From an optimization exercise on the open Yosys and OpenROAD flow, aimed at small area and a short achievable clock period; shortcuts taken in it are not production practice. At most, simulation tests tie the RTL to the original design; equivalence was not proved. The series may have gaps, and a smaller design here may also do less where the tests do not look. For runs 3, 12 and 13, only the layout was checked, not whether the RTL still works. In runs 7 to 11 the design's own scripts or RTL, not TritonCTS, make the clock network. No driver is modelled on the clock port, so clock power and skew are understated where the tree is cut down; a real chip needs a root buffer or a tree. Power figures rest on the tool's default switching activity, not on a simulated workload.

**flow/run.sh**
```bash
#!/bin/bash
# Layout flow: the standard ORFS flow (standard.sh, unchanged synthesis) with
#  - every non-sequential cell set to its smallest size right after synthesis, so that
#    the resizer sizes up only what timing needs (flow/downsize.tcl, before floorplan);
#  - port buffers buf_1 on inputs (BUFFER_PORTS_ARGS) and buf_2 on outputs
#    (flow/outbuf.tcl, right after global placement) instead of the default cell;
#  - a setup margin for the resizer's timing repair (the clock and constraints are the standard flow's).
set -euo pipefail
HERE=$(pwd)
source "$HERE/flow/settings.sh"
export PRE_FLOORPLAN_TCL="$HERE/flow/downsize.tcl"
export BUFFER_PORTS_ARGS="-inputs -buffer_cell sky130_fd_sc_hd__buf_1"
export POST_GLOBAL_PLACE_TCL="$HERE/flow/outbuf.tcl"
bash standard.sh > "$HERE/standard_flow.log" 2>&1
```
**flow/downsize.tcl**
```tcl
# Set every combinational cell to the smallest drive strength of its kind that the
# library offers and the platform allows; flip-flops are left as synthesis made them.
set n 0
foreach inst [[ord::get_db_block] getInsts] {
  set m [[$inst getMaster] getName]
  if {![regexp {^(sky130_fd_sc_hd__)([a-z0-9]+)_(\d+)$} $m -> pre fn sz]} { continue }
  if {[string match "df*" $fn] || [string match "conb" $fn]} { continue }
  foreach s {0 1 2} {
    if {$s >= $sz} { break }
    set cand ${pre}${fn}_$s
    if {[lsearch -exact $::env(DONT_USE_CELLS) $cand] >= 0} { continue }
    if {[get_lib_cells -quiet */$cand] eq ""} { continue }
    replace_cell [$inst getName] $cand
    incr n
    break
  }
}
puts "downsize.tcl: $n cells set to a smaller size"
```
**flow/outbuf.tcl**
```tcl
# Buffer every output port (the inputs were buffered just before global placement).
buffer_ports -outputs -buffer_cell sky130_fd_sc_hd__buf_2
```
**flow/settings.sh**
```bash
export SETUP_SLACK_MARGIN=11.8
```
**standard.sh**
```bash
#!/bin/bash
# synth_recipe.tcl (not shown) runs the flow's synth.tcl, then flattens the netlist and writes it again
# the make line also repeats each setting of config.mk as NAME=value (left out here)
make -C /OpenROAD-flow-scripts/flow DESIGN_CONFIG=/design/flow/config.mk WORK_HOME=/design/flow/orfs CLKGATE_MAP_FILE= SYNTH_SCRIPT=/design/flow/synth_recipe.tcl "${@:-finish}"
```
**config.mk**
```make
export PLATFORM = sky130hd
export DESIGN_NAME = alu_top
export DESIGN_NICKNAME = alu_top
export VERILOG_FILES = /design/flow/design.v
export SDC_FILE = /design/flow/constraint.sdc
export NUM_CORES = 4
export LEC_CHECK = 0
export CAP_MARGIN = 20
export CORE_MARGIN = 2
export CORE_UTILIZATION = 40
export SLEW_MARGIN = 20
export SYNTH_HIERARCHICAL = 1
```
**constraint.sdc**
```tcl
create_clock -name core_clock -period 16.0 [get_ports {clk}]
set_input_delay 3.2000 -clock core_clock [delete_from_list [all_inputs] [get_ports {clk}]]
set_output_delay 3.2000 -clock core_clock [all_outputs]
set_load 0.01 [all_outputs]
```
**design.v**
```verilog
`timescale 1ns / 1ps
module alu_top (
	input clk,
	input [31:0] a, b,
	input cin, binv, sel1, sel0,
	output reg [31:0] result,
	output reg co, zero, ovr);
	reg [31:0] a_q, b_q;
	reg cin_q, binv_q, sel1_q, sel0_q;
	wire [31:0] result_d;
	wire co_d, zero_d, ovr_d;
	always @(posedge clk) begin
		a_q <= a;
		b_q <= b;
		cin_q <= cin;
		binv_q <= binv;
		sel1_q <= sel1;
		sel0_q <= sel0;
		result <= result_d;
		co <= co_d;
		zero <= zero_d;
		ovr <= ovr_d;
	end
	DRAP_ALU u_alu (.result(result_d), .co(co_d), .zero(zero_d), .ovr(ovr_d),
		.a(a_q), .b(b_q), .cin(cin_q), .binv(binv_q), .sel1(sel1_q), .sel0(sel0_q));
endmodule

`timescale 1ns / 1ps
module DRAP_ALU (
output [31:0] result,
output co, zero, ovr,
input [31:0] a, b,
input cin, binv,
input sel1, sel0);
wire isadd, isslt, nsand, nsor;
alu_dec u_dec (isadd, isslt, nsand, nsor, sel1, sel0);
wire [31:0] bm, gn, tn, p, lg, sum;
alu_xor2  u_bm [31:0] (bm, b, {32{binv}});    
alu_nand2 u_gn [31:0] (gn, a, bm);            
alu_nor2  u_tn [31:0] (tn, a, bm);            
alu_andn  u_p  [31:0] (p, gn, tn);            
alu_oai22 u_lg [31:0] (lg, nsand, gn, nsor, tn);  
wire n1;
alu_inv u_n1 (n1, cin);
wire G2;
alu_oai21 u_G2 (G2, gn[0], tn[0], n1);
wire G3;
alu_oai21 u_G3 (G3, gn[2], tn[2], gn[1]);
wire T4;
alu_nor2 u_T4 (T4, tn[2], tn[1]);
wire G5;
alu_oai21 u_G5 (G5, gn[4], tn[4], gn[3]);
wire T6;
alu_nor2 u_T6 (T6, tn[4], tn[3]);
wire G7;
alu_oai21 u_G7 (G7, gn[6], tn[6], gn[5]);
wire T8;
alu_nor2 u_T8 (T8, tn[6], tn[5]);
wire G9;
alu_oai21 u_G9 (G9, gn[8], tn[8], gn[7]);
wire T10;
alu_nor2 u_T10 (T10, tn[8], tn[7]);
wire G11;
alu_oai21 u_G11 (G11, gn[10], tn[10], gn[9]);
wire T12;
alu_nor2 u_T12 (T12, tn[10], tn[9]);
wire G13;
alu_oai21 u_G13 (G13, gn[12], tn[12], gn[11]);
wire T14;
alu_nor2 u_T14 (T14, tn[12], tn[11]);
wire G15;
alu_oai21 u_G15 (G15, gn[14], tn[14], gn[13]);
wire T16;
alu_nor2 u_T16 (T16, tn[14], tn[13]);
wire G17;
alu_oai21 u_G17 (G17, gn[16], tn[16], gn[15]);
wire T18;
alu_nor2 u_T18 (T18, tn[16], tn[15]);
wire G19;
alu_oai21 u_G19 (G19, gn[18], tn[18], gn[17]);
wire T20;
alu_nor2 u_T20 (T20, tn[18], tn[17]);
wire G21;
alu_oai21 u_G21 (G21, gn[20], tn[20], gn[19]);
wire T22;
alu_nor2 u_T22 (T22, tn[20], tn[19]);
wire G23;
alu_oai21 u_G23 (G23, gn[22], tn[22], gn[21]);
wire T24;
alu_nor2 u_T24 (T24, tn[22], tn[21]);
wire G25;
alu_oai21 u_G25 (G25, gn[24], tn[24], gn[23]);
wire T26;
alu_nor2 u_T26 (T26, tn[24], tn[23]);
wire G27;
alu_oai21 u_G27 (G27, gn[26], tn[26], gn[25]);
wire T28;
alu_nor2 u_T28 (T28, tn[26], tn[25]);
wire G29;
alu_oai21 u_G29 (G29, gn[28], tn[28], gn[27]);
wire T30;
alu_nor2 u_T30 (T30, tn[28], tn[27]);
wire G31;
alu_oai21 u_G31 (G31, gn[30], tn[30], gn[29]);
wire T32;
alu_nor2 u_T32 (T32, tn[30], tn[29]);
wire G33;
alu_aoi21 u_G33 (G33, G3, T4, G2);
wire G34;
alu_aoi21 u_G34 (G34, G7, T8, G5);
wire T35;
alu_nand2 u_T35 (T35, T8, T6);
wire G36;
alu_aoi21 u_G36 (G36, G11, T12, G9);
wire T37;
alu_nand2 u_T37 (T37, T12, T10);
wire G38;
alu_aoi21 u_G38 (G38, G15, T16, G13);
wire T39;
alu_nand2 u_T39 (T39, T16, T14);
wire G40;
alu_aoi21 u_G40 (G40, G19, T20, G17);
wire T41;
alu_nand2 u_T41 (T41, T20, T18);
wire G42;
alu_aoi21 u_G42 (G42, G23, T24, G21);
wire T43;
alu_nand2 u_T43 (T43, T24, T22);
wire G44;
alu_aoi21 u_G44 (G44, G27, T28, G25);
wire T45;
alu_nand2 u_T45 (T45, T28, T26);
wire G46;
alu_aoi21 u_G46 (G46, G31, T32, G29);
wire T47;
alu_nand2 u_T47 (T47, T32, T30);
wire G48;
alu_oai21 u_G48 (G48, G34, T35, G33);
wire G49;
alu_oai21 u_G49 (G49, G38, T39, G36);
wire T50;
alu_nor2 u_T50 (T50, T39, T37);
wire G51;
alu_oai21 u_G51 (G51, G42, T43, G40);
wire T52;
alu_nor2 u_T52 (T52, T43, T41);
wire G53;
alu_oai21 u_G53 (G53, G46, T47, G44);
wire T54;
alu_nor2 u_T54 (T54, T47, T45);
wire G55;
alu_aoi21 u_G55 (G55, G49, T50, G48);
wire G56;
alu_aoi21 u_G56 (G56, G53, T54, G51);
wire T57;
alu_nand2 u_T57 (T57, T54, T52);
wire G58;
alu_oai21 u_G58 (G58, G56, T57, G55);
wire n59;
alu_inv u_n59 (n59, G55);
wire G60;
alu_aoi21 u_G60 (G60, G51, T52, n59);
wire n61;
alu_inv u_n61 (n61, G48);
wire G62;
alu_oai21 u_G62 (G62, G36, T37, n61);
wire G63;
alu_oai21 u_G63 (G63, G40, T41, G55);
wire G64;
alu_oai21 u_G64 (G64, G44, T45, G60);
wire n65;
alu_inv u_n65 (n65, G33);
wire G66;
alu_aoi21 u_G66 (G66, G5, T6, n65);
wire G67;
alu_aoi21 u_G67 (G67, G9, T10, G48);
wire G68;
alu_aoi21 u_G68 (G68, G13, T14, G62);
wire G69;
alu_aoi21 u_G69 (G69, G17, T18, n59);
wire G70;
alu_aoi21 u_G70 (G70, G21, T22, G63);
wire n71;
alu_inv u_n71 (n71, G60);
wire G72;
alu_aoi21 u_G72 (G72, G25, T26, n71);
wire G73;
alu_aoi21 u_G73 (G73, G29, T30, G64);
wire n74;
alu_inv u_n74 (n74, G2);
wire G75;
alu_oai21 u_G75 (G75, gn[1], tn[1], n74);
wire G76;
alu_oai21 u_G76 (G76, gn[3], tn[3], G33);
wire G77;
alu_oai21 u_G77 (G77, gn[5], tn[5], G66);
wire G78;
alu_oai21 u_G78 (G78, gn[7], tn[7], n61);
wire G79;
alu_oai21 u_G79 (G79, gn[9], tn[9], G67);
wire n80;
alu_inv u_n80 (n80, G62);
wire G81;
alu_oai21 u_G81 (G81, gn[11], tn[11], n80);
wire G82;
alu_oai21 u_G82 (G82, gn[13], tn[13], G68);
wire G83;
alu_oai21 u_G83 (G83, gn[15], tn[15], G55);
wire G84;
alu_oai21 u_G84 (G84, gn[17], tn[17], G69);
wire n85;
alu_inv u_n85 (n85, G63);
wire G86;
alu_oai21 u_G86 (G86, gn[19], tn[19], n85);
wire G87;
alu_oai21 u_G87 (G87, gn[21], tn[21], G70);
wire G88;
alu_oai21 u_G88 (G88, gn[23], tn[23], G60);
wire G89;
alu_oai21 u_G89 (G89, gn[25], tn[25], G72);
wire n90;
alu_inv u_n90 (n90, G64);
wire G91;
alu_oai21 u_G91 (G91, gn[27], tn[27], n90);
wire G92;
alu_oai21 u_G92 (G92, gn[29], tn[29], G73);
alu_xor2 u_s0 (sum[0], p[0], cin);
alu_xor2 u_s1 (sum[1], p[1], G2);
alu_xor2 u_s2 (sum[2], p[2], G75);
alu_xnor2 u_s3 (sum[3], p[3], G33);
alu_xor2 u_s4 (sum[4], p[4], G76);
alu_xnor2 u_s5 (sum[5], p[5], G66);
alu_xor2 u_s6 (sum[6], p[6], G77);
alu_xor2 u_s7 (sum[7], p[7], G48);
alu_xor2 u_s8 (sum[8], p[8], G78);
alu_xnor2 u_s9 (sum[9], p[9], G67);
alu_xor2 u_s10 (sum[10], p[10], G79);
alu_xor2 u_s11 (sum[11], p[11], G62);
alu_xor2 u_s12 (sum[12], p[12], G81);
alu_xnor2 u_s13 (sum[13], p[13], G68);
alu_xor2 u_s14 (sum[14], p[14], G82);
alu_xnor2 u_s15 (sum[15], p[15], G55);
alu_xor2 u_s16 (sum[16], p[16], G83);
alu_xnor2 u_s17 (sum[17], p[17], G69);
alu_xor2 u_s18 (sum[18], p[18], G84);
alu_xor2 u_s19 (sum[19], p[19], G63);
alu_xor2 u_s20 (sum[20], p[20], G86);
alu_xnor2 u_s21 (sum[21], p[21], G70);
alu_xor2 u_s22 (sum[22], p[22], G87);
alu_xnor2 u_s23 (sum[23], p[23], G60);
alu_xor2 u_s24 (sum[24], p[24], G88);
alu_xnor2 u_s25 (sum[25], p[25], G72);
alu_xor2 u_s26 (sum[26], p[26], G89);
alu_xor2 u_s27 (sum[27], p[27], G64);
alu_xor2 u_s28 (sum[28], p[28], G91);
alu_xnor2 u_s29 (sum[29], p[29], G73);
alu_xor2 u_s30 (sum[30], p[30], G92);
alu_xor2 u_s31 (sum[31], p[31], G58);
alu_ao21 u_r1 (result[1], isadd, sum[1], lg[1]);
alu_ao21 u_r2 (result[2], isadd, sum[2], lg[2]);
alu_ao21 u_r3 (result[3], isadd, sum[3], lg[3]);
alu_ao21 u_r4 (result[4], isadd, sum[4], lg[4]);
alu_ao21 u_r5 (result[5], isadd, sum[5], lg[5]);
alu_ao21 u_r6 (result[6], isadd, sum[6], lg[6]);
alu_ao21 u_r7 (result[7], isadd, sum[7], lg[7]);
alu_ao21 u_r8 (result[8], isadd, sum[8], lg[8]);
alu_ao21 u_r9 (result[9], isadd, sum[9], lg[9]);
alu_ao21 u_r10 (result[10], isadd, sum[10], lg[10]);
alu_ao21 u_r11 (result[11], isadd, sum[11], lg[11]);
alu_ao21 u_r12 (result[12], isadd, sum[12], lg[12]);
alu_ao21 u_r13 (result[13], isadd, sum[13], lg[13]);
alu_ao21 u_r14 (result[14], isadd, sum[14], lg[14]);
alu_ao21 u_r15 (result[15], isadd, sum[15], lg[15]);
alu_ao21 u_r16 (result[16], isadd, sum[16], lg[16]);
alu_ao21 u_r17 (result[17], isadd, sum[17], lg[17]);
alu_ao21 u_r18 (result[18], isadd, sum[18], lg[18]);
alu_ao21 u_r19 (result[19], isadd, sum[19], lg[19]);
alu_ao21 u_r20 (result[20], isadd, sum[20], lg[20]);
alu_ao21 u_r21 (result[21], isadd, sum[21], lg[21]);
alu_ao21 u_r22 (result[22], isadd, sum[22], lg[22]);
alu_ao21 u_r23 (result[23], isadd, sum[23], lg[23]);
alu_ao21 u_r24 (result[24], isadd, sum[24], lg[24]);
alu_ao21 u_r25 (result[25], isadd, sum[25], lg[25]);
alu_ao21 u_r26 (result[26], isadd, sum[26], lg[26]);
alu_ao21 u_r27 (result[27], isadd, sum[27], lg[27]);
alu_ao21 u_r28 (result[28], isadd, sum[28], lg[28]);
alu_ao21 u_r29 (result[29], isadd, sum[29], lg[29]);
alu_ao21 u_r30 (result[30], isadd, sum[30], lg[30]);
alu_ao21 u_r31 (result[31], isadd, sum[31], lg[31]);
alu_ao221 u_r0 (result[0], isadd, sum[0], isslt, sum[31], lg[0]);
wire g31, t31;
alu_inv u_g31 (g31, gn[31]);
alu_inv u_t31 (t31, tn[31]);
alu_ao21 u_co (co, t31, G58, g31);
alu_mux2 u_ov (ovr, g31, tn[31], G58);
alu_zero32 u_zero (zero, result);
endmodule
module alu_dec (output isadd, isslt, nsand, nsor, input sel1, sel0);
assign isadd = sel1 & ~sel0;
assign isslt = sel1 & sel0;
assign nsand = sel1 | sel0;
assign nsor = sel1 | ~sel0;
endmodule
module alu_inv (output y, input a);
assign y = ~a;
endmodule
module alu_nand2 (output y, input a, b);
assign y = ~(a & b);
endmodule
module alu_nor2 (output y, input a, b);
assign y = ~(a | b);
endmodule
module alu_xor2 (output y, input a, b);
assign y = a ^ b;
endmodule
module alu_xnor2 (output y, input a, b);
assign y = ~(a ^ b);
endmodule
module alu_andn (output y, input gn, tn);
assign y = gn & ~tn;
endmodule
module alu_oai22 (output y, input a1, a2, b1, b2);
assign y = ~((a1 | a2) & (b1 | b2));
endmodule
module alu_aoi21 (output y, input gh, th, gl);
assign y = ~(gh | (th & gl));
endmodule
module alu_oai21 (output y, input ghn, thn, gln);
assign y = ~(ghn & (thn | gln));
endmodule
module alu_ao21 (output y, input a1, a2, b1);
assign y = (a1 & a2) | b1;
endmodule
module alu_ao221 (output y, input a1, a2, b1, b2, c1);
assign y = (a1 & a2) | (b1 & b2) | c1;
endmodule
module alu_mux2 (output y, input d0, d1, s);
assign y = s ? d1 : d0;
endmodule
module alu_zero32 (output z, input [31:0] r);
assign z = ~|r;
endmodule
```
**Run 1: the metal 3 layer**

Bar = 20 µm.
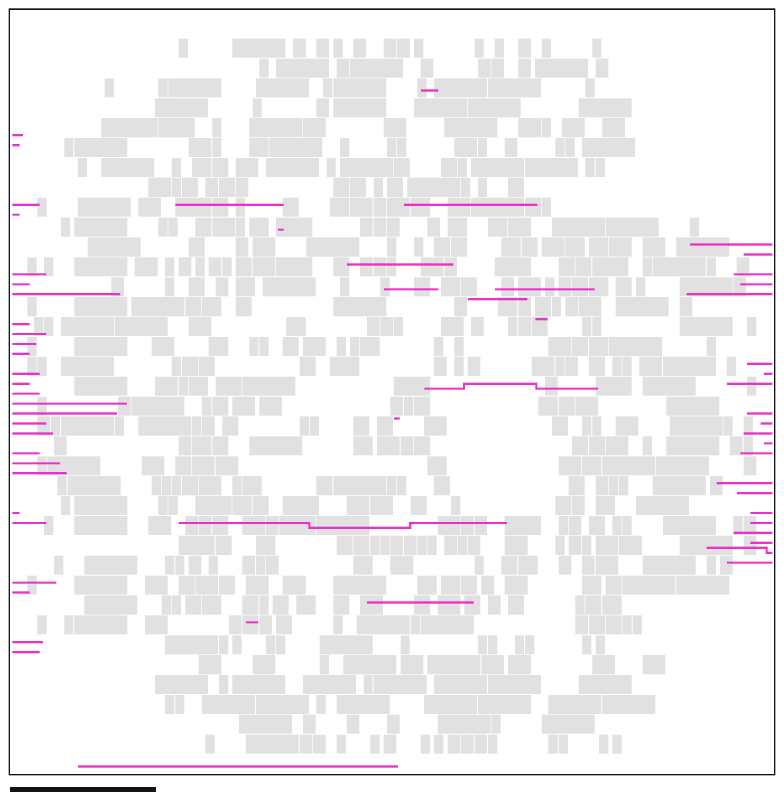
longest straight run	43.5 µm
share of all routed wire	4.8%
nets with wire on the layer	55
wire length on this layer	430 µm

**Run 1: supply network**

Pins as bars on the die edge. Tap cells in gray.
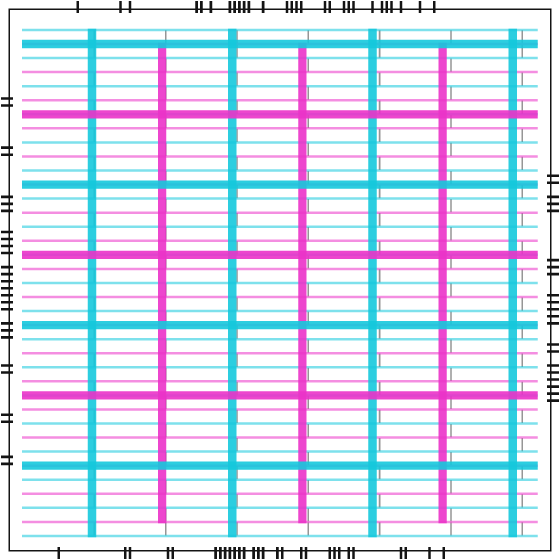
net	color
VDD	magenta
VSS	cyan
met5 straps	7
signal pins	104
Die Height: 105 µm
Die W: 105 µm
Peak VDD IR: 0.0565 mV

**Run 1: routed clock nets over the placement**

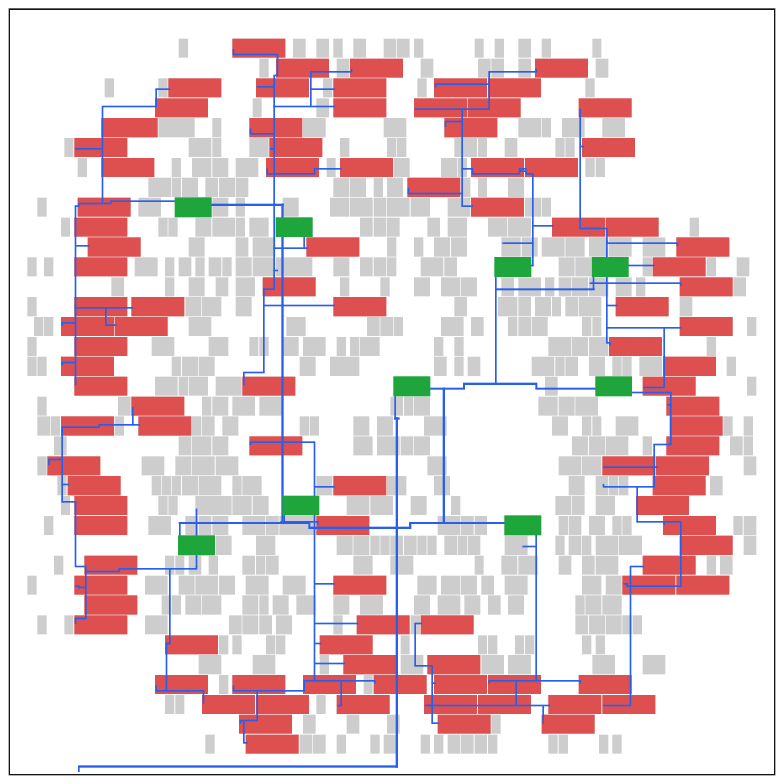
[flip-flops] red | count: 103
[cells driving clock nets] green | count: 9
[clock wires] blue | length: 1,030 µm
flops lie	widely spread

==> qor.csv, run 1 <==
metric,value,unit
R2R setup slack,12200,ps
n_diodes,0,
switching part of the total power,0.292,
"Clk Latency, worst-skew pair",360,ps
FILL cells,972,
Min-Delay Path Class,reg -> reg,
Clock net power,0.000152,W
CLK BUF,12,
postcts setup bufs,0,
"Slew Viols, Final",0,
Clock transition at path regs,90,ps
Die Area,10900,µm²
Comb pwr share,0.229,
Non-Filler Instances,694,
Worst EP arrival,860,ps
outcome,timing/DRC/antenna clean,
placed cell count,678,
CP endpoint,zero,
grt met3 use,0.0432,
final worst path period need,4060,ps
most frequent cells in the layout,"102 x dfxtp_1, 68 x buf_1, 54 x xor2_1, 51 x nor2_1, 40 x nand2_1",
Slew HR,0.701,
count of non-CTS buffers in the layout,107,
Tot Pwr,0.000569,W
ClkCell Share,0.0397,
Final ANT Viol Nets,0,
routing usage on met2,0.285,
Critical Path Source,zero$_DFF_P_,
Mapped Cells,438,
Regs by FF count,"a_q x32, b_q x32, result x32",
"Cell Area, Placed",4670,µm²
Total Neg Setup Slack,0,ps
Final Cell Area,4880,µm²
Top Layer Used,met4,
final worst path period share,0.254,
M1 GR Usage,0.201,
Critical path buffers and inverters,1,
RR Endpoint,zero$_DFF_P_,
drt first pass iters,4,
Hold Slack,631,ps
IO Port Bufs,103,
WHS Endpoint,co$_DFF_P_,
CTS Sinks,103,
critical path class,reg -> out,
sequential power,0.000286,W
CTS HTree Levels,3,
tap cells,133,
seq_cells,103,
Final Util,0.499,
Min-Delay Startpoint,a_q[31]$_DFF_P_,
met2 WL post-DR,4220,µm
Leak,2.19,nW
share of cells above drive strength 1,0.107,
first-pass GRT wire length,14600,µm
final wirelength,8890,µm
Setup-failing EPs final,0,
fraction of area in registers,0.423,
core area,9770,µm²
total track usage,0.167,
pwr dens,116,nW/µm²
root buffer cell,clkbuf_8,
clock buffer count from CTS,9,
met1 WL,4100,µm
crit path cell chain,buf_2,
HPWL after DPL,6380,µm
max incr delay on CP,360,ps
drc violations,0,
via/cell ratio,4.73,
global route hottest layer,met2,
Multi-input gate area,1950,µm²
Crit. path cell count,1,
fraction of area in multi-input gates,0.400,
clk buf depth,2,
Row Count,36,
I/O Pins,104,
RSZ-0062 raised after global routing,no,
Reg area,2060,µm²
r2r worst-path depth,17,
Hold Crit Depth,3,
Main power group,registers,
Switch Pwr,0.000166,W
invs w/o clock,11,
antenna violations before repair,0,
CP startpoint kind,register,
routed length per instance,12.8,µm
non-clk buf share,0.0956,
comb pwr,0.000130,W
reg2reg start,binv_q$_DFF_P_,
met3 wire len,430,µm
vias,3285,
Worst path slowest cell,dfxtp_1,
clock network fraction of design power,0.268,
Final nets,625,
fmax,246,MHz
CTS tree,done,
crit path capture type,output pin,
hold buffer count at CTS,0,
"worst slack, placed",11630,ps
Post-CTS Resized,3,
drt initial violations,110,
"commonest non-fill, non-tap cell in the layout",dfxtp_1,
Overflow after GRT,0,
initial core utilization,0.413,
vias in the first global route,3254,
largest net degree at the start of global routing,33,
"Max FO, Critical Path",1,
critical path's top delay family,flip-flops,
measured slew at the worst slew-check pin,444,ps
P_int,0.000402,W
Critical Path RT,12800,ps
worst setup margin,11940,ps
Worst Clk Skew,8.80,ps
Leading cell kind,registers,
comb_multi_in,324,
max-cap violations,0,
Flop pwr share,0.504,
Yosys warnings,7,
final hold vios,0,
Syn Nets,507,
==> run 1 -> run 2 <==
==> flow/settings.sh (replaced) <==
export SETUP_SLACK_MARGIN=12.2
==> run 2 against run 1 <==
Net effect: non-clock buffer count grew 1; die area is the same; global-route usage grew 0.068 points; sequential cell count is the same; critical path type unchanged; largest cell class unchanged; highest routed layer unchanged.
==> qor.csv, run 2 <==
metric,value,unit,change
outcome,timing/DRC/antenna clean,,
Leak,2.22,nW,+1.7%
Comb pwr share,0.239,,+0.010
via/cell ratio,4.74,,+0.22%
antenna violations before repair,0,,unchanged
seq_cells,103,,unchanged
Peak VDD IR,0.0566,mV,+0.34%
Overflow after GRT,0,,unchanged
count of non-CTS buffers in the layout,108,,+0.93%
fraction of area in registers,0.415,,-0.00762
tap cells,133,,unchanged
pwr dens,115,nW/µm²,-0.91%
Hold Crit Depth,3,,unchanged
Non-Filler Instances,695,,+0.14%
"worst slack, placed",11630,ps,unchanged
first-pass GRT wire length,14700,µm,+0.47%
invs w/o clock,11,,unchanged
max-cap violations,0,,unchanged
RR Endpoint,zero$_DFF_P_,,
"commonest non-fill, non-tap cell in the layout",dfxtp_1,,
Syn Nets,507,,unchanged
Die Area,10900,µm²,unchanged
sequential power,0.000289,W,about the same
Main power group,registers,,
drt first pass iters,4,,unchanged
root buffer cell,clkbuf_8,,
critical path class,reg -> out,,
HPWL after DPL,6380,µm,unchanged
P_int,0.000412,W,+2.3%
most frequent cells in the layout,"84 x dfxtp_1, 68 x buf_1, 54 x xor2_1, 51 x nor2_1, 40 x nand2_1",,
drt initial violations,100,,-9.1%
Multi-input gate area,1950,µm²,unchanged
Switch Pwr,0.000168,W,+1.2%
Clock transition at path regs,90,ps,about the same
CP endpoint,zero,,
critical path's top delay family,flip-flops,,
hold buffer count at CTS,0,,unchanged
Final Cell Area,5030,µm²,+2.9%
met2 WL post-DR,4230,µm,+0.26%
switching part of the total power,0.290,,-0.00230
max incr delay on CP,340,ps,-20 ps
Total Neg Setup Slack,0,ps,unchanged
Tot Pwr,0.000580,W,+2.0%
Critical Path Source,zero$_DFF_P_,,
vias in the first global route,3261,,+0.22%
reg2reg start,binv_q$_DFF_P_,,
R2R setup slack,12340,ps,+140 ps
CLK BUF,12,,unchanged
placed cell count,678,,unchanged
Min-Delay Path Class,reg -> reg,,
core area,9770,µm²,unchanged
clock buffer count from CTS,9,,unchanged
initial core utilization,0.413,,unchanged
Worst Clk Skew,9.73,ps,+0.921 ps
CTS Sinks,103,,unchanged
Crit. path cell count,1,,unchanged
Post-CTS Resized,24,,+21
final worst path period share,0.251,,-0.00261
ClkCell Share,0.0386,,-0.00114
CTS tree,done,,
comb_multi_in,324,,unchanged
Final ANT Viol Nets,0,,unchanged
RSZ-0062 raised after global routing,yes,,
FILL cells,957,,-1.5%
Final nets,626,,+0.16%
Flop pwr share,0.499,,-0.005
IO Port Bufs,103,,unchanged
CP startpoint kind,register,,
CTS HTree Levels,3,,unchanged
largest net degree at the start of global routing,33,,unchanged
share of cells above drive strength 1,0.141,,+0.0336
Critical path buffers and inverters,1,,unchanged
fraction of area in multi-input gates,0.388,,-0.0114
Setup-failing EPs final,0,,unchanged
"Cell Area, Placed",4670,µm²,unchanged
met3 wire len,453,µm,+5.3%
Row Count,36,,unchanged
I/O Pins,104,,unchanged
final hold vios,0,,unchanged
r2r worst-path depth,17,,unchanged
Slew HR,0.710,,+0.00916
met1 WL,4110,µm,about the same
clk buf depth,2,,unchanged
crit path cell chain,buf_6,,
postcts setup bufs,0,,unchanged
Min-Delay Startpoint,a_q[31]$_DFF_P_,,
Die Height,105,µm,unchanged
Yosys warnings,7,,unchanged
Hold Slack,636,ps,+5.55 ps
Top Layer Used,met4,,
measured slew at the worst slew-check pin,431,ps,-13.0 ps
comb pwr,0.000139,W,+7%
final worst path period need,4020,ps,-41.7 ps
Critical Path RT,12800,ps,about the same
WHS Endpoint,co$_DFF_P_,,
"Slew Viols, Final",0,,unchanged
crit path capture type,output pin,,
non-clk buf share,0.117,,+0.0214
Die W,105,µm,unchanged
Mapped Cells,438,,unchanged
Worst path slowest cell,dfxtp_2,,
"Max FO, Critical Path",1,,unchanged
Leading cell kind,registers,,
worst setup margin,11980,ps,+41.7 ps
drc violations,0,,unchanged
Worst EP arrival,820,ps,-40 ps
Final Util,0.514,,+0.0147
n_diodes,0,,unchanged
fmax,249,MHz,+1.0%
Regs by FF count,"a_q x32, b_q x32, result x32",,
Reg area,2090,µm²,+1.1%
**Run 2: routed clock nets over the placement**

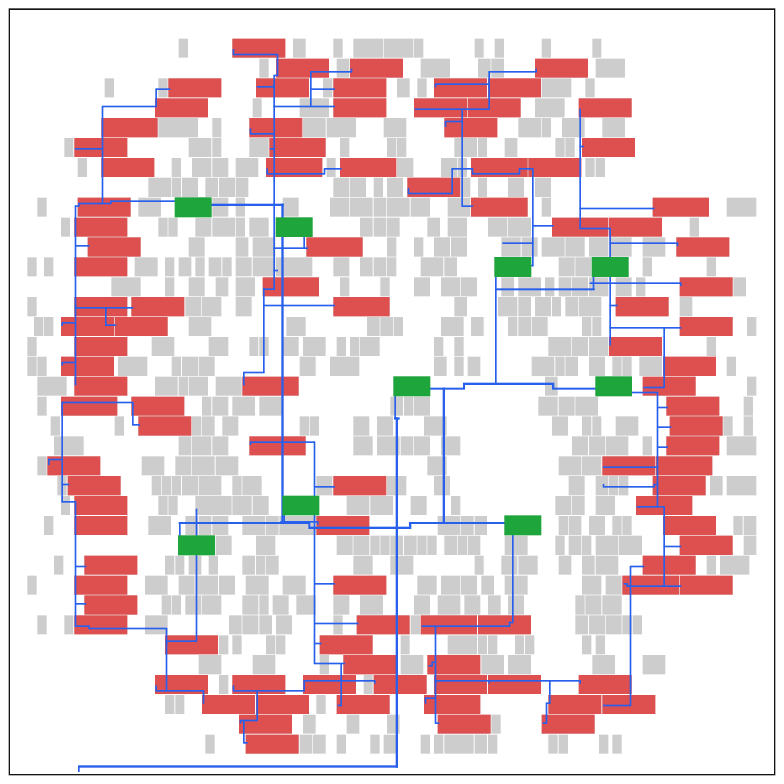
[clock wires] blue | length: 1,040 µm
[cells driving clock nets] green | count: 9
[flip-flops] red | count: 103
routed clock nets	10
flops lie	widely spread
Clk Latency, worst-skew pair: 360 ps
clock network fraction of design power: 0.262
Clock net power: 0.000152 W

**Run 2: the metal 3 layer**

Bar = 20 µm.
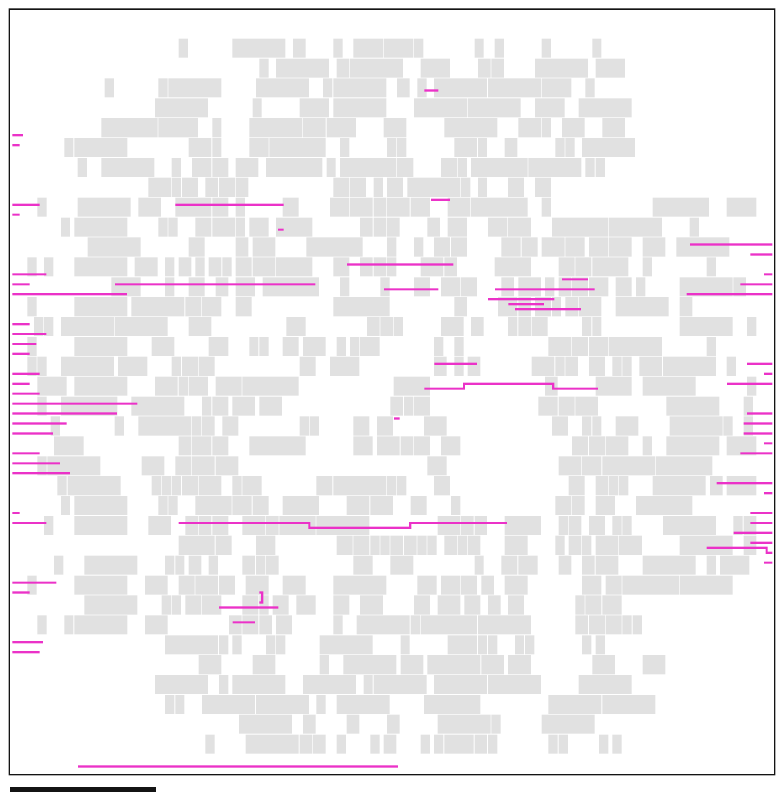
longest straight run	43.5 µm
wire length on this layer	453 µm
nets with wire on the layer	60
final wirelength: 8930 µm
vias: 3,297
grt met3 use: 0.0432

**Run 2: routing congestion**

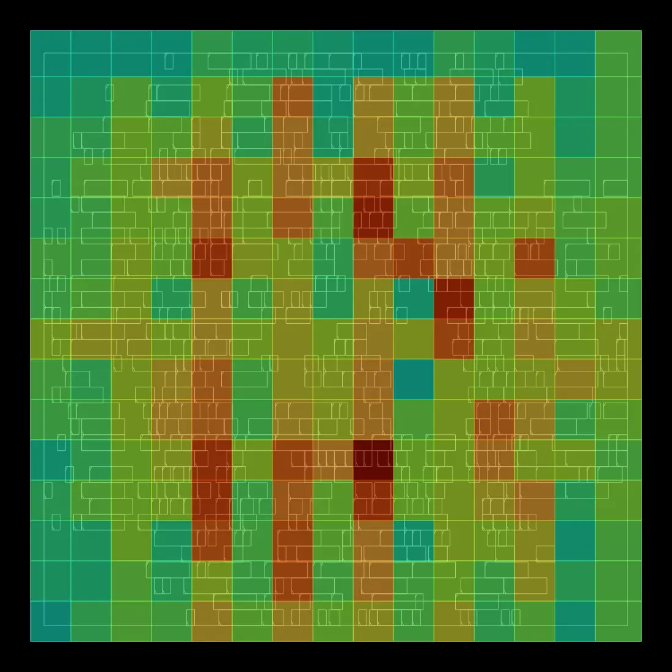
global route hottest layer: met2
routed length per instance: 12.8 µm
M1 GR Usage: 0.202
routing usage on met2: 0.287
total track usage: 0.167

==> run 2 -> run 3 <==
--- a/design.v
+++ b/design.v
@@ -293,7 +293,14 @@
 alu_inv u_t31 (t31, tn[31]);
 alu_ao21 u_co (co, t31, G58, g31);
 alu_mux2 u_ov (ovr, g31, tn[31], G58);
-alu_zero32 u_zero (zero, result);
+wire [31:0] zx;
+alu_xnor2 u_zx [31:0] (zx, p, {tn[30:0], ~cin});   
+wire zadd, zlog, zoth, s31n;
+alu_zero32 u_zadd (zadd, zx);
+alu_zero32 u_zlog (zlog, lg);
+alu_mux2 u_zoth (zoth, zlog, zadd, isadd);
+alu_inv u_s31n (s31n, sum[31]);
+alu_mux2 u_z (zero, zoth, s31n, isslt);
 endmodule
 module alu_dec (output isadd, isslt, nsand, nsor, input sel1, sel0);
 assign isadd = sel1 & ~sel0;
==> flow/settings.sh (replaced) <==
export SETUP_SLACK_MARGIN=12.0
**Run 3: routed clock nets over the placement**

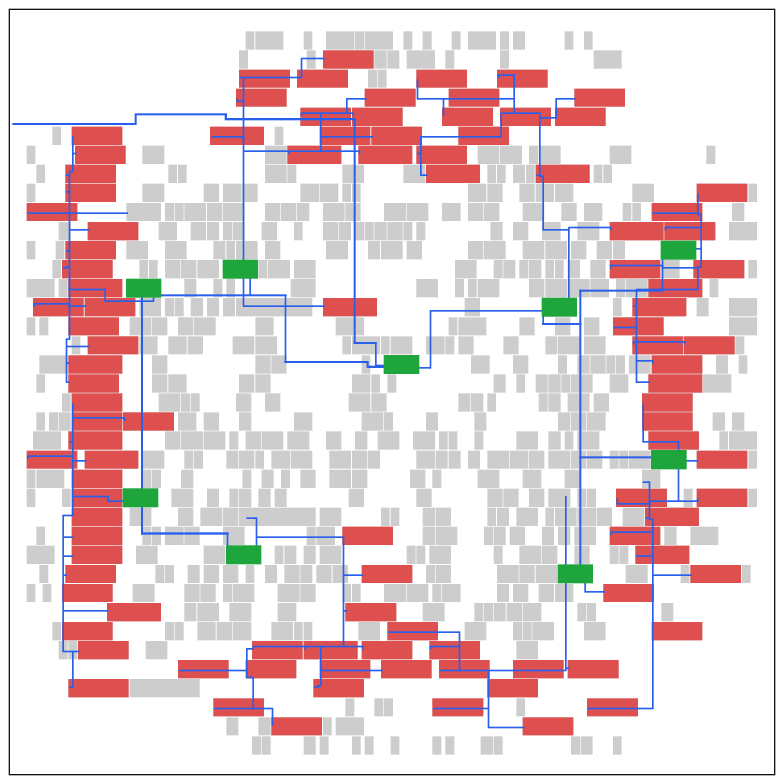
[flip-flops] red | count: 103
[cells driving clock nets] green | count: 9
[clock wires] blue | length: 1,050 µm
routed clock nets	10

**Run 3: the metal 3 layer**

Bar = 20 µm.
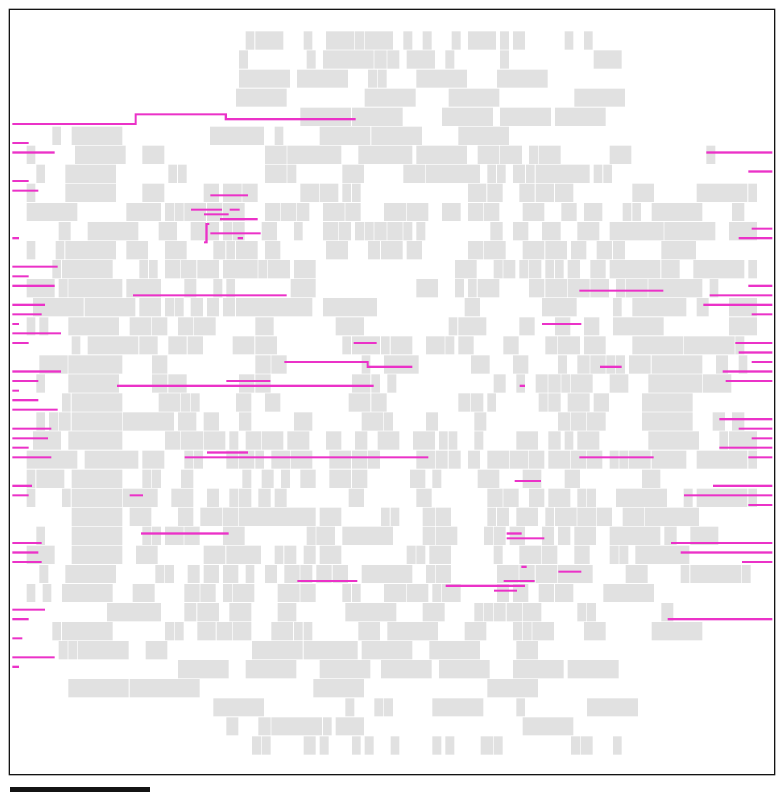
share of all routed wire	5.7%
main direction	horizontal

==> run 3 against run 2 <==
Net effect: still clean on timing, DRC and antenna; register-to-register slack better by 50 ps; sequential share of layout area down 3.1 points; global-route usage up 0.23 points; wire length up 11%; highest routed layer unchanged.
==> qor.csv, run 3 <==
metric,value,unit,change
Critical Path RT,12800,ps,about the same
Worst path slowest cell,dfxtp_2,,
final worst path period share,0.251,,about the same
P_int,0.000445,W,+8.1%
invs w/o clock,13,,+2
antenna violations before repair,0,,unchanged
Multi-input gate area,2310,µm²,+19%
Peak VDD IR,0.0818,mV,+44%
Hold Crit Depth,3,,unchanged
I/O Pins,104,,unchanged
seq_cells,103,,unchanged
hold buffer count at CTS,0,,unchanged
Hold Slack,659,ps,+23.0 ps
drc violations,0,,unchanged
R2R setup slack,12390,ps,+50 ps
Die Height,109,µm,+4.4%
fraction of area in registers,0.384,,-0.0310
Post-CTS Resized,15,,-38%
drt initial violations,151,,+51%
crit path cell chain,buf_6,,
Leak,2.32,nW,+4.4%
Flop pwr share,0.465,,-0.034
Worst EP arrival,820,ps,about the same
Crit. path cell count,1,,unchanged
postcts setup bufs,0,,unchanged
Regs by FF count,"a_q x32, b_q x32, result x32",,
RR Endpoint,result[30]$_DFF_P_,,
CLK BUF,10,,-2
clock buffer count from CTS,9,,unchanged
Syn Nets,554,,+9.3%
via/cell ratio,4.84,,+1.9%
CTS Sinks,103,,unchanged
Final ANT Viol Nets,0,,unchanged
max-cap violations,0,,unchanged
Slew HR,0.525,,-0.185
count of non-CTS buffers in the layout,106,,-1.9%
"worst slack, placed",11750,ps,+118 ps
global route hottest layer,met2,,
"commonest non-fill, non-tap cell in the layout",dfxtp_1,,
Reg area,2090,µm²,+0.12%
fraction of area in multi-input gates,0.425,,+0.0370
Top Layer Used,met4,,
tap cells,140,,+5.3%
IO Port Bufs,103,,unchanged
Min-Delay Startpoint,a_q[31]$_DFF_P_,,
Comb pwr share,0.252,,+0.013
reg2reg start,binv_q$_DFF_P_,,
Critical Path Source,zero$_DFF_P_,,
comb pwr,0.000158,W,+14%
max incr delay on CP,340,ps,about the same
drt first pass iters,4,,unchanged
placed cell count,730,,+7.7%
Setup-failing EPs final,0,,unchanged
share of cells above drive strength 1,0.125,,-0.0154
Leading cell kind,multi-input combinational cells,,
outcome,timing/DRC/antenna clean,,
Die W,109,µm,+4.4%
CTS tree,done,,
Critical path buffers and inverters,1,,unchanged
root buffer cell,clkbuf_8,,
Final nets,671,,+7.2%
worst setup margin,11980,ps,-0.900 ps
Tot Pwr,0.000626,W,+8.0%
pwr dens,115,nW/µm²,-0.19%
switching part of the total power,0.289,,-0.000740
n_diodes,0,,unchanged
Clock transition at path regs,90,ps,about the same
largest net degree at the start of global routing,34,,+3.0%
Total Neg Setup Slack,0,ps,unchanged
total track usage,0.170,,+0.00229
met1 WL,4640,µm,+13%
FILL cells,1034,,+8.0%
Row Count,38,,+5.6%
CP endpoint,zero,,
Non-Filler Instances,747,,+7.5%
clock network fraction of design power,0.284,,+0.022
critical path's top delay family,flip-flops,,
sequential power,0.000291,W,about the same
clk buf depth,2,,unchanged
met2 WL post-DR,4570,µm,+7.9%
Overflow after GRT,0,,unchanged
initial core utilization,0.409,,-0.00411
Switch Pwr,0.000181,W,+7.7%
ClkCell Share,0.0421,,+0.00351
CTS HTree Levels,3,,unchanged
comb_multi_in,369,,+14%
final worst path period need,4020,ps,+0.900 ps
CP startpoint kind,register,,
**Run 3: routing congestion**

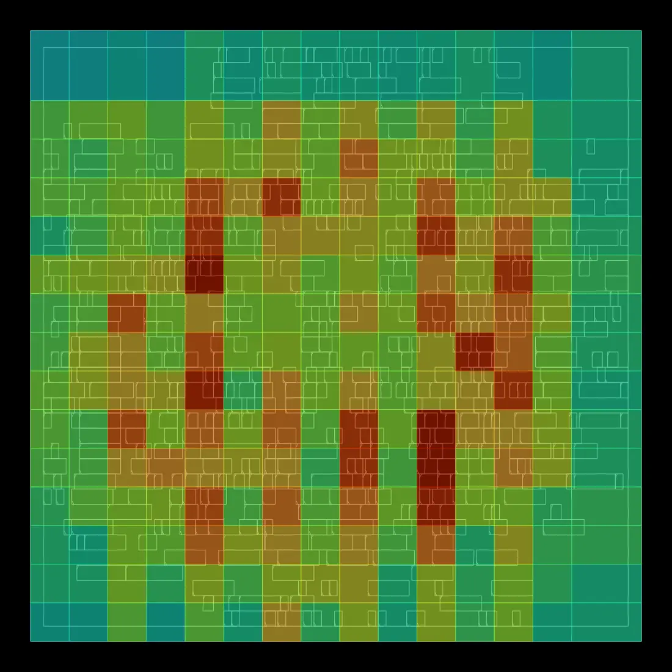
M1 GR Usage: 0.216
routed length per instance: 13.3 µm
routing usage on met2: 0.279
Final Util: 0.504
grt met3 use: 0.0424

==> run 3 -> run 4 <==
--- a/design.v
+++ b/design.v
@@ -293,14 +293,7 @@
 alu_inv u_t31 (t31, tn[31]);
 alu_ao21 u_co (co, t31, G58, g31);
 alu_mux2 u_ov (ovr, g31, tn[31], G58);
-wire [31:0] zx;
-alu_xnor2 u_zx [31:0] (zx, p, {tn[30:0], ~cin});   
-wire zadd, zlog, zoth, s31n;
-alu_zero32 u_zadd (zadd, zx);
-alu_zero32 u_zlog (zlog, lg);
-alu_mux2 u_zoth (zoth, zlog, zadd, isadd);
-alu_inv u_s31n (s31n, sum[31]);
-alu_mux2 u_z (zero, zoth, s31n, isslt);
+alu_zero32 u_zero (zero, result);
 endmodule
 module alu_dec (output isadd, isslt, nsand, nsor, input sel1, sel0);
 assign isadd = sel1 & ~sel0;
==> flow/run.sh (replaced) <==
#!/bin/bash
# Layout flow: the standard ORFS flow (standard.sh, unchanged synthesis) with
#  - every non-sequential cell set to its smallest size right after synthesis, so that
#    the resizer sizes up only what timing needs (flow/downsize.tcl, before floorplan);
#  - port buffers buf_1 on inputs and buf_2 on outputs instead of the default cell
#    (flow/ports.tcl, before global placement; DONT_BUFFER_PORTS skips the default call);
#  - a setup margin for the resizer's timing repair (the clock and constraints are the standard flow's).
set -euo pipefail
HERE=$(pwd)
source "$HERE/flow/settings.sh"
export PRE_FLOORPLAN_TCL="$HERE/flow/downsize.tcl"
export PRE_GLOBAL_PLACE_TCL="$HERE/flow/ports.tcl"
export DONT_BUFFER_PORTS=1
bash standard.sh > "$HERE/standard_flow.log" 2>&1
==> flow/ports.tcl (new file) <==
# Buffer every input and output port (as the standard flow does), with a small cell.
buffer_ports -inputs -buffer_cell sky130_fd_sc_hd__buf_1
buffer_ports -outputs -buffer_cell sky130_fd_sc_hd__buf_2
==> flow/settings.sh (replaced) <==
export SETUP_SLACK_MARGIN=12.2
removed: flow/outbuf.tcl
**Run 4: the metal 3 layer**

Bar = 20 µm.
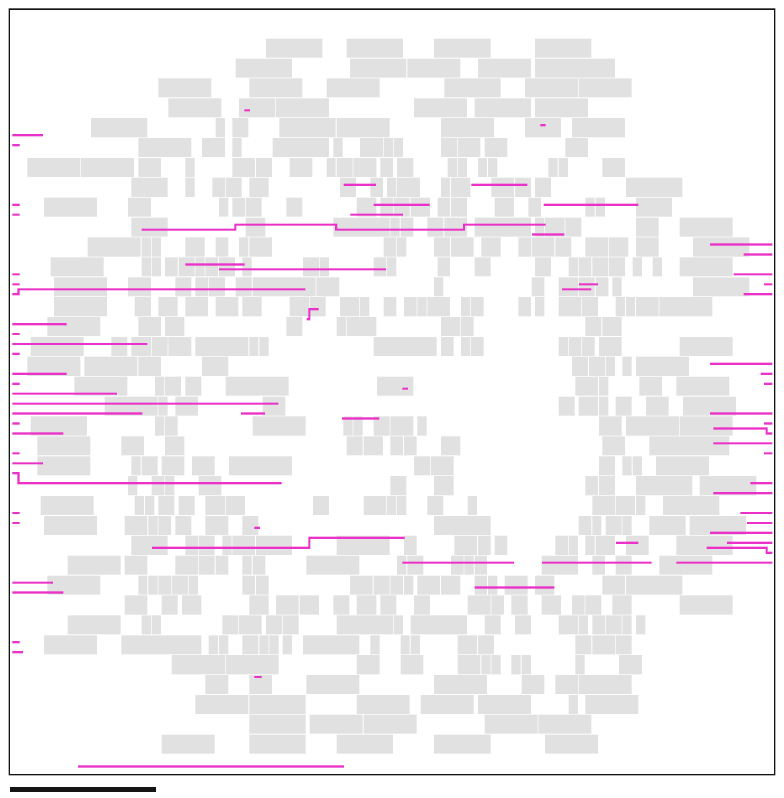
wire length on this layer	589 µm
main direction	horizontal
final wirelength: 8660 µm
vias: 2,965
grt met3 use: 0.0733

**Run 4: routing congestion**

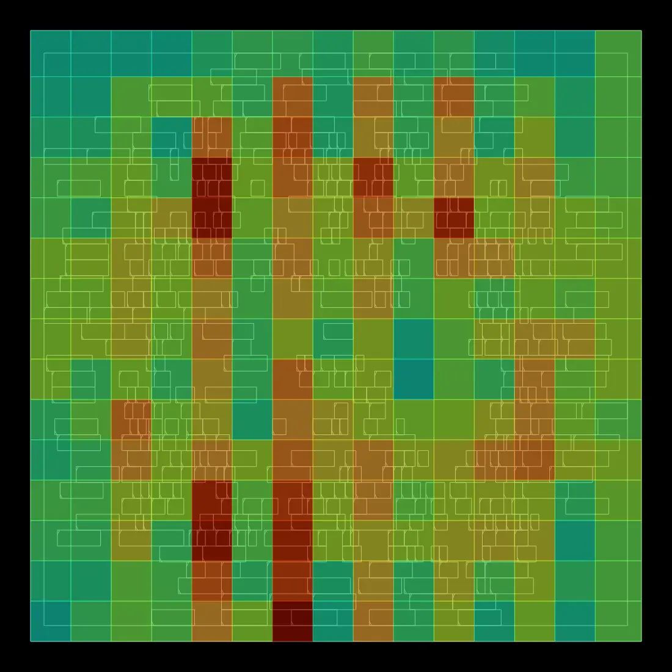
routed length per instance: 14.6 µm
M1 GR Usage: 0.184

**Run 4: routed clock nets over the placement**

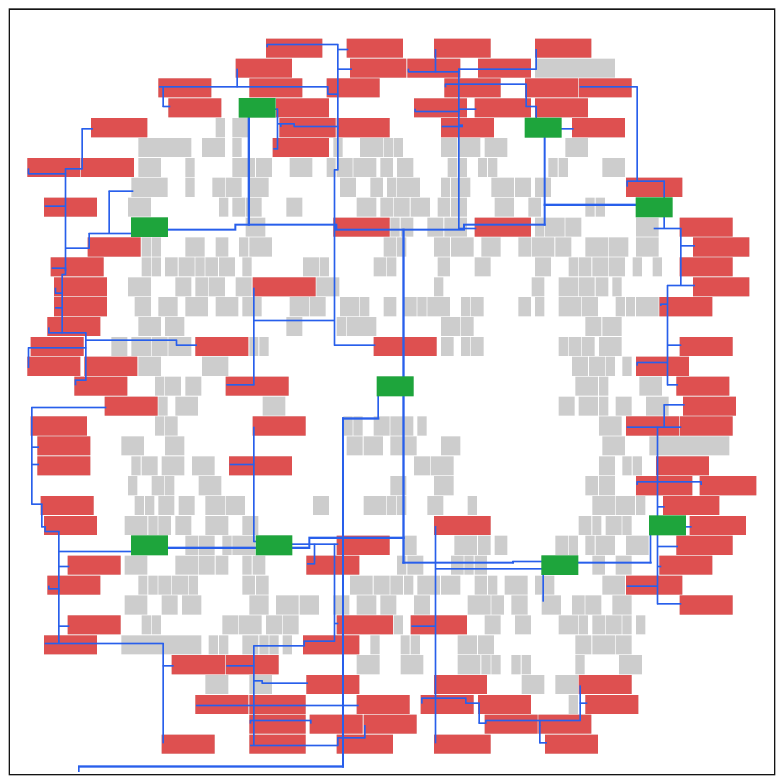
[clock wires] blue | length: 1,110 µm
[flip-flops] red | count: 103
[cells driving clock nets] green | count: 9
flops lie	widely spread
routed clock nets	10

==> run 4 against run 3 <==
Net effect: setup slack improved by 66 ps; non-clock buffer count decreased by 100; core utilization down 3.5 points; worst hold slack worse by 33 ps; clock-buffer cell count stayed put; first-iteration DRC count fell by 46%; total power shrank 4.8%; synthesized cell count fell by 9.7%; register-to-register slack is essentially flat; critical endpoint unchanged.
==> qor.csv, run 4 <==
metric,value,unit,change
Final nets,524,,-22%
Top Layer Used,met5,,
Post-CTS Resized,42,,+27
Die W,105,µm,-4.2%
met1 WL,3890,µm,-16%
fraction of area in registers,0.462,,+0.0782
Setup-failing EPs final,0,,unchanged
Tot Pwr,0.000596,W,-4.8%
postcts setup bufs,0,,unchanged
largest net degree at the start of global routing,33,,-2.9%
worst setup margin,12050,ps,+65.9 ps
clock buffer count from CTS,9,,unchanged
I/O Pins,104,,unchanged
Regs by FF count,"a_q x32, b_q x32, result x32",,
Syn Nets,507,,-8.5%
"Clk Latency, worst-skew pair",380,ps,
n_diodes,0,,unchanged
count of non-CTS buffers in the layout,6,,-94%
reg2reg start,binv_q$_DFF_P_,,
drt initial violations,82,,-46%
tap cells,133,,-5.0%
Hold Crit Depth,3,,unchanged
hold buffer count at CTS,0,,unchanged
met2 WL post-DR,4020,µm,-12%
Crit. path cell count,0,,-1
ClkCell Share,0.0533,,+0.0112
R2R setup slack,12390,ps,about the same
share of cells above drive strength 1,0.135,,+0.00987
Leak,1.99,nW,-14%
outcome,timing/DRC/antenna clean,,
Final Util,0.469,,-0.0353
CP endpoint,zero,,
Die Height,105,µm,-4.2%
RR Endpoint,zero$_DFF_P_,,
clock network fraction of design power,0.321,,+0.037
"worst slack, placed",11600,ps,-149 ps
core area,9770,µm²,
drt first pass iters,4,,unchanged
"Cell Area, Placed",4240,µm²,
Reg area,2120,µm²,+1.4%
initial core utilization,0.413,,+0.00411
switching part of the total power,0.274,,-0.0155
total track usage,0.161,,-0.00888
P_int,0.000433,W,-2.7%
CP startpoint kind,register,,
Leading cell kind,registers,,
WHS Endpoint,co$_DFF_P_,,
FILL cells,968,,-6.4%
sequential power,0.000299,W,+3%
Clock transition at path regs,100,ps,about the same
antenna violations before repair,1,,+1
most frequent cells in the layout,"67 x dfxtp_1, 54 x xor2_1, 51 x nor2_1, 40 x nand2_1, 37 x o21ai_0",,
Flop pwr share,0.501,,+0.036
routing usage on met2,0.265,,-0.0144
seq_cells,103,,unchanged
Total Neg Setup Slack,0,ps,unchanged
Clock net power,0.000192,W,
Worst EP arrival,750,ps,-70 ps
"commonest non-fill, non-tap cell in the layout",dfxtp_1,,
Final ANT Viol Nets,0,,unchanged
drc violations,0,,unchanged
global route hottest layer,met2,,
Slew HR,0.694,,+0.169
root buffer cell,clkbuf_8,,
fraction of area in multi-input gates,0.427,,+0.00154
clk buf depth,2,,unchanged
Overflow after GRT,0,,unchanged
placed cell count,575,,-21%
Multi-input gate area,1950,µm²,-15%
Comb pwr share,0.178,,-0.074
GP Congestion,0.803,,
Worst Clk Skew,13.1,ps,
Row Count,36,,-5.3%
via/cell ratio,5.01,,+3.6%
Main power group,registers,,
CTS HTree Levels,3,,unchanged
final worst path period need,3950,ps,-65.9 ps
Hold Slack,626,ps,-33.0 ps
Peak VDD IR,0.0605,mV,-26%
comb pwr,0.000106,W,-33%
HPWL after DPL,6160,µm,
CTS Sinks,103,,unchanged
Switch Pwr,0.000163,W,-9.9%
Min-Delay Startpoint,a_q[31]$_DFF_P_,,
IO Port Bufs,103,,unchanged
Critical Path RT,12800,ps,about the same
comb_multi_in,324,,-12%
non-clk buf share,0.0126,,
invs w/o clock,11,,-2
CLK BUF,10,,unchanged
final worst path period share,0.247,,-0.00412
pwr dens,130,nW/µm²,+13%
Critical Path Source,zero$_DFF_P_,,
max-cap violations,0,,unchanged
Non-Filler Instances,592,,-21%
CTS tree,done,,
RSZ-0062 raised after global routing,yes,,
==> run 4 -> run 5 <==
==> flow/run.sh (replaced) <==
#!/bin/bash
# Layout flow: the standard ORFS flow (standard.sh, unchanged synthesis) with
#  - every non-sequential cell set to its smallest size right after synthesis, so that
#    the resizer sizes up only what timing needs (flow/downsize.tcl, before floorplan);
#  - port buffers buf_1 on inputs (BUFFER_PORTS_ARGS) and buf_2 on outputs
#    (flow/outbuf.tcl, right after global placement) instead of the default cell;
#  - a one-level clock tree: the clock port drives 4 clock buffers, each driving a
#    cluster of flip-flops (flow/clocktree.tcl, right after CTS);
#  - a setup margin for the resizer's timing repair (the clock and constraints are the standard flow's).
set -euo pipefail
HERE=$(pwd)
source "$HERE/flow/settings.sh"
export PRE_FLOORPLAN_TCL="$HERE/flow/downsize.tcl"
export BUFFER_PORTS_ARGS="-inputs -buffer_cell sky130_fd_sc_hd__buf_1"
export POST_GLOBAL_PLACE_TCL="$HERE/flow/outbuf.tcl"
export POST_CTS_TCL="$HERE/flow/clocktree.tcl"
bash standard.sh > "$HERE/standard_flow.log" 2>&1
==> flow/clocktree.tcl (new file) <==
set nbuf 4
if {[info exists ::env(CLK_NBUF)]} { set nbuf $::env(CLK_NBUF) }
set bufcell sky130_fd_sc_hd__clkbuf_8
if {[info exists ::env(CLK_BUFCELL)]} { set bufcell $::env(CLK_BUFCELL) }
set block [ord::get_db_block]
set db [ord::get_db]
set clknet [$block findNet clk]
# walk the tree from the port: collect buffers, nets and flip-flop clock pins
set bufs {}
set nets {}
set sinks {}
set todo [list $clknet]
while {[llength $todo]} {
  set net [lindex $todo 0]
  set todo [lrange $todo 1 end]
  foreach it [$net getITerms] {
    if {![$it isInputSignal]} { continue }
    set inst [$it getInst]
    set m [[$inst getMaster] getName]
    if {[string match "*clkbuf*" $m] || [string match "*__buf_*" $m] || [string match "*clkinv*" $m] || [string match "*__inv_*" $m]} {
      if {[string match "*inv*" $m]} { error "clocktree.tcl: inverter $m in the clock tree" }
      lappend bufs $inst
      foreach o [$inst getITerms] {
        if {[$o isOutputSignal] && [$o getNet] ne "NULL"} { lappend todo [$o getNet]; lappend nets [$o getNet] }
      }
    } else {
      lappend sinks $it
    }
  }
}
puts "clocktree.tcl: [llength $bufs] clock buffers, [llength $sinks] sinks"
foreach it $sinks {
  if {![string match "*dfxtp*" [[[$it getInst] getMaster] getName]]} { error "clocktree.tcl: unexpected clock sink [[$it getInst] getName]" }
}
# remove the old tree
foreach it $sinks { $it disconnect }
foreach inst $bufs { odb::dbInst_destroy $inst }
foreach net $nets { odb::dbNet_destroy $net }
# k-means on sink locations
set pts {}
foreach it $sinks {
  set bb [[$it getInst] getBBox]
  lappend pts [list [expr {([$bb xMin] + [$bb xMax]) / 2.0}] [expr {([$bb yMin] + [$bb yMax]) / 2.0}]]
}
set n [llength $pts]
set cent {}
set sorted [lsort -real -index 0 $pts]
for {set k 0} {$k < $nbuf} {incr k} { lappend cent [lindex $sorted [expr {int(($k + 0.5) * $n / $nbuf)}]] }
for {set iter 0} {$iter < 50} {incr iter} {
  set asg {}
  foreach p $pts {
    set best 0; set bd 1e30
    for {set k 0} {$k < $nbuf} {incr k} {
      set c [lindex $cent $k]
      set d [expr {pow([lindex $p 0] - [lindex $c 0], 2) + pow([lindex $p 1] - [lindex $c 1], 2)}]
      if {$d < $bd} { set bd $d; set best $k }
    }
    lappend asg $best
  }
  set nc {}
  for {set k 0} {$k < $nbuf} {incr k} {
    set sx 0; set sy 0; set c 0
    foreach p $pts a $asg { if {$a == $k} { set sx [expr {$sx + [lindex $p 0]}]; set sy [expr {$sy + [lindex $p 1]}]; incr c } }
    if {$c} { lappend nc [list [expr {$sx / $c}] [expr {$sy / $c}]] } else { lappend nc [lindex $cent $k] }
  }
  set cent $nc
}
set master [$db findMaster $bufcell]
for {set k 0} {$k < $nbuf} {incr k} {
  set inst [odb::dbInst_create $block $master "clkbuf_flat_$k"]
  set net [odb::dbNet_create $block "clknet_flat_$k"]
  $net setSigType CLOCK
  [$inst findITerm A] connect $clknet
  [$inst findITerm X] connect $net
  set c [lindex $cent $k]
  $inst setLocation [expr {int([lindex $c 0])}] [expr {int([lindex $c 1])}]
  $inst setPlacementStatus PLACED
  set cnt 0
  foreach it $sinks a $asg { if {$a == $k} { $it connect $net; incr cnt } }
  puts "clocktree.tcl: buffer $k at [lindex $c 0] [lindex $c 1] drives $cnt flip-flops"
}
detailed_placement
check_placement -verbose
estimate_parasitics -placement
report_clock_skew
report_worst_slack -max
report_worst_slack -min
==> flow/outbuf.tcl (new file) <==
# Buffer every output port (the inputs were buffered just before global placement).
buffer_ports -outputs -buffer_cell sky130_fd_sc_hd__buf_2
==> flow/settings.sh (replaced) <==
export SETUP_SLACK_MARGIN=12.1
export CLK_BUFCELL=sky130_fd_sc_hd__clkbuf_8
removed: flow/ports.tcl
==> run 5 against run 4 <==
Net effect: the run now fails in 4_1_cts; synthesized cell count stayed put.
==> qor.csv, run 5 <==
metric,value,unit,change
Syn Nets,507,,unchanged
placed cell count,678,,+18%
Fail Step,4_1_cts,,
Yosys warnings,7,,
outcome,did not finish,,
HPWL after DPL,6380,µm,+3.5%
Mapped Cells,438,,
"worst slack, placed",11630,ps,+30.7 ps
IO Port Bufs,103,,unchanged
I/O Pins,104,,unchanged
Row Count,36,,unchanged
Die W,105,µm,unchanged
Err,"Error: cts.tcl, 90 clocktree.tcl: inverter sky130_fd_sc_hd__clkinvlp_4 in the clock tree",,
Die Height,105,µm,unchanged
"Cell Area, Placed",4670,µm²,+10%
initial core utilization,0.413,,unchanged
==> run 5 -> run 6 <==
==> flow/settings.sh (replaced) <==
export SETUP_SLACK_MARGIN=12.1
export CLK_BUFCELL=sky130_fd_sc_hd__clkbuf_16
==> run 6 against run 5 <==
Net effect: the flow again stops in 4_1_cts; synthesized cell count did not move.
==> qor.csv, run 6 <==
metric,value,unit,change
outcome,did not finish,,
Fail Step,4_1_cts,,
Err,"Error: cts.tcl, 90 clocktree.tcl: inverter sky130_fd_sc_hd__clkinvlp_4 in the clock tree",,
"worst slack, placed",11630,ps,unchanged
initial core utilization,0.413,,unchanged
HPWL after DPL,6380,µm,unchanged
"Cell Area, Placed",4670,µm²,unchanged
Row Count,36,,unchanged
placed cell count,678,,unchanged
Syn Nets,507,,unchanged
Die Height,105,µm,unchanged
IO Port Bufs,103,,unchanged
I/O Pins,104,,unchanged
Yosys warnings,7,,unchanged
Mapped Cells,438,,unchanged
Die W,105,µm,unchanged
==> run 6 -> run 7 <==
--- a/flow/clocktree.tcl
+++ b/flow/clocktree.tcl
@@ -18,7 +18,11 @@
     set inst [$it getInst]
     set m [[$inst getMaster] getName]
     if {[string match "*clkbuf*" $m] || [string match "*__buf_*" $m] || [string match "*clkinv*" $m] || [string match "*__inv_*" $m]} {
-      if {[string match "*inv*" $m]} { error "clocktree.tcl: inverter $m in the clock tree" }
+      set drives 0
+      foreach o [$inst getITerms] {
+        if {[$o isOutputSignal] && [$o getNet] ne "NULL"} { set drives 1 }
+      }
+      if {[string match "*inv*" $m] && $drives} { error "clocktree.tcl: inverter $m in the clock tree" }
       lappend bufs $inst
       foreach o [$inst getITerms] {
         if {[$o isOutputSignal] && [$o getNet] ne "NULL"} { lappend todo [$o getNet]; lappend nets [$o getNet] }
==> run 7 against run 6 <==
Net effect: the run now finishes clean; synthesized cell count unchanged.
==> qor.csv, run 7 <==
metric,value,unit,change
Regs by FF count,"a_q x32, b_q x32, result x32",,
Die Height,105,µm,unchanged
Syn Nets,507,,unchanged
Die W,105,µm,unchanged
final worst path period share,0.239,,
Flop pwr share,0.545,,
crit path cell chain,buf_6,,
drt first pass iters,4,,
fraction of area in registers,0.425,,
critical path class,reg -> out,,
comb_multi_in,324,,
measured slew at the worst slew-check pin,439,ps,
max-cap violations,0,,
via/cell ratio,4.75,,
vias,3250,,
R2R setup slack,12380,ps,
Final Util,0.500,,
Worst Clk Skew,12.7,ps,
sequential power,0.000288,W,
I/O Pins,104,,unchanged
Final ANT Viol Nets,0,,
reg2reg start,binv_q$_DFF_P_,,
routing usage on met2,0.280,,
Final nets,622,,
routed length per instance,12.8,µm,
outcome,timing/DRC/antenna clean,,
Clock transition at path regs,100,ps,
clock network fraction of design power,0.199,,
Min-Delay Path Class,reg -> reg,,
met2 WL post-DR,4130,µm,
final wirelength,8790,µm,
invs w/o clock,11,,
Die Area,10900,µm²,
Setup-failing EPs final,0,,
Overflow after GRT,0,,
RR Endpoint,zero$_DFF_P_,,
largest net degree at the start of global routing,33,,
"Max FO, Critical Path",1,,
Peak VDD IR,0.0584,mV,
Non-Filler Instances,684,,
CP startpoint kind,register,,
Worst EP arrival,620,ps,
Top Layer Used,met4,,
Tot Pwr,0.000529,W,
antenna violations before repair,0,,
tap cells,133,,
Row Count,36,,unchanged
Crit. path cell count,1,,
final worst path period need,3820,ps,
Yosys warnings,7,,unchanged
critical path's top delay family,flip-flops,,
CP endpoint,zero,,
most frequent cells in the layout,"92 x dfxtp_1, 68 x buf_1, 54 x xor2_1, 50 x nor2_1, 40 x nand2_1",,
RSZ-0062 raised after global routing,no,,
met1 WL,4100,µm,
Critical Path RT,12800,ps,
initial core utilization,0.413,,unchanged
vias in the first global route,3208,,
placed cell count,678,,unchanged
max incr delay on CP,350,ps,
final hold vios,0,,
met3 wire len,457,µm,
"Slew Viols, Final",0,,
pwr dens,108,nW/µm²,
WHS Endpoint,co$_DFF_P_,,
r2r worst-path depth,17,,
comb pwr,0.000136,W,
"worst slack, placed",11630,ps,unchanged
Hold Crit Depth,3,,
switching part of the total power,0.272,,
drt initial violations,97,,
first-pass GRT wire length,14500,µm,
Clock net power,0.000105,W,
Comb pwr share,0.257,,
"commonest non-fill, non-tap cell in the layout",dfxtp_1,,
HPWL after DPL,6380,µm,unchanged
"Cell Area, Placed",4670,µm²,unchanged
P_int,0.000385,W,
"Clk Latency, worst-skew pair",160,ps,
Reg area,2080,µm²,
Mapped Cells,438,,unchanged
IO Port Bufs,103,,unchanged
**Run 7: routing congestion**

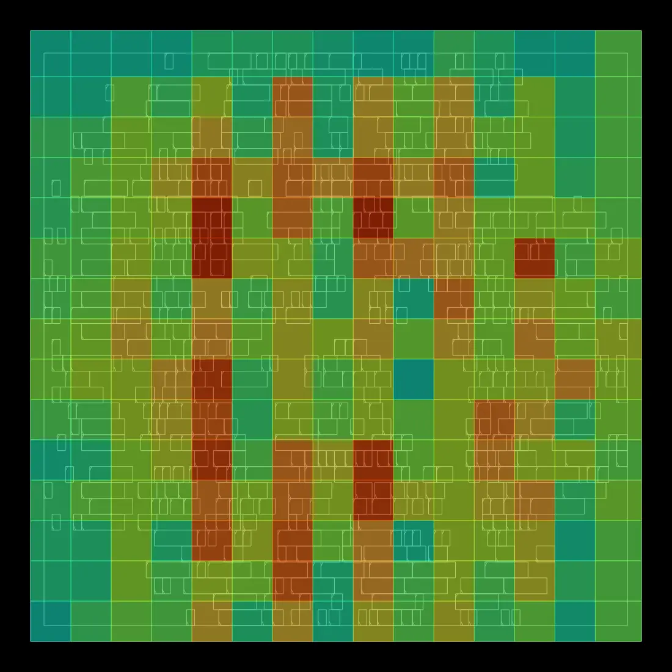
total track usage: 0.163
grt met3 use: 0.0401

**Run 7: sizing map**

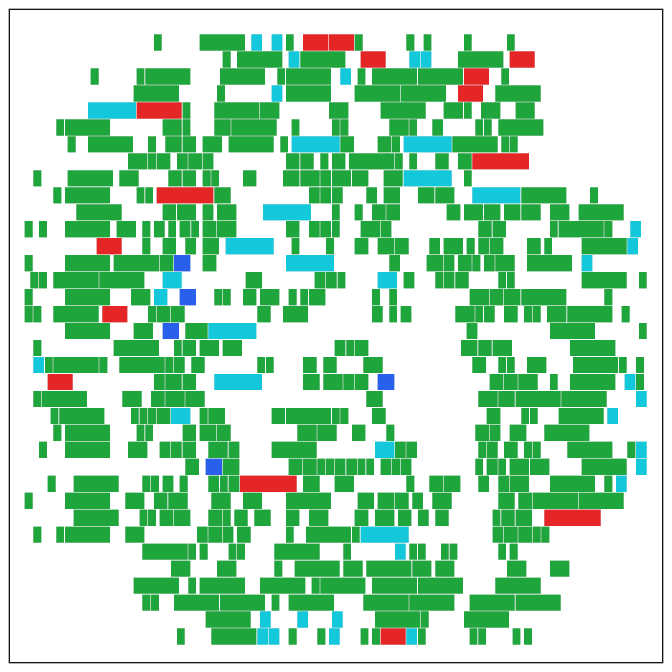
size	color	cells
drive 6 and up	red	15
drive 2	cyan	41
drive 1 or less	green	490
drive 3 to 4	blue	5
Final Cell Area: 4890 µm²
worst setup margin: 12,180 ps

**Run 7: routed clock nets over the placement**

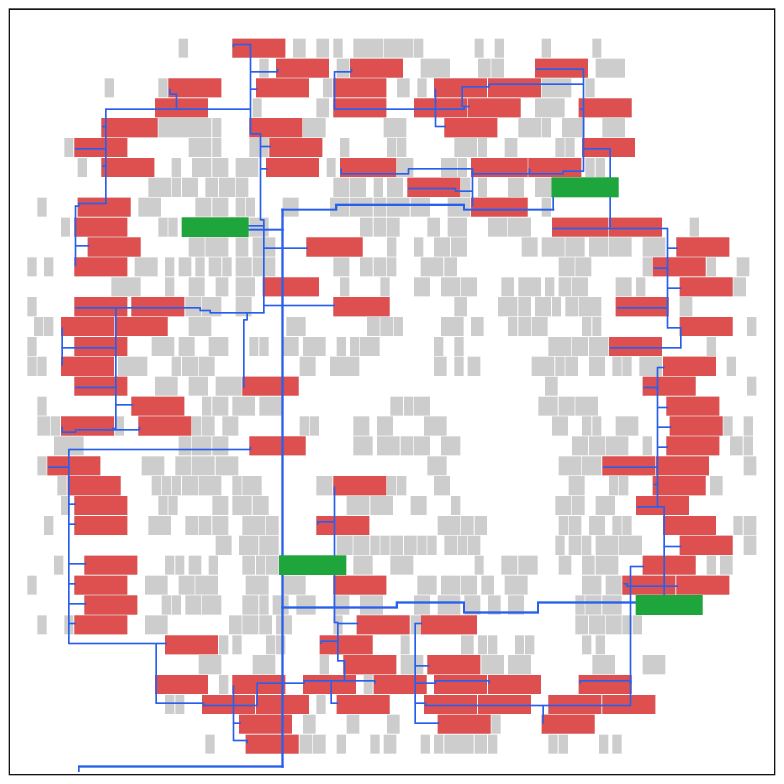
[cells driving clock nets] green | count: 4
[clock wires] blue | length: 939 µm
[flip-flops] red | count: 103
flops lie	widely spread

==> run 7 -> run 8 <==
--- a/flow/run.sh
+++ b/flow/run.sh
@@ -14,4 +14,6 @@
 export BUFFER_PORTS_ARGS="-inputs -buffer_cell sky130_fd_sc_hd__buf_1"
 export POST_GLOBAL_PLACE_TCL="$HERE/flow/outbuf.tcl"
 export POST_CTS_TCL="$HERE/flow/clocktree.tcl"
+# timing is repaired after the clock tree is replaced (global route step), not before
+export SKIP_CTS_REPAIR_TIMING=1
 bash standard.sh > "$HERE/standard_flow.log" 2>&1
--- a/flow/clocktree.tcl
+++ b/flow/clocktree.tcl
@@ -1,6 +1,6 @@
 set nbuf 4
 if {[info exists ::env(CLK_NBUF)]} { set nbuf $::env(CLK_NBUF) }
-set bufcell sky130_fd_sc_hd__clkbuf_8
+set bufcell sky130_fd_sc_hd__clkbuf_16
 if {[info exists ::env(CLK_BUFCELL)]} { set bufcell $::env(CLK_BUFCELL) }
 set block [ord::get_db_block]
 set db [ord::get_db]
==> flow/settings.sh (replaced) <==
export SETUP_SLACK_MARGIN=12.15
**Run 8: sizing map**

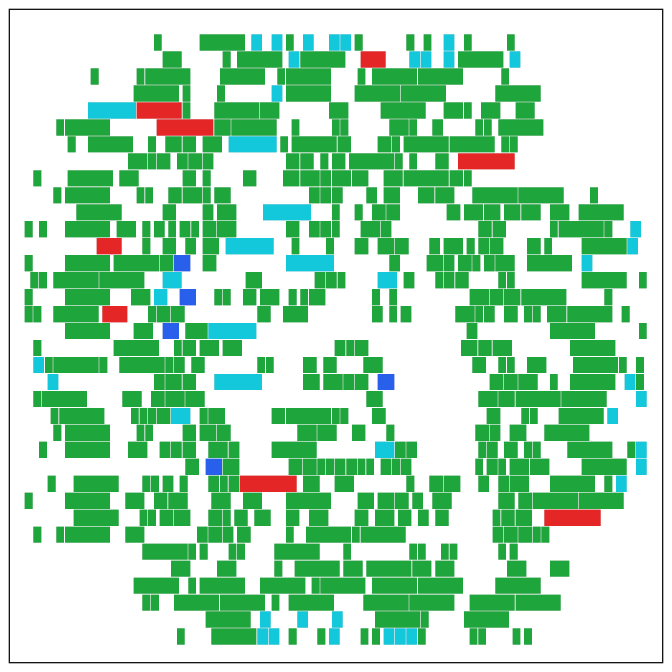
size	color	cells
drive 6 and up	red	8
drive 3 to 4	blue	5
drive 2	cyan	44
drive 1 or less	green	494
Final Cell Area: 4840 µm²
worst setup margin: 12,170 ps

**Run 8: routed clock nets over the placement**

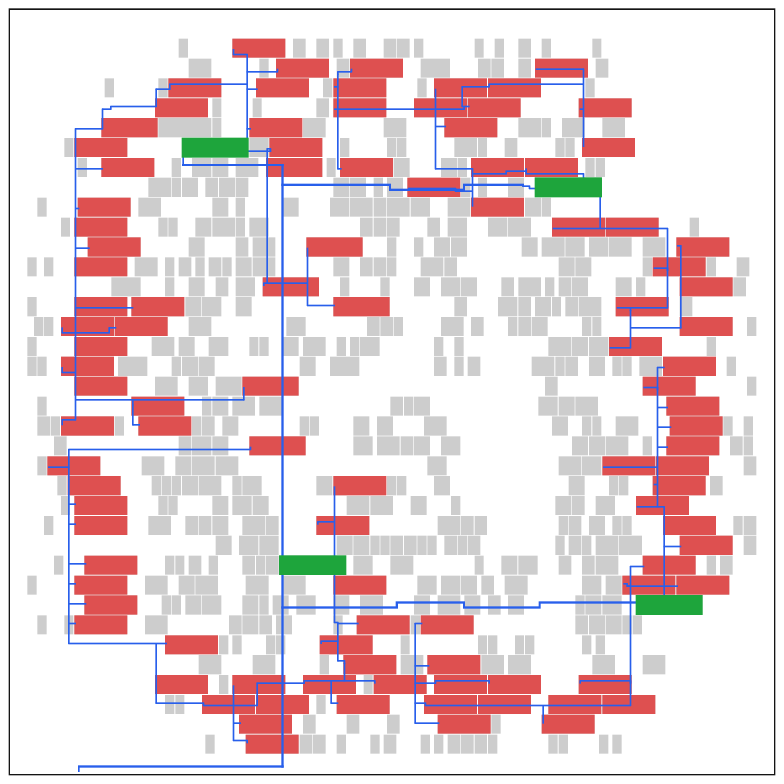
[flip-flops] red | count: 103
[cells driving clock nets] green | count: 4
[clock wires] blue | length: 915 µm
flops lie	widely spread

**Run 8: the metal 3 layer**

Bar = 20 µm.
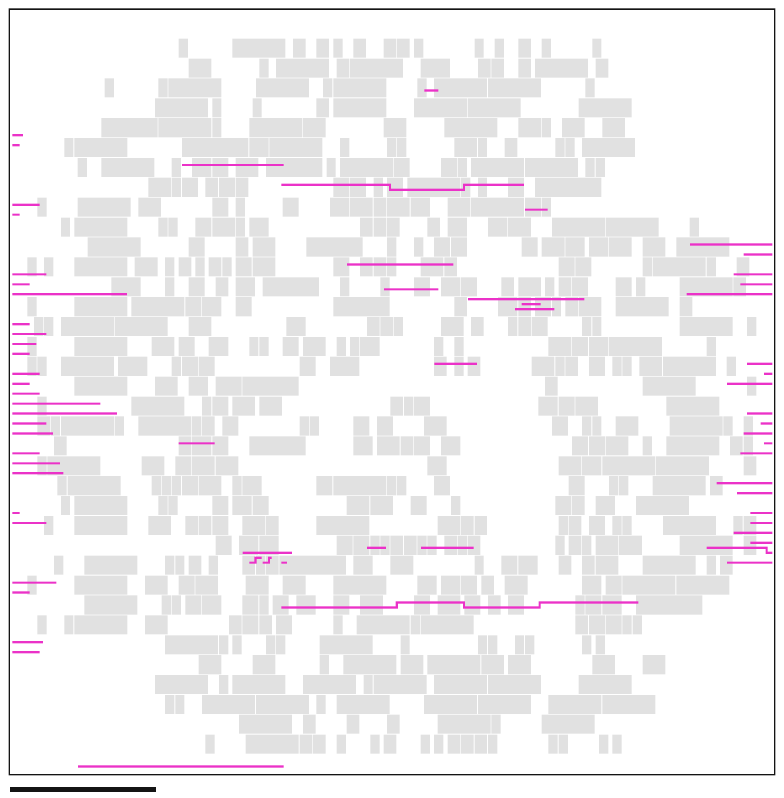
main direction	horizontal
longest straight run	27.8 µm
wire length on this layer	423 µm
share of all routed wire	4.9%

==> run 8 against run 7 <==
Net effect: via count grew 0.55%; total power shrank 0.91%; synthesized cell count is the same; register-to-register slack gained 30 ps; clock power is essentially flat; critical path type unchanged; sequential cell count is the same; clock skew grew 1.4 ps.
==> qor.csv, run 8 <==
metric,value,unit,change
"Max FO, Critical Path",1,,unchanged
outcome,timing/DRC/antenna clean,,
"worst slack, placed",11630,ps,unchanged
"Clk Latency, worst-skew pair",160,ps,about the same
I/O Pins,104,,unchanged
Min-Delay Startpoint,a_q[31]$_DFF_P_,,
final worst path period need,3830,ps,+5.90 ps
crit path capture type,output pin,,
routing usage on met2,0.278,,-0.00187
Critical Path Source,result[0]$_DFF_P_,,
grt met3 use,0.0414,,+0.00125
Overflow after GRT,0,,unchanged
first-pass GRT wire length,14400,µm,-0.95%
Switch Pwr,0.000142,W,
Comb pwr share,0.253,,-0.004
critical path's top delay family,flip-flops,,
Top Layer Used,met4,,
HPWL after DPL,6380,µm,unchanged
core area,9770,µm²,
Hold Slack,659,ps,
Setup-failing EPs final,0,,unchanged
met3 wire len,422,µm,-7.7%
vias in the first global route,3175,,-1.0%
R2R setup slack,12410,ps,+30 ps
seq_cells,103,,
FILL cells,977,,
global route hottest layer,met2,,
vias,3268,,+0.55%
Leak,2.16,nW,
CTS Sinks,103,,
fraction of area in multi-input gates,0.404,,
Total Neg Setup Slack,0,ps,
"Slew Viols, Final",0,,unchanged
P_int,0.000382,W,-0.89%
sequential power,0.000287,W,about the same
met1 WL,4070,µm,-0.66%
Non-Filler Instances,684,,unchanged
Final nets,622,,unchanged
largest net degree at the start of global routing,33,,unchanged
routed length per instance,12.7,µm,-0.79%
fraction of area in registers,0.428,,+0.00325
fmax,261,MHz,
most frequent cells in the layout,"96 x dfxtp_1, 68 x buf_1, 54 x xor2_1, 50 x nor2_1, 40 x nand2_1",,
initial core utilization,0.413,,unchanged
Clock transition at path regs,100,ps,about the same
measured slew at the worst slew-check pin,440,ps,+0.847 ps
drt initial violations,135,,+39%
Die Area,10900,µm²,unchanged
comb_multi_in,324,,unchanged
CP endpoint,result[0],,
max incr delay on CP,350,ps,about the same
Die W,105,µm,unchanged
final wirelength,8720,µm,-0.79%
n_diodes,0,,
critical path class,reg -> out,,
Slew HR,0.704,,
total track usage,0.162,,-0.00121
Main power group,registers,,
CP startpoint kind,register,,
Flop pwr share,0.548,,+0.003
Mapped Cells,438,,unchanged
IO Port Bufs,103,,unchanged
Yosys warnings,7,,unchanged
met2 WL post-DR,4110,µm,-0.36%
antenna violations before repair,0,,unchanged
Reg area,2070,µm²,-0.24%
Worst path slowest cell,dfxtp_2,,
Syn Nets,507,,unchanged
Hold Crit Depth,3,,unchanged
Clock net power,0.000104,W,about the same
pwr dens,108,nW/µm²,about the same
r2r worst-path depth,17,,unchanged
Final ANT Viol Nets,0,,unchanged
tap cells,133,,unchanged
final hold vios,0,,unchanged
Multi-input gate area,1950,µm²,
reg2reg start,binv_q$_DFF_P_,,
Tot Pwr,0.000524,W,-0.91%
Peak VDD IR,0.0570,mV,-2.4%
Critical path buffers and inverters,1,,
final worst path period share,0.239,,+0.000369
Die Height,105,µm,unchanged
max-cap violations,0,,unchanged
drc violations,0,,
placed cell count,678,,unchanged
share of cells above drive strength 1,0.103,,
invs w/o clock,11,,unchanged
Min-Delay Path Class,reg -> reg,,
clock network fraction of design power,0.199,,about the same
WHS Endpoint,co$_DFF_P_,,
crit path cell chain,buf_2,,
via/cell ratio,4.78,,+0.55%
RR Endpoint,zero$_DFF_P_,,
Leading cell kind,registers,,
RSZ-0062 raised after global routing,yes,,
Critical Path RT,12800,ps,about the same
Row Count,36,,unchanged
drt first pass iters,5,,+1
"Cell Area, Placed",4670,µm²,unchanged
comb pwr,0.000132,W,-3%
Worst EP arrival,630,ps,about the same
Final Util,0.495,,-0.00499
Crit. path cell count,1,,unchanged
M1 GR Usage,0.202,,
Regs by FF count,"a_q x32, b_q x32, result x32",,
Worst Clk Skew,14.2,ps,+1.43 ps
"commonest non-fill, non-tap cell in the layout",dfxtp_1,,
switching part of the total power,0.272,,about the same
==> run 8 -> run 9 <==
--- a/config.mk
+++ b/config.mk
@@ -7,6 +7,6 @@
 export LEC_CHECK = 0
 export CAP_MARGIN = 20
 export CORE_MARGIN = 2
-export CORE_UTILIZATION = 40
+export CORE_UTILIZATION = 60
 export SLEW_MARGIN = 20
 export SYNTH_HIERARCHICAL = 1
**Run 9: routing congestion**

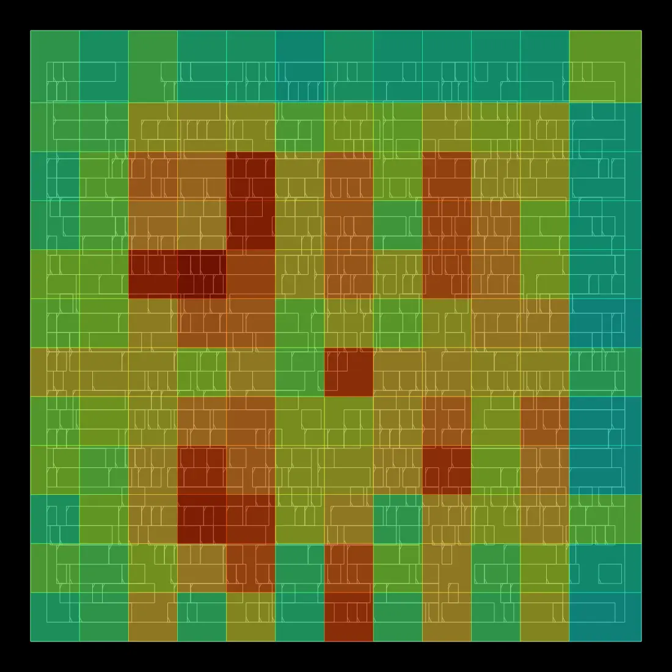
M1 GR Usage: 0.303
total track usage: 0.238
Final Util: 0.746

**Run 9: supply network**

Pins as bars on the die edge. Tap cells in gray.
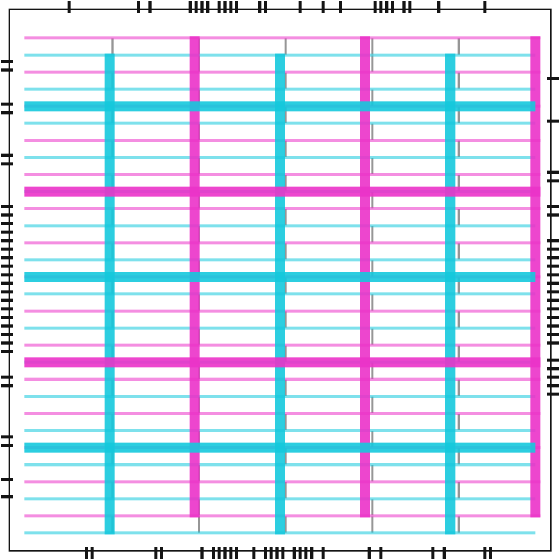
net	color
VDD	magenta
VSS	cyan
met4 straps	6
met1 rails	30
rows	29
met5 straps	5
tap cells	77

==> run 9 against run 8 <==
Net effect: highest routed layer unchanged; global-route usage increased by 7.6 points; worst hold slack got worse by 46 ps; critical endpoint is now result[27]; design area decreased by 0.93%; sequential cell count unchanged; wire length increased by 1.6%; final cell count decreased by 8.0%; sequential power about the same; combinational power about the same; critical path type unchanged; first-iteration DRC count decreased by 11%; die area decreased by 32%; register-to-register slack improved by 90 ps.
==> qor.csv, run 9 <==
metric,value,unit,change
outcome,timing/DRC/antenna clean,,
Hold Slack,612,ps,-46.4 ps
largest net degree at the start of global routing,33,,unchanged
RSZ-0062 raised after global routing,no,,
"Slew Viols, Final",0,,unchanged
Non-Filler Instances,629,,-8.0%
Reg area,2070,µm²,+0.12%
FILL cells,512,,-48%
Peak VDD IR,0.0868,mV,+52%
fraction of area in multi-input gates,0.408,,+0.00405
Crit. path cell count,1,,unchanged
fmax,261,MHz,about the same
Overflow after GRT,0,,unchanged
seq_cells,103,,unchanged
Row Count,29,,-19%
Worst EP arrival,620,ps,about the same
core area,6420,µm²,-34%
Main power group,registers,,
final worst path period share,0.239,,about the same
Regs by FF count,"a_q x32, b_q x32, result x32",,
Leak,2.17,nW,+0.61%
fraction of area in registers,0.433,,+0.00454
final hold vios,0,,unchanged
invs w/o clock,11,,unchanged
drc violations,0,,unchanged
Slew HR,0.478,,-0.226
measured slew at the worst slew-check pin,782,ps,+343 ps
Comb pwr share,0.255,,+0.002
IO Port Bufs,103,,unchanged
Critical path buffers and inverters,1,,unchanged
first-pass GRT wire length,14000,µm,-2.3%
Yosys warnings,7,,unchanged
global route hottest layer,met2,,
Final nets,623,,+0.16%
HPWL after DPL,6270,µm,-1.7%
Hold Crit Depth,3,,unchanged
Worst Clk Skew,14.3,ps,+0.111 ps
Final ANT Viol Nets,0,,unchanged
comb pwr,0.000135,W,about the same
pwr dens,110,nW/µm²,+1.9%
max incr delay on CP,360,ps,about the same
max-cap violations,0,,unchanged
placed cell count,620,,-8.6%
via/cell ratio,5.39,,+13%
routing usage on met2,0.409,,+0.131
vias in the first global route,3162,,-0.41%
Min-Delay Startpoint,a_q[31]$_DFF_P_,,
drt initial violations,120,,-11%
Leading cell kind,registers,,
Tot Pwr,0.000529,W,+0.97%
clock network fraction of design power,0.200,,about the same
"worst slack, placed",11410,ps,-221 ps
"Clk Latency, worst-skew pair",160,ps,about the same
Total Neg Setup Slack,0,ps,unchanged
Clock net power,0.000106,W,about the same
n_diodes,0,,unchanged
r2r worst-path depth,13,,-4
grt met3 use,0.0318,,-0.00959
Mapped Cells,438,,unchanged
Clock transition at path regs,100,ps,about the same
vias,3393,,+3.8%
CTS Sinks,103,,unchanged
antenna violations before repair,0,,unchanged
reg2reg start,binv_q$_DFF_P_,,
Syn Nets,507,,unchanged
Worst path slowest cell,dfxtp_2,,
final worst path period need,3820,ps,-1.50 ps
R2R setup slack,12500,ps,+90 ps
Multi-input gate area,1950,µm²,about the same
final wirelength,8850,µm,+1.6%
Min-Delay Path Class,reg -> reg,,
"Max FO, Critical Path",1,,unchanged
routed length per instance,14.1,µm,+10%
sequential power,0.000289,W,about the same
**Run 9: routed clock nets over the placement**

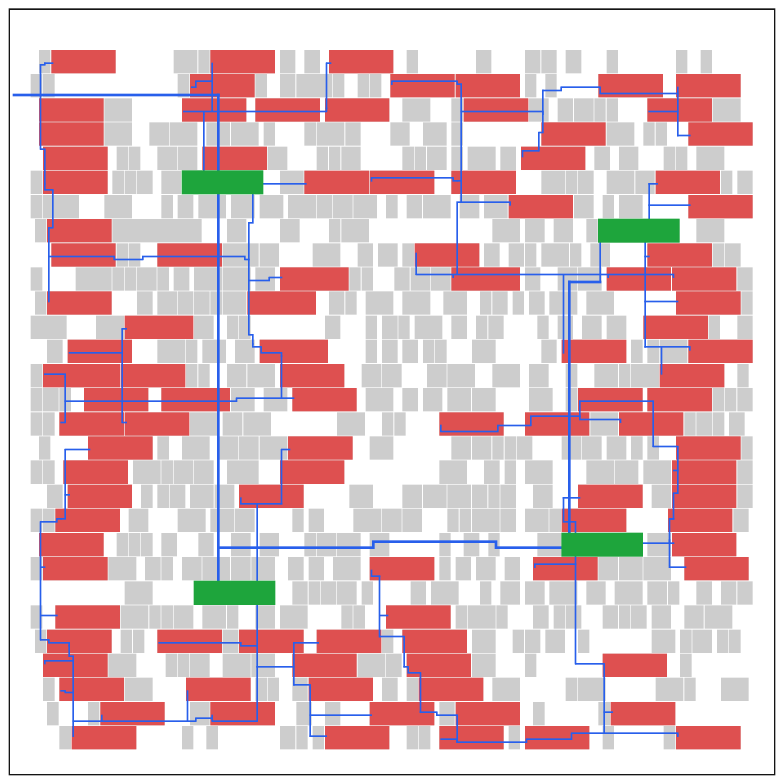
[flip-flops] red | count: 103
[clock wires] blue | length: 841 µm
[cells driving clock nets] green | count: 4
flops lie	widely spread
routed clock nets	5

==> run 9 -> run 10 <==
==> flow/settings.sh (replaced) <==
export SETUP_SLACK_MARGIN=12.25
--- a/config.mk
+++ b/config.mk
@@ -7,6 +7,6 @@
 export LEC_CHECK = 0
 export CAP_MARGIN = 20
 export CORE_MARGIN = 2
-export CORE_UTILIZATION = 60
+export CORE_UTILIZATION = 40
 export SLEW_MARGIN = 20
 export SYNTH_HIERARCHICAL = 1
**Run 10: routing congestion**

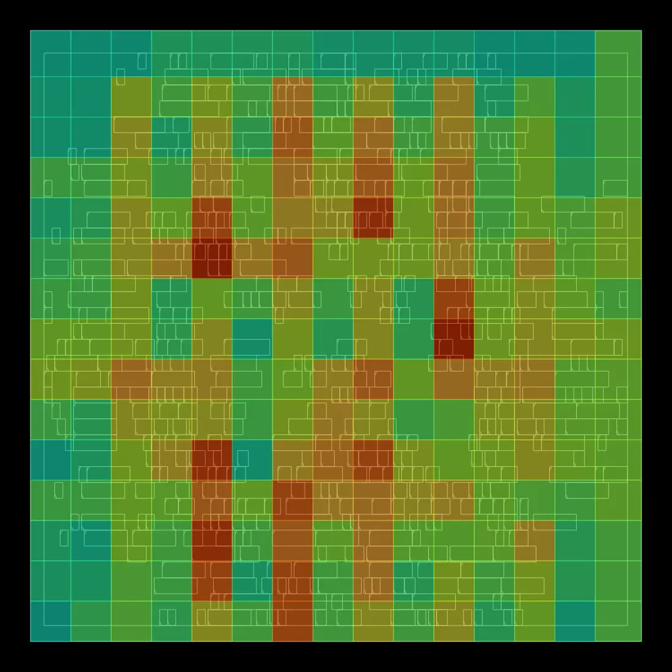
routed length per instance: 12.7 µm
total track usage: 0.161
Final Util: 0.508
grt met3 use: 0.0382

**Run 10: sizing map**

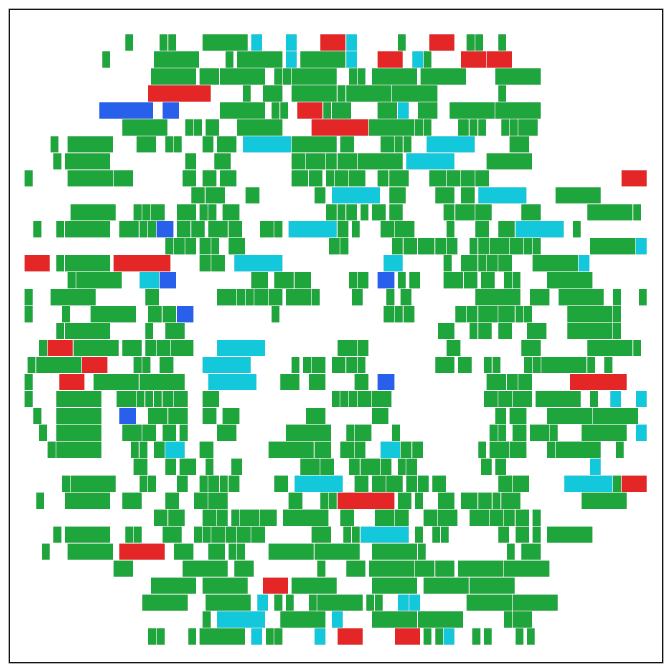
size	color	cells
drive 2	cyan	39
drive 3 to 4	blue	8
drive 6 and up	red	21
drive 1 or less	green	486

**Run 10: supply network**

Pins as bars on the die edge. Tap cells in gray.
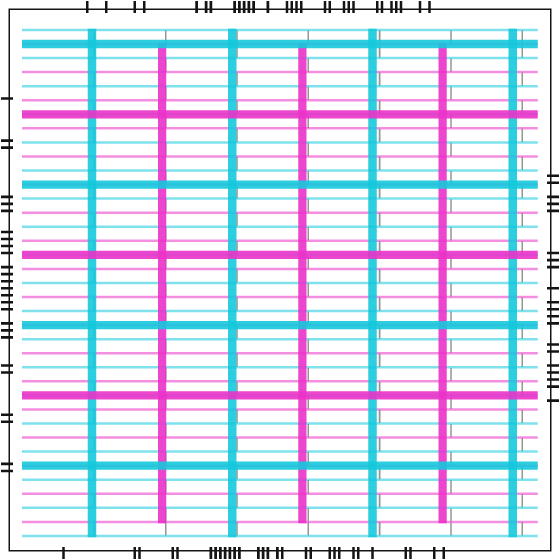
net	color
VDD	magenta
VSS	cyan
met1 rails	37
signal pins	104
tap cells	133
rows	36
met5 straps	7

==> run 10 against run 9 <==
Net effect: sequential share of layout area fell by 1.3 points; wire length fell by 1.1%; sequential cell count did not move; final cell count rose by 9.2%; sequential power barely moved; global-route usage fell by 7.7 points; combinational power barely moved; maximum frequency barely moved; worst hold slack improved by 26 ps; first-iteration DRC count rose by 24%; critical path depth did not move; core utilization fell by 24 points.
==> qor.csv, run 10 <==
metric,value,unit,change
outcome,timing/DRC/antenna clean,,
"Clk Latency, worst-skew pair",160,ps,about the same
"Max FO, Critical Path",1,,unchanged
Mapped Cells,438,,unchanged
Leak,2.20,nW,+1.4%
Final nets,625,,+0.32%
Main power group,registers,,
pwr dens,107,nW/µm²,-3.1%
Die Height,105,µm,
Regs by FF count,"a_q x32, b_q x32, result x32",,
sequential power,0.000290,W,about the same
Yosys warnings,7,,unchanged
Reg area,2080,µm²,+0.54%
CTS Sinks,103,,unchanged
vias in the first global route,3200,,+1.2%
Non-Filler Instances,687,,+9.2%
Critical path buffers and inverters,1,,unchanged
P_int,0.000388,W,
antenna violations before repair,0,,unchanged
Slew HR,0.715,,+0.237
first-pass GRT wire length,14300,µm,+2.1%
vias,3270,,-3.6%
drt initial violations,149,,+24%
Flop pwr share,0.545,,
global route hottest layer,met2,,
Switch Pwr,0.000143,W,
Comb pwr share,0.260,,+0.005
invs w/o clock,11,,unchanged
Worst EP arrival,620,ps,about the same
Multi-input gate area,1950,µm²,-0.19%
Hold Slack,638,ps,+25.5 ps
M1 GR Usage,0.198,,-0.105
Syn Nets,507,,unchanged
final worst path period need,3820,ps,-2.20 ps
"Slew Viols, Final",0,,unchanged
Leading cell kind,registers,,
Final ANT Viol Nets,0,,unchanged
measured slew at the worst slew-check pin,423,ps,-359 ps
Top Layer Used,met4,,
Clock net power,0.000104,W,about the same
comb_multi_in,324,,
Row Count,36,,+24%
n_diodes,0,,unchanged
max-cap violations,0,,unchanged
Total Neg Setup Slack,0,ps,unchanged
Clock transition at path regs,100,ps,about the same
Crit. path cell count,1,,unchanged
reg2reg start,binv_q$_DFF_P_,,
fraction of area in registers,0.420,,-0.0129
share of cells above drive strength 1,0.123,,
routing usage on met2,0.283,,-0.127
final hold vios,0,,unchanged
max incr delay on CP,360,ps,about the same
seq_cells,103,,unchanged
Worst Clk Skew,17.4,ps,+3.12 ps
RSZ-0062 raised after global routing,yes,,
Peak VDD IR,0.0747,mV,-14%
fmax,262,MHz,about the same
Tot Pwr,0.000531,W,+0.40%
clock network fraction of design power,0.195,,-0.005
comb pwr,0.000138,W,about the same
Min-Delay Path Class,reg -> reg,,
"worst slack, placed",11670,ps,+254 ps
FILL cells,942,,+84%
largest net degree at the start of global routing,33,,unchanged
final wirelength,8760,µm,-1.1%
core area,9770,µm²,+52%
R2R setup slack,12490,ps,about the same
drc violations,0,,unchanged
final worst path period share,0.239,,about the same
Worst path slowest cell,dfxtp_2,,
fraction of area in multi-input gates,0.393,,-0.0150
HPWL after DPL,6310,µm,+0.68%
r2r worst-path depth,15,,+2
placed cell count,677,,+9.2%
==> run 10 -> run 11 <==
==> flow/settings.sh (replaced) <==
export SETUP_SLACK_MARGIN=12.0
**Run 11: sizing map**

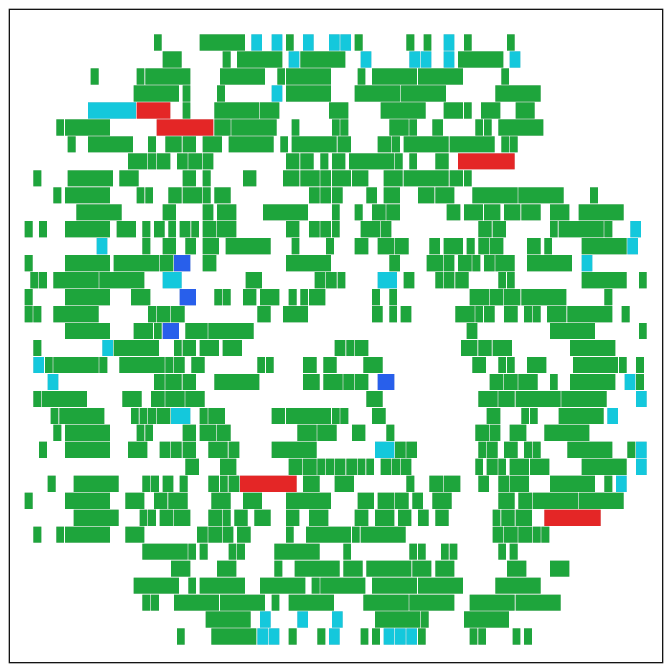
size	color	cells
drive 2	cyan	40
drive 6 and up	red	5
drive 1 or less	green	501
drive 3 to 4	blue	4

**Run 11: routing congestion**

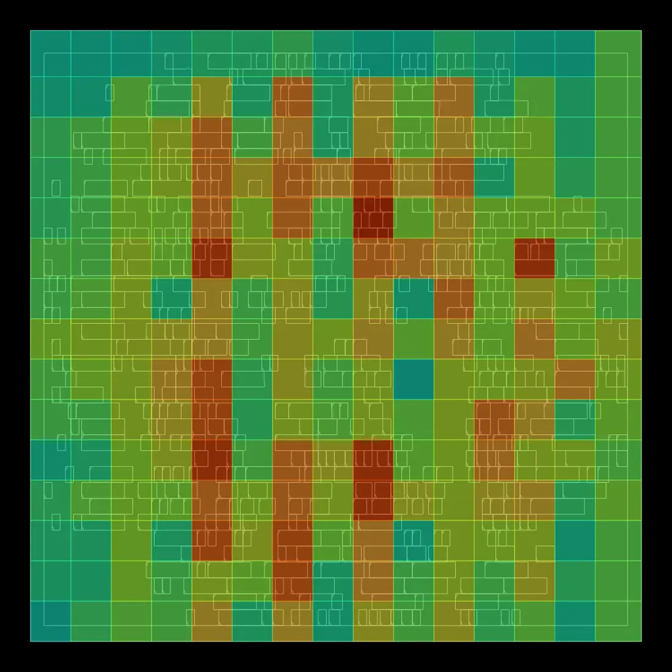
total track usage: 0.162
M1 GR Usage: 0.202
Final Util: 0.491
routing usage on met2: 0.278

**Run 11: routed clock nets over the placement**

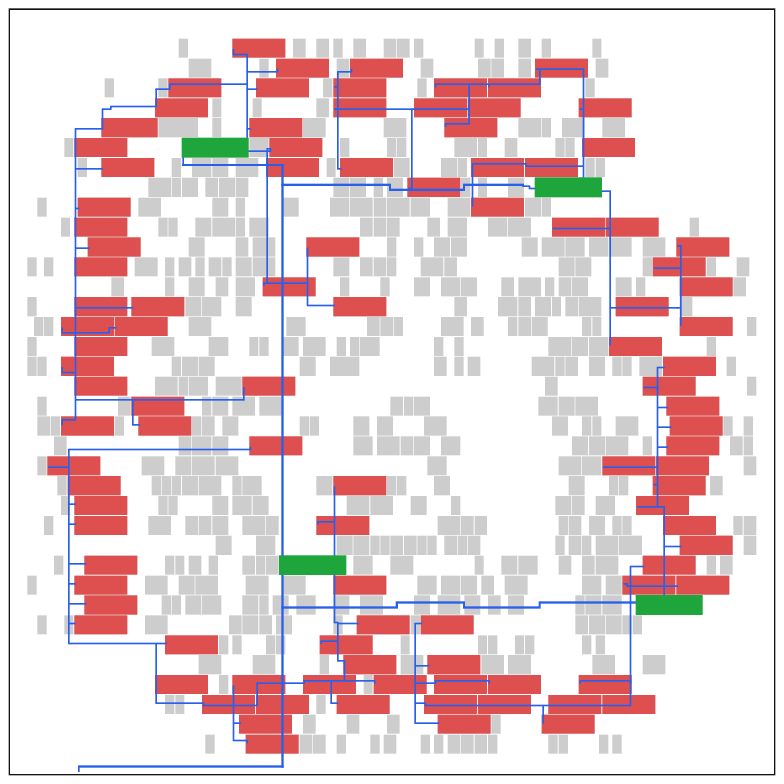
[flip-flops] red | count: 103
[clock wires] blue | length: 898 µm
[cells driving clock nets] green | count: 4
flops lie	widely spread

==> run 11 against run 10 <==
Net effect: setup slack got worse by 38 ps; die area unchanged; first-iteration DRC count decreased by 33%; final cell count decreased by 0.58%; worst hold slack improved by 25 ps; wire length decreased by 1.0%; critical path type unchanged; critical endpoint is now zero; highest routed layer unchanged.
==> qor.csv, run 11 <==
metric,value,unit,change
drc violations,0,,unchanged
first-pass GRT wire length,14400,µm,+0.24%
Syn Nets,507,,unchanged
clock network fraction of design power,0.199,,+0.004
Critical Path Source,zero$_DFF_P_,,
critical path class,reg -> out,,
crit path cell chain,buf_2,,
Switch Pwr,0.000142,W,-0.92%
WHS Endpoint,co$_DFF_P_,,
fmax,259,MHz,-0.98%
worst setup margin,12140,ps,
r2r worst-path depth,17,,+2
Final ANT Viol Nets,0,,unchanged
Multi-input gate area,1950,µm²,unchanged
n_diodes,0,,unchanged
drt first pass iters,5,,
reg2reg start,binv_q$_DFF_P_,,
P_int,0.000380,W,-2.3%
Die Area,10900,µm²,
switching part of the total power,0.272,,
seq_cells,103,,unchanged
Leak,2.15,nW,-2.5%
Reg area,2060,µm²,-1.0%
"worst slack, placed",11630,ps,-33.1 ps
R2R setup slack,12340,ps,-150 ps
vias,3262,,-0.24%
Peak VDD IR,0.0646,mV,-13%
fraction of area in registers,0.430,,+0.0105
core area,9770,µm²,unchanged
Non-Filler Instances,683,,-0.58%
invs w/o clock,11,,unchanged
RR Endpoint,zero$_DFF_P_,,
Critical path buffers and inverters,1,,unchanged
Mapped Cells,438,,unchanged
"Clk Latency, worst-skew pair",160,ps,about the same
"Cell Area, Placed",4670,µm²,
pwr dens,109,nW/µm²,+1.6%
Final nets,621,,-0.64%
met3 wire len,450,µm,
Min-Delay Startpoint,a_q[31]$_DFF_P_,,
antenna violations before repair,0,,unchanged
outcome,timing/DRC/antenna clean,,
drt initial violations,100,,-33%
Overflow after GRT,0,,
Regs by FF count,"a_q x32, b_q x32, result x32",,
critical path's top delay family,flip-flops,,
max-cap violations,0,,unchanged
initial core utilization,0.413,,
via/cell ratio,4.78,,
comb_multi_in,324,,unchanged
Top Layer Used,met4,,
comb pwr,0.000131,W,-5%
Die W,105,µm,
"Slew Viols, Final",0,,unchanged
Die Height,105,µm,unchanged
met2 WL post-DR,4130,µm,
Flop pwr share,0.550,,+0.005
FILL cells,975,,+3.5%
Tot Pwr,0.000521,W,-1.9%
Row Count,36,,unchanged
Worst Clk Skew,14.9,ps,-2.47 ps
Worst path slowest cell,dfxtp_1,,
vias in the first global route,3175,,-0.78%
final worst path period share,0.241,,+0.00236
Clock transition at path regs,100,ps,about the same
share of cells above drive strength 1,0.0891,,-0.0337
fraction of area in multi-input gates,0.407,,+0.0139
Main power group,registers,,
Min-Delay Path Class,reg -> reg,,
largest net degree at the start of global routing,33,,unchanged
Worst EP arrival,660,ps,+40 ps
Crit. path cell count,1,,unchanged
max incr delay on CP,360,ps,about the same
Critical Path RT,12800,ps,
crit path capture type,output pin,,
final hold vios,0,,unchanged
measured slew at the worst slew-check pin,426,ps,+2.64 ps
placed cell count,678,,+0.15%
RSZ-0062 raised after global routing,no,,
tap cells,133,,
CP endpoint,zero,,
Total Neg Setup Slack,0,ps,unchanged
final wirelength,8670,µm,-1.0%
Final Cell Area,4800,µm²,
Clock net power,0.000104,W,about the same
IO Port Bufs,103,,
I/O Pins,104,,
"Max FO, Critical Path",1,,unchanged
Hold Slack,662,ps,+24.7 ps
grt met3 use,0.0414,,+0.00313
sequential power,0.000287,W,about the same
most frequent cells in the layout,"102 x dfxtp_1, 68 x buf_1, 54 x xor2_1, 51 x nor2_1, 40 x nand2_1",,
CTS Sinks,103,,unchanged
final worst path period need,3860,ps,+37.7 ps
Setup-failing EPs final,0,,
global route hottest layer,met2,,
routed length per instance,12.7,µm,-0.43%
Slew HR,0.714,,-0.00140
"commonest non-fill, non-tap cell in the layout",dfxtp_1,,
CP startpoint kind,register,,
Comb pwr share,0.251,,-0.009
HPWL after DPL,6380,µm,+1.0%
Yosys warnings,7,,unchanged
met1 WL,3980,µm,
Hold Crit Depth,3,,
Leading cell kind,registers,,
==> run 11 -> run 12 <==
==> design.v (replaced) <==
`timescale 1ns / 1ps
module alu_top (
	input clk,
	input [31:0] a, b,
	input cin, binv, sel1, sel0,
	output reg [31:0] result,
	output reg co, zero, ovr);
	reg [31:0] a_q, b_q;
	reg cin_q, binv_q, sel1_q, sel0_q;
	wire [31:0] result_d;
	wire co_d, zero_d, ovr_d;
	always @(posedge clk) begin
		a_q <= a;
		b_q <= b;
		cin_q <= cin;
		binv_q <= binv;
		sel1_q <= sel1;
		sel0_q <= sel0;
		result <= result_d;
		co <= co_d;
		zero <= zero_d;
		ovr <= ovr_d;
	end
	DRAP_ALU u_alu (.result(result_d), .co(co_d), .zero(zero_d), .ovr(ovr_d),
		.a(a_q), .b(b_q), .cin(cin_q), .binv(binv_q), .sel1(sel1_q), .sel0(sel0_q));
endmodule

`timescale 1ns / 1ps
module DRAP_ALU (
output [31:0] result,
output co, zero, ovr,
input [31:0] a, b,
input cin, binv,
input sel1, sel0);
wire [31:0] bm = b ^ {32{binv}};
wire [32:0] s = {1'b0, a} + {1'b0, bm} + {32'b0, cin};
wire [31:0] sum = s[31:0];
wire set = sum[31];
wire c31 = a[31] ^ bm[31] ^ sum[31];
assign co = s[32];
assign ovr = c31 ^ co;
assign result = sel1 ? (sel0 ? {31'b0, set} : sum) : (sel0 ? (a | bm) : (a & bm));
assign zero = ~|result;
endmodule
==> run.sh (new file) <==
#!/bin/bash
# synth_recipe.tcl (not shown) runs the flow's synth.tcl, then flattens the netlist and writes it again
# the make line also repeats each setting of config.mk as NAME=value (left out here)
make -C /OpenROAD-flow-scripts/flow DESIGN_CONFIG=/design/flow/config.mk WORK_HOME=/design/flow/orfs CLKGATE_MAP_FILE= SYNTH_SCRIPT=/design/flow/synth_recipe.tcl finish
--- a/config.mk
+++ b/config.mk
@@ -9,4 +9,3 @@
 export CORE_MARGIN = 2
 export CORE_UTILIZATION = 40
 export SLEW_MARGIN = 20
-export SYNTH_HIERARCHICAL = 1
removed: flow/run.sh
removed: flow/clocktree.tcl
removed: flow/downsize.tcl
removed: flow/outbuf.tcl
removed: flow/settings.sh
removed: standard.sh
==> run 12 against run 11 <==
Net effect: clock power is 110% higher; total power is 41% higher; via count is 35% higher; largest power group unchanged; sequential power hardly changed; critical endpoint is now zero$_DFF_P_; die area is 35% higher; maximum frequency is 24% lower; clock skew is 7.9 ps lower; largest cell class is now multi-input combinational cells; design area is 46% higher.
==> qor.csv, run 12 <==
metric,value,unit,change
Row Count,42,,+17%
CP endpoint,zero$_DFF_P_,,
Post-synth top cells,"103 x dfxtp_1, 74 x inv_1, 64 x ha_1",,
fmax,197,MHz,-24%
sequential power,0.000289,W,about the same
worst setup margin,10930,ps,-1210 ps
max-cap violations,0,,unchanged
Min-Delay Path Class,reg -> reg,,
Final ANT Viol Nets,0,,unchanged
Mapped Cells,587,,+34%
"Max FO, Critical Path",32,,+31
R2R setup slack,10930,ps,-1410 ps
drt initial violations,234,,+130%
max incr delay on CP,520,ps,+160 ps
final hold vios,0,,unchanged
global route hottest layer,met2,,
fraction of area in registers,0.294,,-0.136
Regs by FF count,"a_q x32, b_q x32, result x32",,
Switch Pwr,0.000217,W,+53%
CTS Sinks,103,,unchanged
Multi-input gate area,3080,µm²,+58%
FILL cells,1260,,+29%
Yosys warnings,1,,-6
met1 WL,5880,µm,+48%
Final Cell Area,7010,µm²,+46%
initial core utilization,0.412,,-0.00127
"Seq/Total Area, Yosys",0.375,,
final worst path period need,5070,ps,+1210 ps
core area,13300,µm²,+37%
CP startpoint kind,register,,
vias in the first global route,4215,,+33%
Leak,3.27,nW,+52%
Slew HR,0.576,,-0.137
placed cell count,850,,+25%
Final nets,820,,+32%
Tot Pwr,0.000735,W,+41%
Non-Filler Instances,865,,+27%
pwr dens,105,nW/µm²,-3.4%
Main power group,registers,,
postcts setup bufs,0,,
critical path's top delay family,simple AND/OR/NAND/NOR gates,,
"Cell Area, Placed",6710,µm²,+44%
Worst path slowest cell,or4_1,,
r2r worst-path depth,16,,-1
Reg area,2060,µm²,unchanged
Flop pwr share,0.394,,-0.156
grt met3 use,0.0343,,-0.00705
Die Area,14700,µm²,+35%
"Slew Viols, Final",0,,unchanged
crit path capture type,register,,
drt first pass iters,5,,unchanged
most frequent cells in the layout,"103 x clkdlybuf4s50_1, 102 x dfxtp_1, 74 x inv_1, 64 x ha_1, 44 x xor2_1",,
Crit. path cell count,16,,+15
Critical path buffers and inverters,2,,+1
Comb pwr share,0.307,,+0.056
clock network fraction of design power,0.300,,+0.101
n_diodes,0,,unchanged
largest net degree at the start of global routing,37,,+12%
I/O Pins,104,,unchanged
met2 WL post-DR,6380,µm,+54%
measured slew at the worst slew-check pin,628,ps,+202 ps
Setup-failing EPs final,0,,unchanged
comb pwr,0.000226,W,+73%
HPWL after DPL,9920,µm,+56%
total track usage,0.182,,+0.0200
RSZ-0062 raised after global routing,no,,
met3 wire len,691,µm,+54%
RR Endpoint,zero$_DFF_P_,,
crit path cell chain,"buf_4, xor2_1, fa_1, inv_1, fa_1, nor2b_1, o2111ai_2, a21oi_1, o21ai_1, nor2b_1, xnor2_1, a221o_1, or4_1, or4_1, or4_1, nor4_2",,
final wirelength,13200,µm,+52%
Min-Delay Startpoint,a_q[28]$_DFF_P_,,
invs w/o clock,75,,+64
drc violations,0,,unchanged
Die W,121,µm,+16%
Clock net power,0.000220,W,+110%
final worst path period share,0.317,,+0.0754
"worst slack, placed",10980,ps,-658 ps
Leading cell kind,multi-input combinational cells,,
tap cells,176,,+32%
switching part of the total power,0.295,,+0.0238
Worst Clk Skew,6.99,ps,-7.94 ps
WHS Endpoint,result[28]$_DFF_P_,,
seq_cells,103,,unchanged
Die Height,121,µm,+16%
Hold Slack,671,ps,+8.43 ps
IO Port Bufs,103,,unchanged
reg2reg start,binv_q$_DFF_P_,,
Top Layer Used,met4,,
outcome,timing/DRC/antenna clean,,
Yosys top cell area share,0.375,,
P_int,0.000518,W,+36%
via/cell ratio,5.11,,+7.0%
Overflow after GRT,0,,unchanged
Clock transition at path regs,70,ps,-30 ps
vias,4419,,+35%
Total Neg Setup Slack,0,ps,unchanged
"commonest non-fill, non-tap cell in the layout",clkdlybuf4s50_1,,
Hold Crit Depth,3,,unchanged
antenna violations before repair,0,,unchanged
post-synthesis async set-or-reset flop share,0,,
"Clk Latency, worst-skew pair",360,ps,+200 ps
fraction of area in multi-input gates,0.439,,+0.0323
Critical Path RT,16280,ps,+3480 ps
Peak VDD IR,0.0492,mV,-24%
Worst EP arrival,5340,ps,+4680 ps
**Run 12: the metal 3 layer**

Bar = 20 µm.
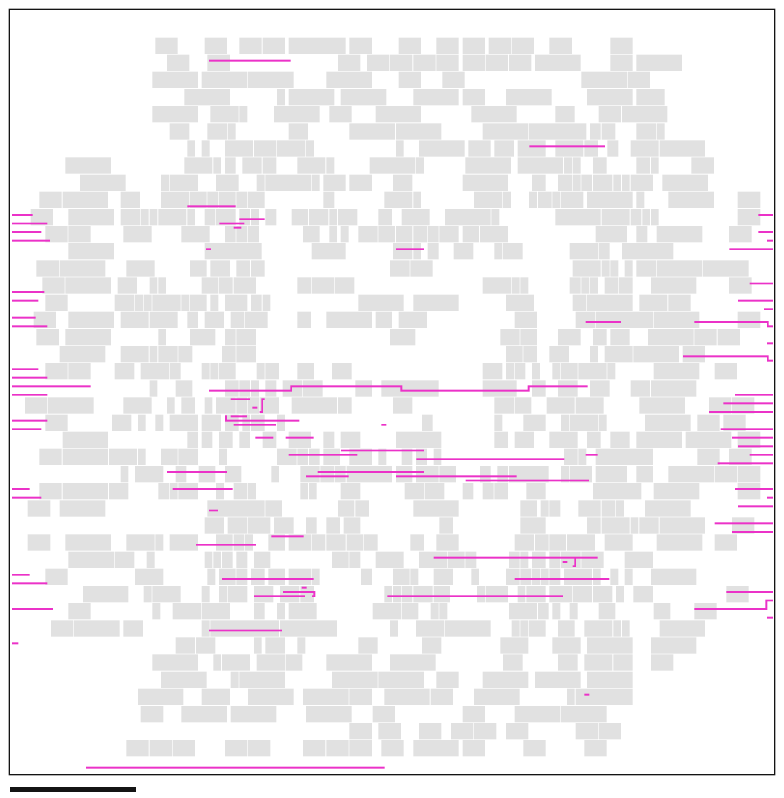
longest straight run	47.2 µm
share of all routed wire	5.2%
nets with wire on the layer	71
wire length on this layer	691 µm

**Run 12: supply network**

Pins as bars on the die edge. Tap cells in gray.
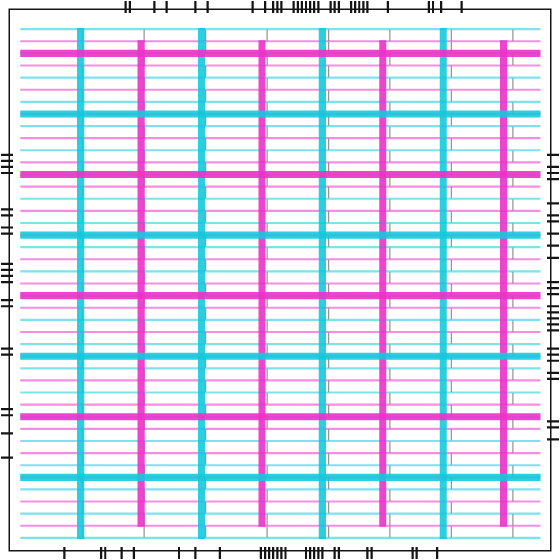
net	color
VSS	cyan
VDD	magenta
met1 rails	43
tap cells	176
signal pins	104
met5 straps	8

**Run 12: routing congestion**

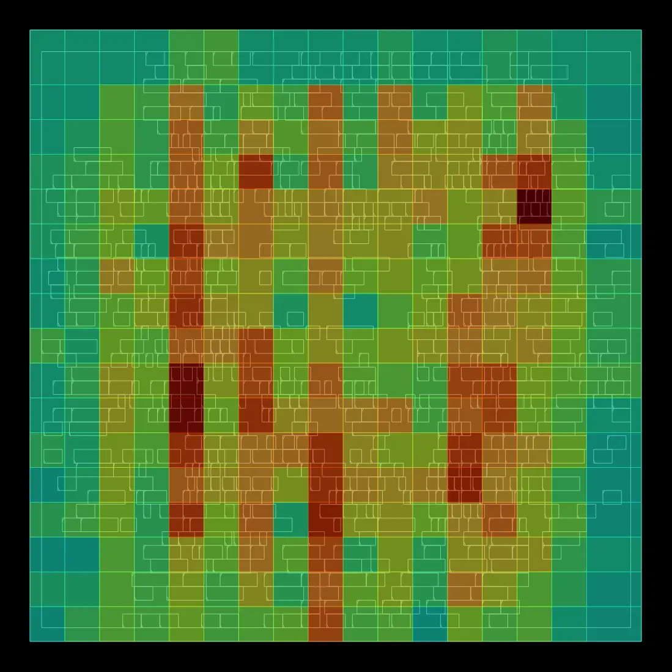
Final Util: 0.525
routed length per instance: 15.3 µm
routing usage on met2: 0.306
M1 GR Usage: 0.225

## Run 13: files that changed since run 12, shown whole
==> design.v <==
`timescale 1ns / 1ps
module alu_top (
	input clk,
	input [31:0] a, b,
	input cin, binv, sel1, sel0,
	output reg [31:0] result,
	output reg co, zero, ovr);
	reg [31:0] a_q, b_q;
	reg cin_q, binv_q, sel1_q, sel0_q;
	wire [31:0] result_d;
	wire co_d, zero_d, ovr_d;
	always @(posedge clk) begin
		a_q <= a;
		b_q <= b;
		cin_q <= cin;
		binv_q <= binv;
		sel1_q <= sel1;
		sel0_q <= sel0;
		result <= result_d;
		co <= co_d;
		zero <= zero_d;
		ovr <= ovr_d;
	end
	DRAP_ALU u_alu (.result(result_d), .co(co_d), .zero(zero_d), .ovr(ovr_d),
		.a(a_q), .b(b_q), .cin(cin_q), .binv(binv_q), .sel1(sel1_q), .sel0(sel0_q));
endmodule

`timescale 1ns / 1ps
module mux2_1 (
output bmux,
input binv, b);
wire w1, w2, binv_n, bn;
not M1 (bn, b);
not M2 (binv_n, binv);
and M3 (w1, b, binv_n);
and M4 (w2, bn, binv);
or M5 (bmux, w1, w2);
endmodule
`timescale 1ns / 1ps
module mux4_1 (
output result,
input and0, or0, sum, less, sel1, sel0);
wire sel1n, sel0n, mux0, mux1, mux2, mux3;
not M1 (sel1n, sel1);
not M2 (sel0n, sel0);
and M3 (mux0, and0, sel1n, sel0n);
and M4 (mux1, or0, sel1n, sel0);
and M5 (mux2, sum, sel1, sel0n);
and M6 (mux3, less, sel1, sel0);
or M7 (result, mux0, mux1, mux2, mux3);
endmodule
`timescale 1ns / 1ps
module full_adder (
output sum, co,
input a, bmux, cin);
assign {co, sum} = {1'b0, a} + {1'b0, bmux} + {1'b0, cin};
endmodule
`timescale 1ns / 1ps
module alu_1bit (
output result, co,
input a, b, cin, binv, less, sel1, sel0);
wire bmux, sum, and0, or0;
mux2_1 M1 (bmux, binv, b);
and M2 (and0, a, bmux);
or M3 (or0, a, bmux);
full_adder M4 (sum, co, a, bmux, cin);
mux4_1 M5 (result, and0, or0, sum, less, sel1, sel0);
endmodule
`timescale 1ns / 1ps
module alu_last_bit (
output result, co, set,
input a, b, cin, binv, less, sel1, sel0);
wire bmux, sum, and0, or0;
mux2_1 M1 (bmux, binv, b);
and M2 (and0, a, bmux);
or M3 (or0, a, bmux);
full_adder M4 (sum, co, a, bmux, cin);
mux4_1 M5 (result, and0, or0, sum, less, sel1, sel0);
assign set = sum;
endmodule
`timescale 1ns / 1ps
module alu_4bit (
output [3:0] result,
output co,
input [3:0] a, b,
input cin, binv,  
input [3:0] less,
input sel1, sel0);
wire cin1, cin2, cin3;
alu_1bit M1 ( result[0], cin1, a[0], b[0], cin, binv, less[0], sel1, sel0);
alu_1bit M2 ( result[1], cin2, a[1], b[1], cin1, binv, less[1], sel1, sel0);
alu_1bit M3 ( result[2], cin3, a[2], b[2], cin2, binv, less[2], sel1, sel0);
alu_1bit M4 ( result[3], co, a[3], b[3], cin3, binv, less[3], sel1, sel0);
endmodule
`timescale 1ns / 1ps
module alu_4bit_upper (
output [3:0] result,
output co, set, ovr,
input [3:0] a, b,
input [3:0] less,
input cin, binv, sel1, sel0 );
wire cin1, cin2, cin3,cin4;
alu_1bit M1 ( result[0], cin1, a[0], b[0], cin, binv, less[0], sel1, sel0);
alu_1bit M2 ( result[1], cin2, a[1], b[1], cin1, binv, less[1], sel1, sel0);
alu_1bit M3 ( result[2], cin3, a[2], b[2], cin2, binv, less[2], sel1, sel0);
alu_last_bit M4 ( result[3], cin4, set, a[3], b[3], cin3, binv, less[3], sel1, sel0);
xor M5 (ovr, cin3, cin4);
assign co = cin4;
endmodule
`timescale 1ns / 1ps
module alu_8bit (
output [7:0] result,
output co,
input [7:0] a, b,
input cin, binv,
input [7:0]less,
input sel1, sel0
);
wire cin1;
alu_4bit M1 ( result[3:0], cin1, a[3:0], b[3:0], cin, binv, less[3:0], sel1, sel0);
alu_4bit M2 ( result[7:4], co, a[7:4], b[7:4], cin1, binv, less[7:4], sel1, sel0);
endmodule
`timescale 1ns / 1ps
module alu_16bit (
output [15:0] result, output co, input [15:0] a, b,
input cin, binv,
input [15:0] less,
input sel1, sel0);
wire cin1;
alu_8bit M1 ( result[7:0], cin1, a[7:0], b[7:0], cin, binv, less[7:0], sel1, sel0);
alu_8bit M2 ( result[15:8], co, a[15:8], b[15:8], cin1, binv, less[15:8], sel1, sel0);
endmodule
`timescale 1ns / 1ps
module alu_24bit (
output [23:0] result,
output co,
input [23:0] a, b,
input cin, binv,
input [23:0] less,
input sel1, sel0);
wire cin1;
alu_16bit M1 ( result[15:0], cin1, a[15:0], b[15:0], cin, binv, less[15:0], sel1, sel0);
alu_8bit M2 ( result[23:16], co, a[23:16], b[23:16], cin1, binv, less[23:16], sel1, sel0);
endmodule
`timescale 1ns / 1ps
module alu_32bit (
	output [31:0] result,
	output co, set, ovr,
	input [31:0] a, b,
	input cin, binv,
	input [31:0] less,
	input sel1, sel0);
	wire cin1, cin2;
	alu_24bit M1 ( result[23:0], cin1, a[23:0], b[23:0], cin, binv, less[23:0], sel1, sel0);
	alu_4bit M2 ( result[27:24], cin2, a[27:24], b[27:24], cin1, binv, less[27:24], sel1, sel0);
	alu_4bit_upper M3 ( result[31:28], co, set, ovr, a[31:28], b[31:28], less[31:28], cin2, binv, sel1, sel0);
endmodule
`timescale 1ns / 1ps
module DRAP_ALU (
output [31:0] result,
output co, zero, ovr,
input [31:0] a, b,
input cin, binv,
input sel1, sel0);
wire [31:0]less;
wire set;
assign less[31:1] = 31'b0;
alu_32bit M1 (result[31:0], co, set, ovr, a[31:0] , b[31:0] , cin, binv, less[31:0], sel1, sel0);
assign less[0] = set;
nor M2 (zero,result[31],result[30],result[29],result[28],result[27],result[26],result[25],
result[24],result[23],result[22],result[21],result[20],result[19],
result[18],result[17],result[16],result[15],result[14],result[13],result[12],
result[11],result[10],result[9],result[8],result[7],result[6],result[5],result[4],
result[3],result[2],result[1],result[0]);
endmodule
**Run 13: routing congestion**

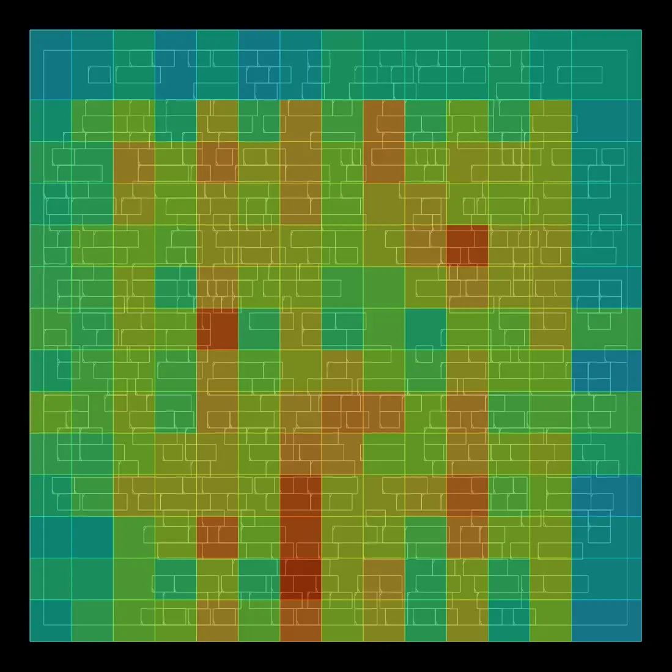
routing usage on met2: 0.262
routed length per instance: 15.1 µm
M1 GR Usage: 0.195
Final Util: 0.563

**Run 13: the metal 3 layer**

Bar = 20 µm.
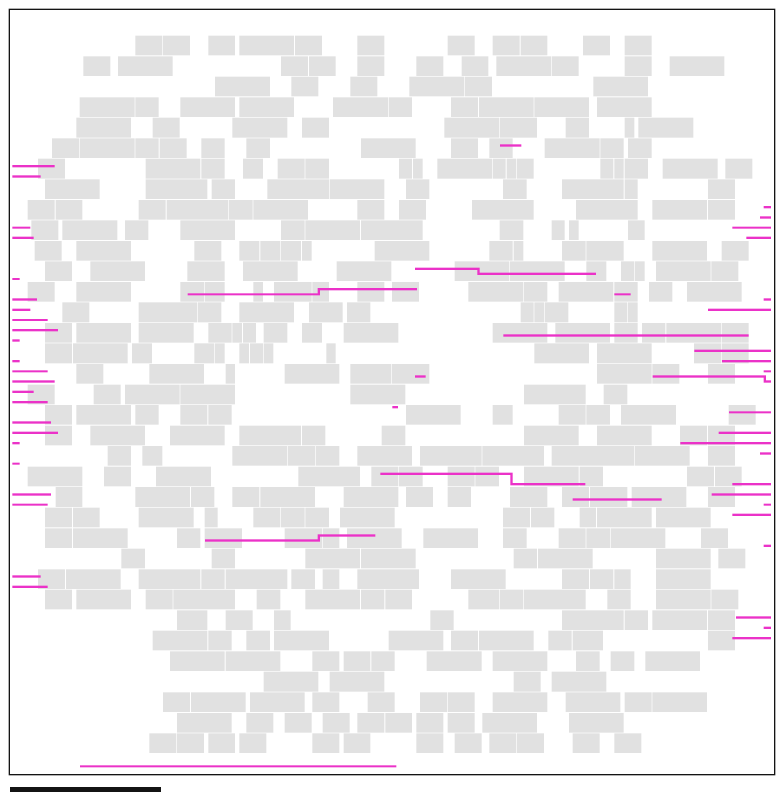
share of all routed wire	5.0%
nets with wire on the layer	50

**Run 13: routed clock nets over the placement**

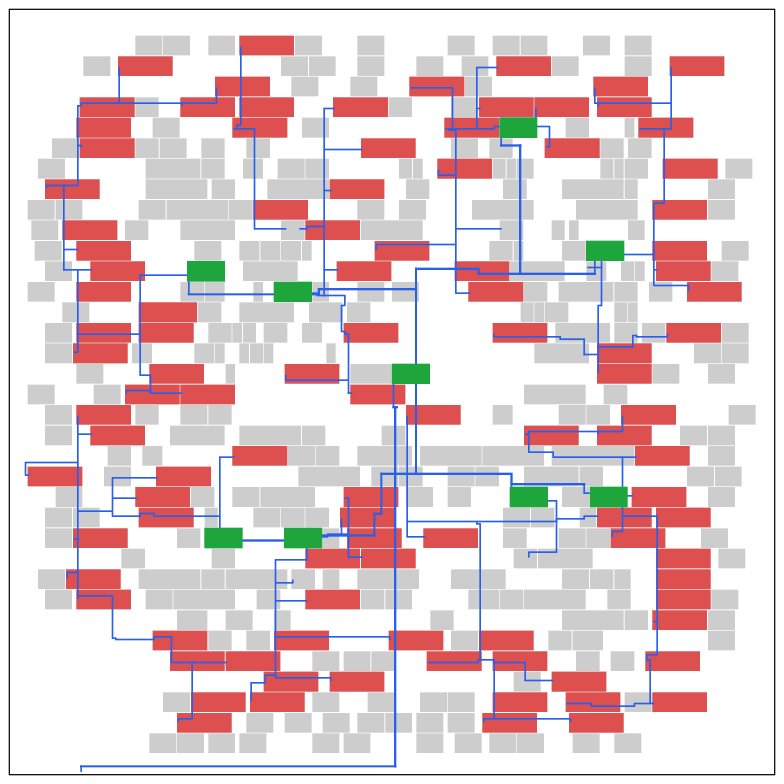
[cells driving clock nets] green | count: 9
[clock wires] blue | length: 1,080 µm
[flip-flops] red | count: 103
routed clock nets	10
flops lie	widely spread

==> run 13 against run 12 <==
Net effect: setup slack got worse by 10000 ps; wire length fell by 43%; total power decreased by 21%; maximum frequency down 67%; register-to-register slack lost 10000 ps; core utilization grew 3.8 points; first-iteration DRC count decreased by 84%; combinational power fell by 44%; clock-buffer cell count fell by 3; non-clock buffer count is 2 higher; largest cell class is now registers.
==> qor.csv, run 13 <==
metric,value,unit,change
Crit. path cell count,41,,+25
vias,2347,,-47%
Row Count,35,,-17%
post-synthesis async set-or-reset flop share,0,,unchanged
reg2reg start,binv_q$_DFF_P_,,
Critical Path RT,16280,ps,about the same
Reg area,2060,µm²,unchanged
"Max FO, Critical Path",2,,-94%
drt initial violations,38,,-84%
"commonest non-fill, non-tap cell in the layout",clkdlybuf4s50_1,,
r2r worst-path depth,41,,+25
final wirelength,7530,µm,-43%
"Seq/Total Area, Yosys",0.545,,+0.170
CP startpoint kind,register,,
Worst EP arrival,15640,ps,"+10,300 ps"
antenna violations before repair,0,,unchanged
Critical path buffers and inverters,2,,unchanged
Tot Pwr,0.000577,W,-21%
Leading cell kind,registers,,
Min-Delay Path Class,reg -> reg,,
RR Endpoint,zero$_DFF_P_,,
final hold vios,0,,unchanged
Hold Crit Depth,2,,-1
Die Height,101,µm,-16%
Final Cell Area,5180,µm²,-26%
tap cells,111,,-37%
I/O Pins,104,,unchanged
Clock net power,0.000163,W,-26%
Final nets,484,,-41%
"Cell Area, Placed",4930,µm²,-27%
Yosys top cell area share,0.545,,+0.170
final worst path period share,0.960,,+0.643
P_int,0.000425,W,-18%
vias in the first global route,2489,,-41%
fraction of area in multi-input gates,0.322,,-0.117
sequential power,0.000289,W,about the same
Min-Delay Startpoint,a_q[8]$_DFF_P_,,
"Slew Viols, Final",0,,unchanged
CTS Sinks,103,,unchanged
"Clk Latency, worst-skew pair",360,ps,about the same
Setup-failing EPs final,0,,unchanged
Die W,101,µm,-16%
outcome,timing/DRC/antenna clean,,
CP endpoint,zero$_DFF_P_,,
met3 wire len,378,µm,-45%
met2 WL post-DR,3720,µm,-42%
Multi-input gate area,1670,µm²,-46%
measured slew at the worst slew-check pin,760,ps,+132 ps
Worst Clk Skew,7.85,ps,+0.867 ps
n_diodes,0,,unchanged
Die Area,10300,µm²,-30%
WHS Endpoint,result[8]$_DFF_P_,,
Mapped Cells,276,,-53%
comb pwr,0.000126,W,-44%
HPWL after DPL,5500,µm,-45%
worst setup margin,639,ps,"-10,290 ps"
Post-synth top cells,"103 x dfxtp_1, 33 x xor2_1, 32 x fa_1",,
R2R setup slack,640,ps,"-10,290 ps"
placed cell count,482,,-43%
Peak VDD IR,0.0591,mV,+20%
Comb pwr share,0.219,,-0.088
postcts setup bufs,0,,unchanged
switching part of the total power,0.264,,-0.0313
IO Port Bufs,103,,unchanged
Regs by FF count,"a_q x32, b_q x32, result x32",,
initial core utilization,0.412,,-0.000509
global route hottest layer,met2,,
max-cap violations,0,,unchanged
Hold Slack,576,ps,-94.4 ps
clock network fraction of design power,0.281,,-0.019
grt met3 use,0.0469,,+0.0126
Overflow after GRT,0,,unchanged
via/cell ratio,4.70,,-7.9%
seq_cells,103,,unchanged
Main power group,registers,,
Clock transition at path regs,90,ps,+20 ps
Non-Filler Instances,499,,-42%
crit path capture type,register,,
drt first pass iters,4,,-1
Yosys warnings,1,,unchanged

## static timing again, ports no longer ideal
Ports are ideal in the flow. The routed layouts listed here were re-timed in OpenROAD. Step 1 assumes that a clkbuf_16 drives the clock port and a buf_2 every other input. Step 2 adds t to the input delays and takes it off the output delays; t is the mean of the earliest and latest rising clock arrival at the registers after step 1. Input paths then give back, and output paths get back, about the clock's delay inside the block. a / b / c = no drivers / after step 1 / after step 2; a / b = the first two.
run	t (ns)	slack for setup (ns)	slew at the worst register clock pin (ns)
run 1	0.386	11.941 / 11.910 / 12.197	0.09 / 0.09
run 2	0.385	11.983 / 11.952 / 12.337	0.09 / 0.09
run 3	0.397	11.982 / 11.951 / 12.348	0.09 / 0.09
run 4	0.401	12.047 / 12.015 / 12.388	0.10 / 0.10
run 7	0.237	12.180 / 12.097 / 12.335	0.10 / 0.10
run 8	0.238	12.174 / 12.091 / 12.329	0.10 / 0.10
run 9	0.235	12.175 / 12.095 / 12.330	0.10 / 0.10
run 10	0.234	12.177 / 12.096 / 12.330	0.10 / 0.10
run 11	0.237	12.140 / 12.058 / 12.295	0.10 / 0.10
run 12	0.396	10.933 / 10.933 / 10.933	0.07 / 0.07
run 13	0.388	0.639 / 0.639 / 0.639	0.10 / 0.10
After both steps setup and hold are still met in every run listed.
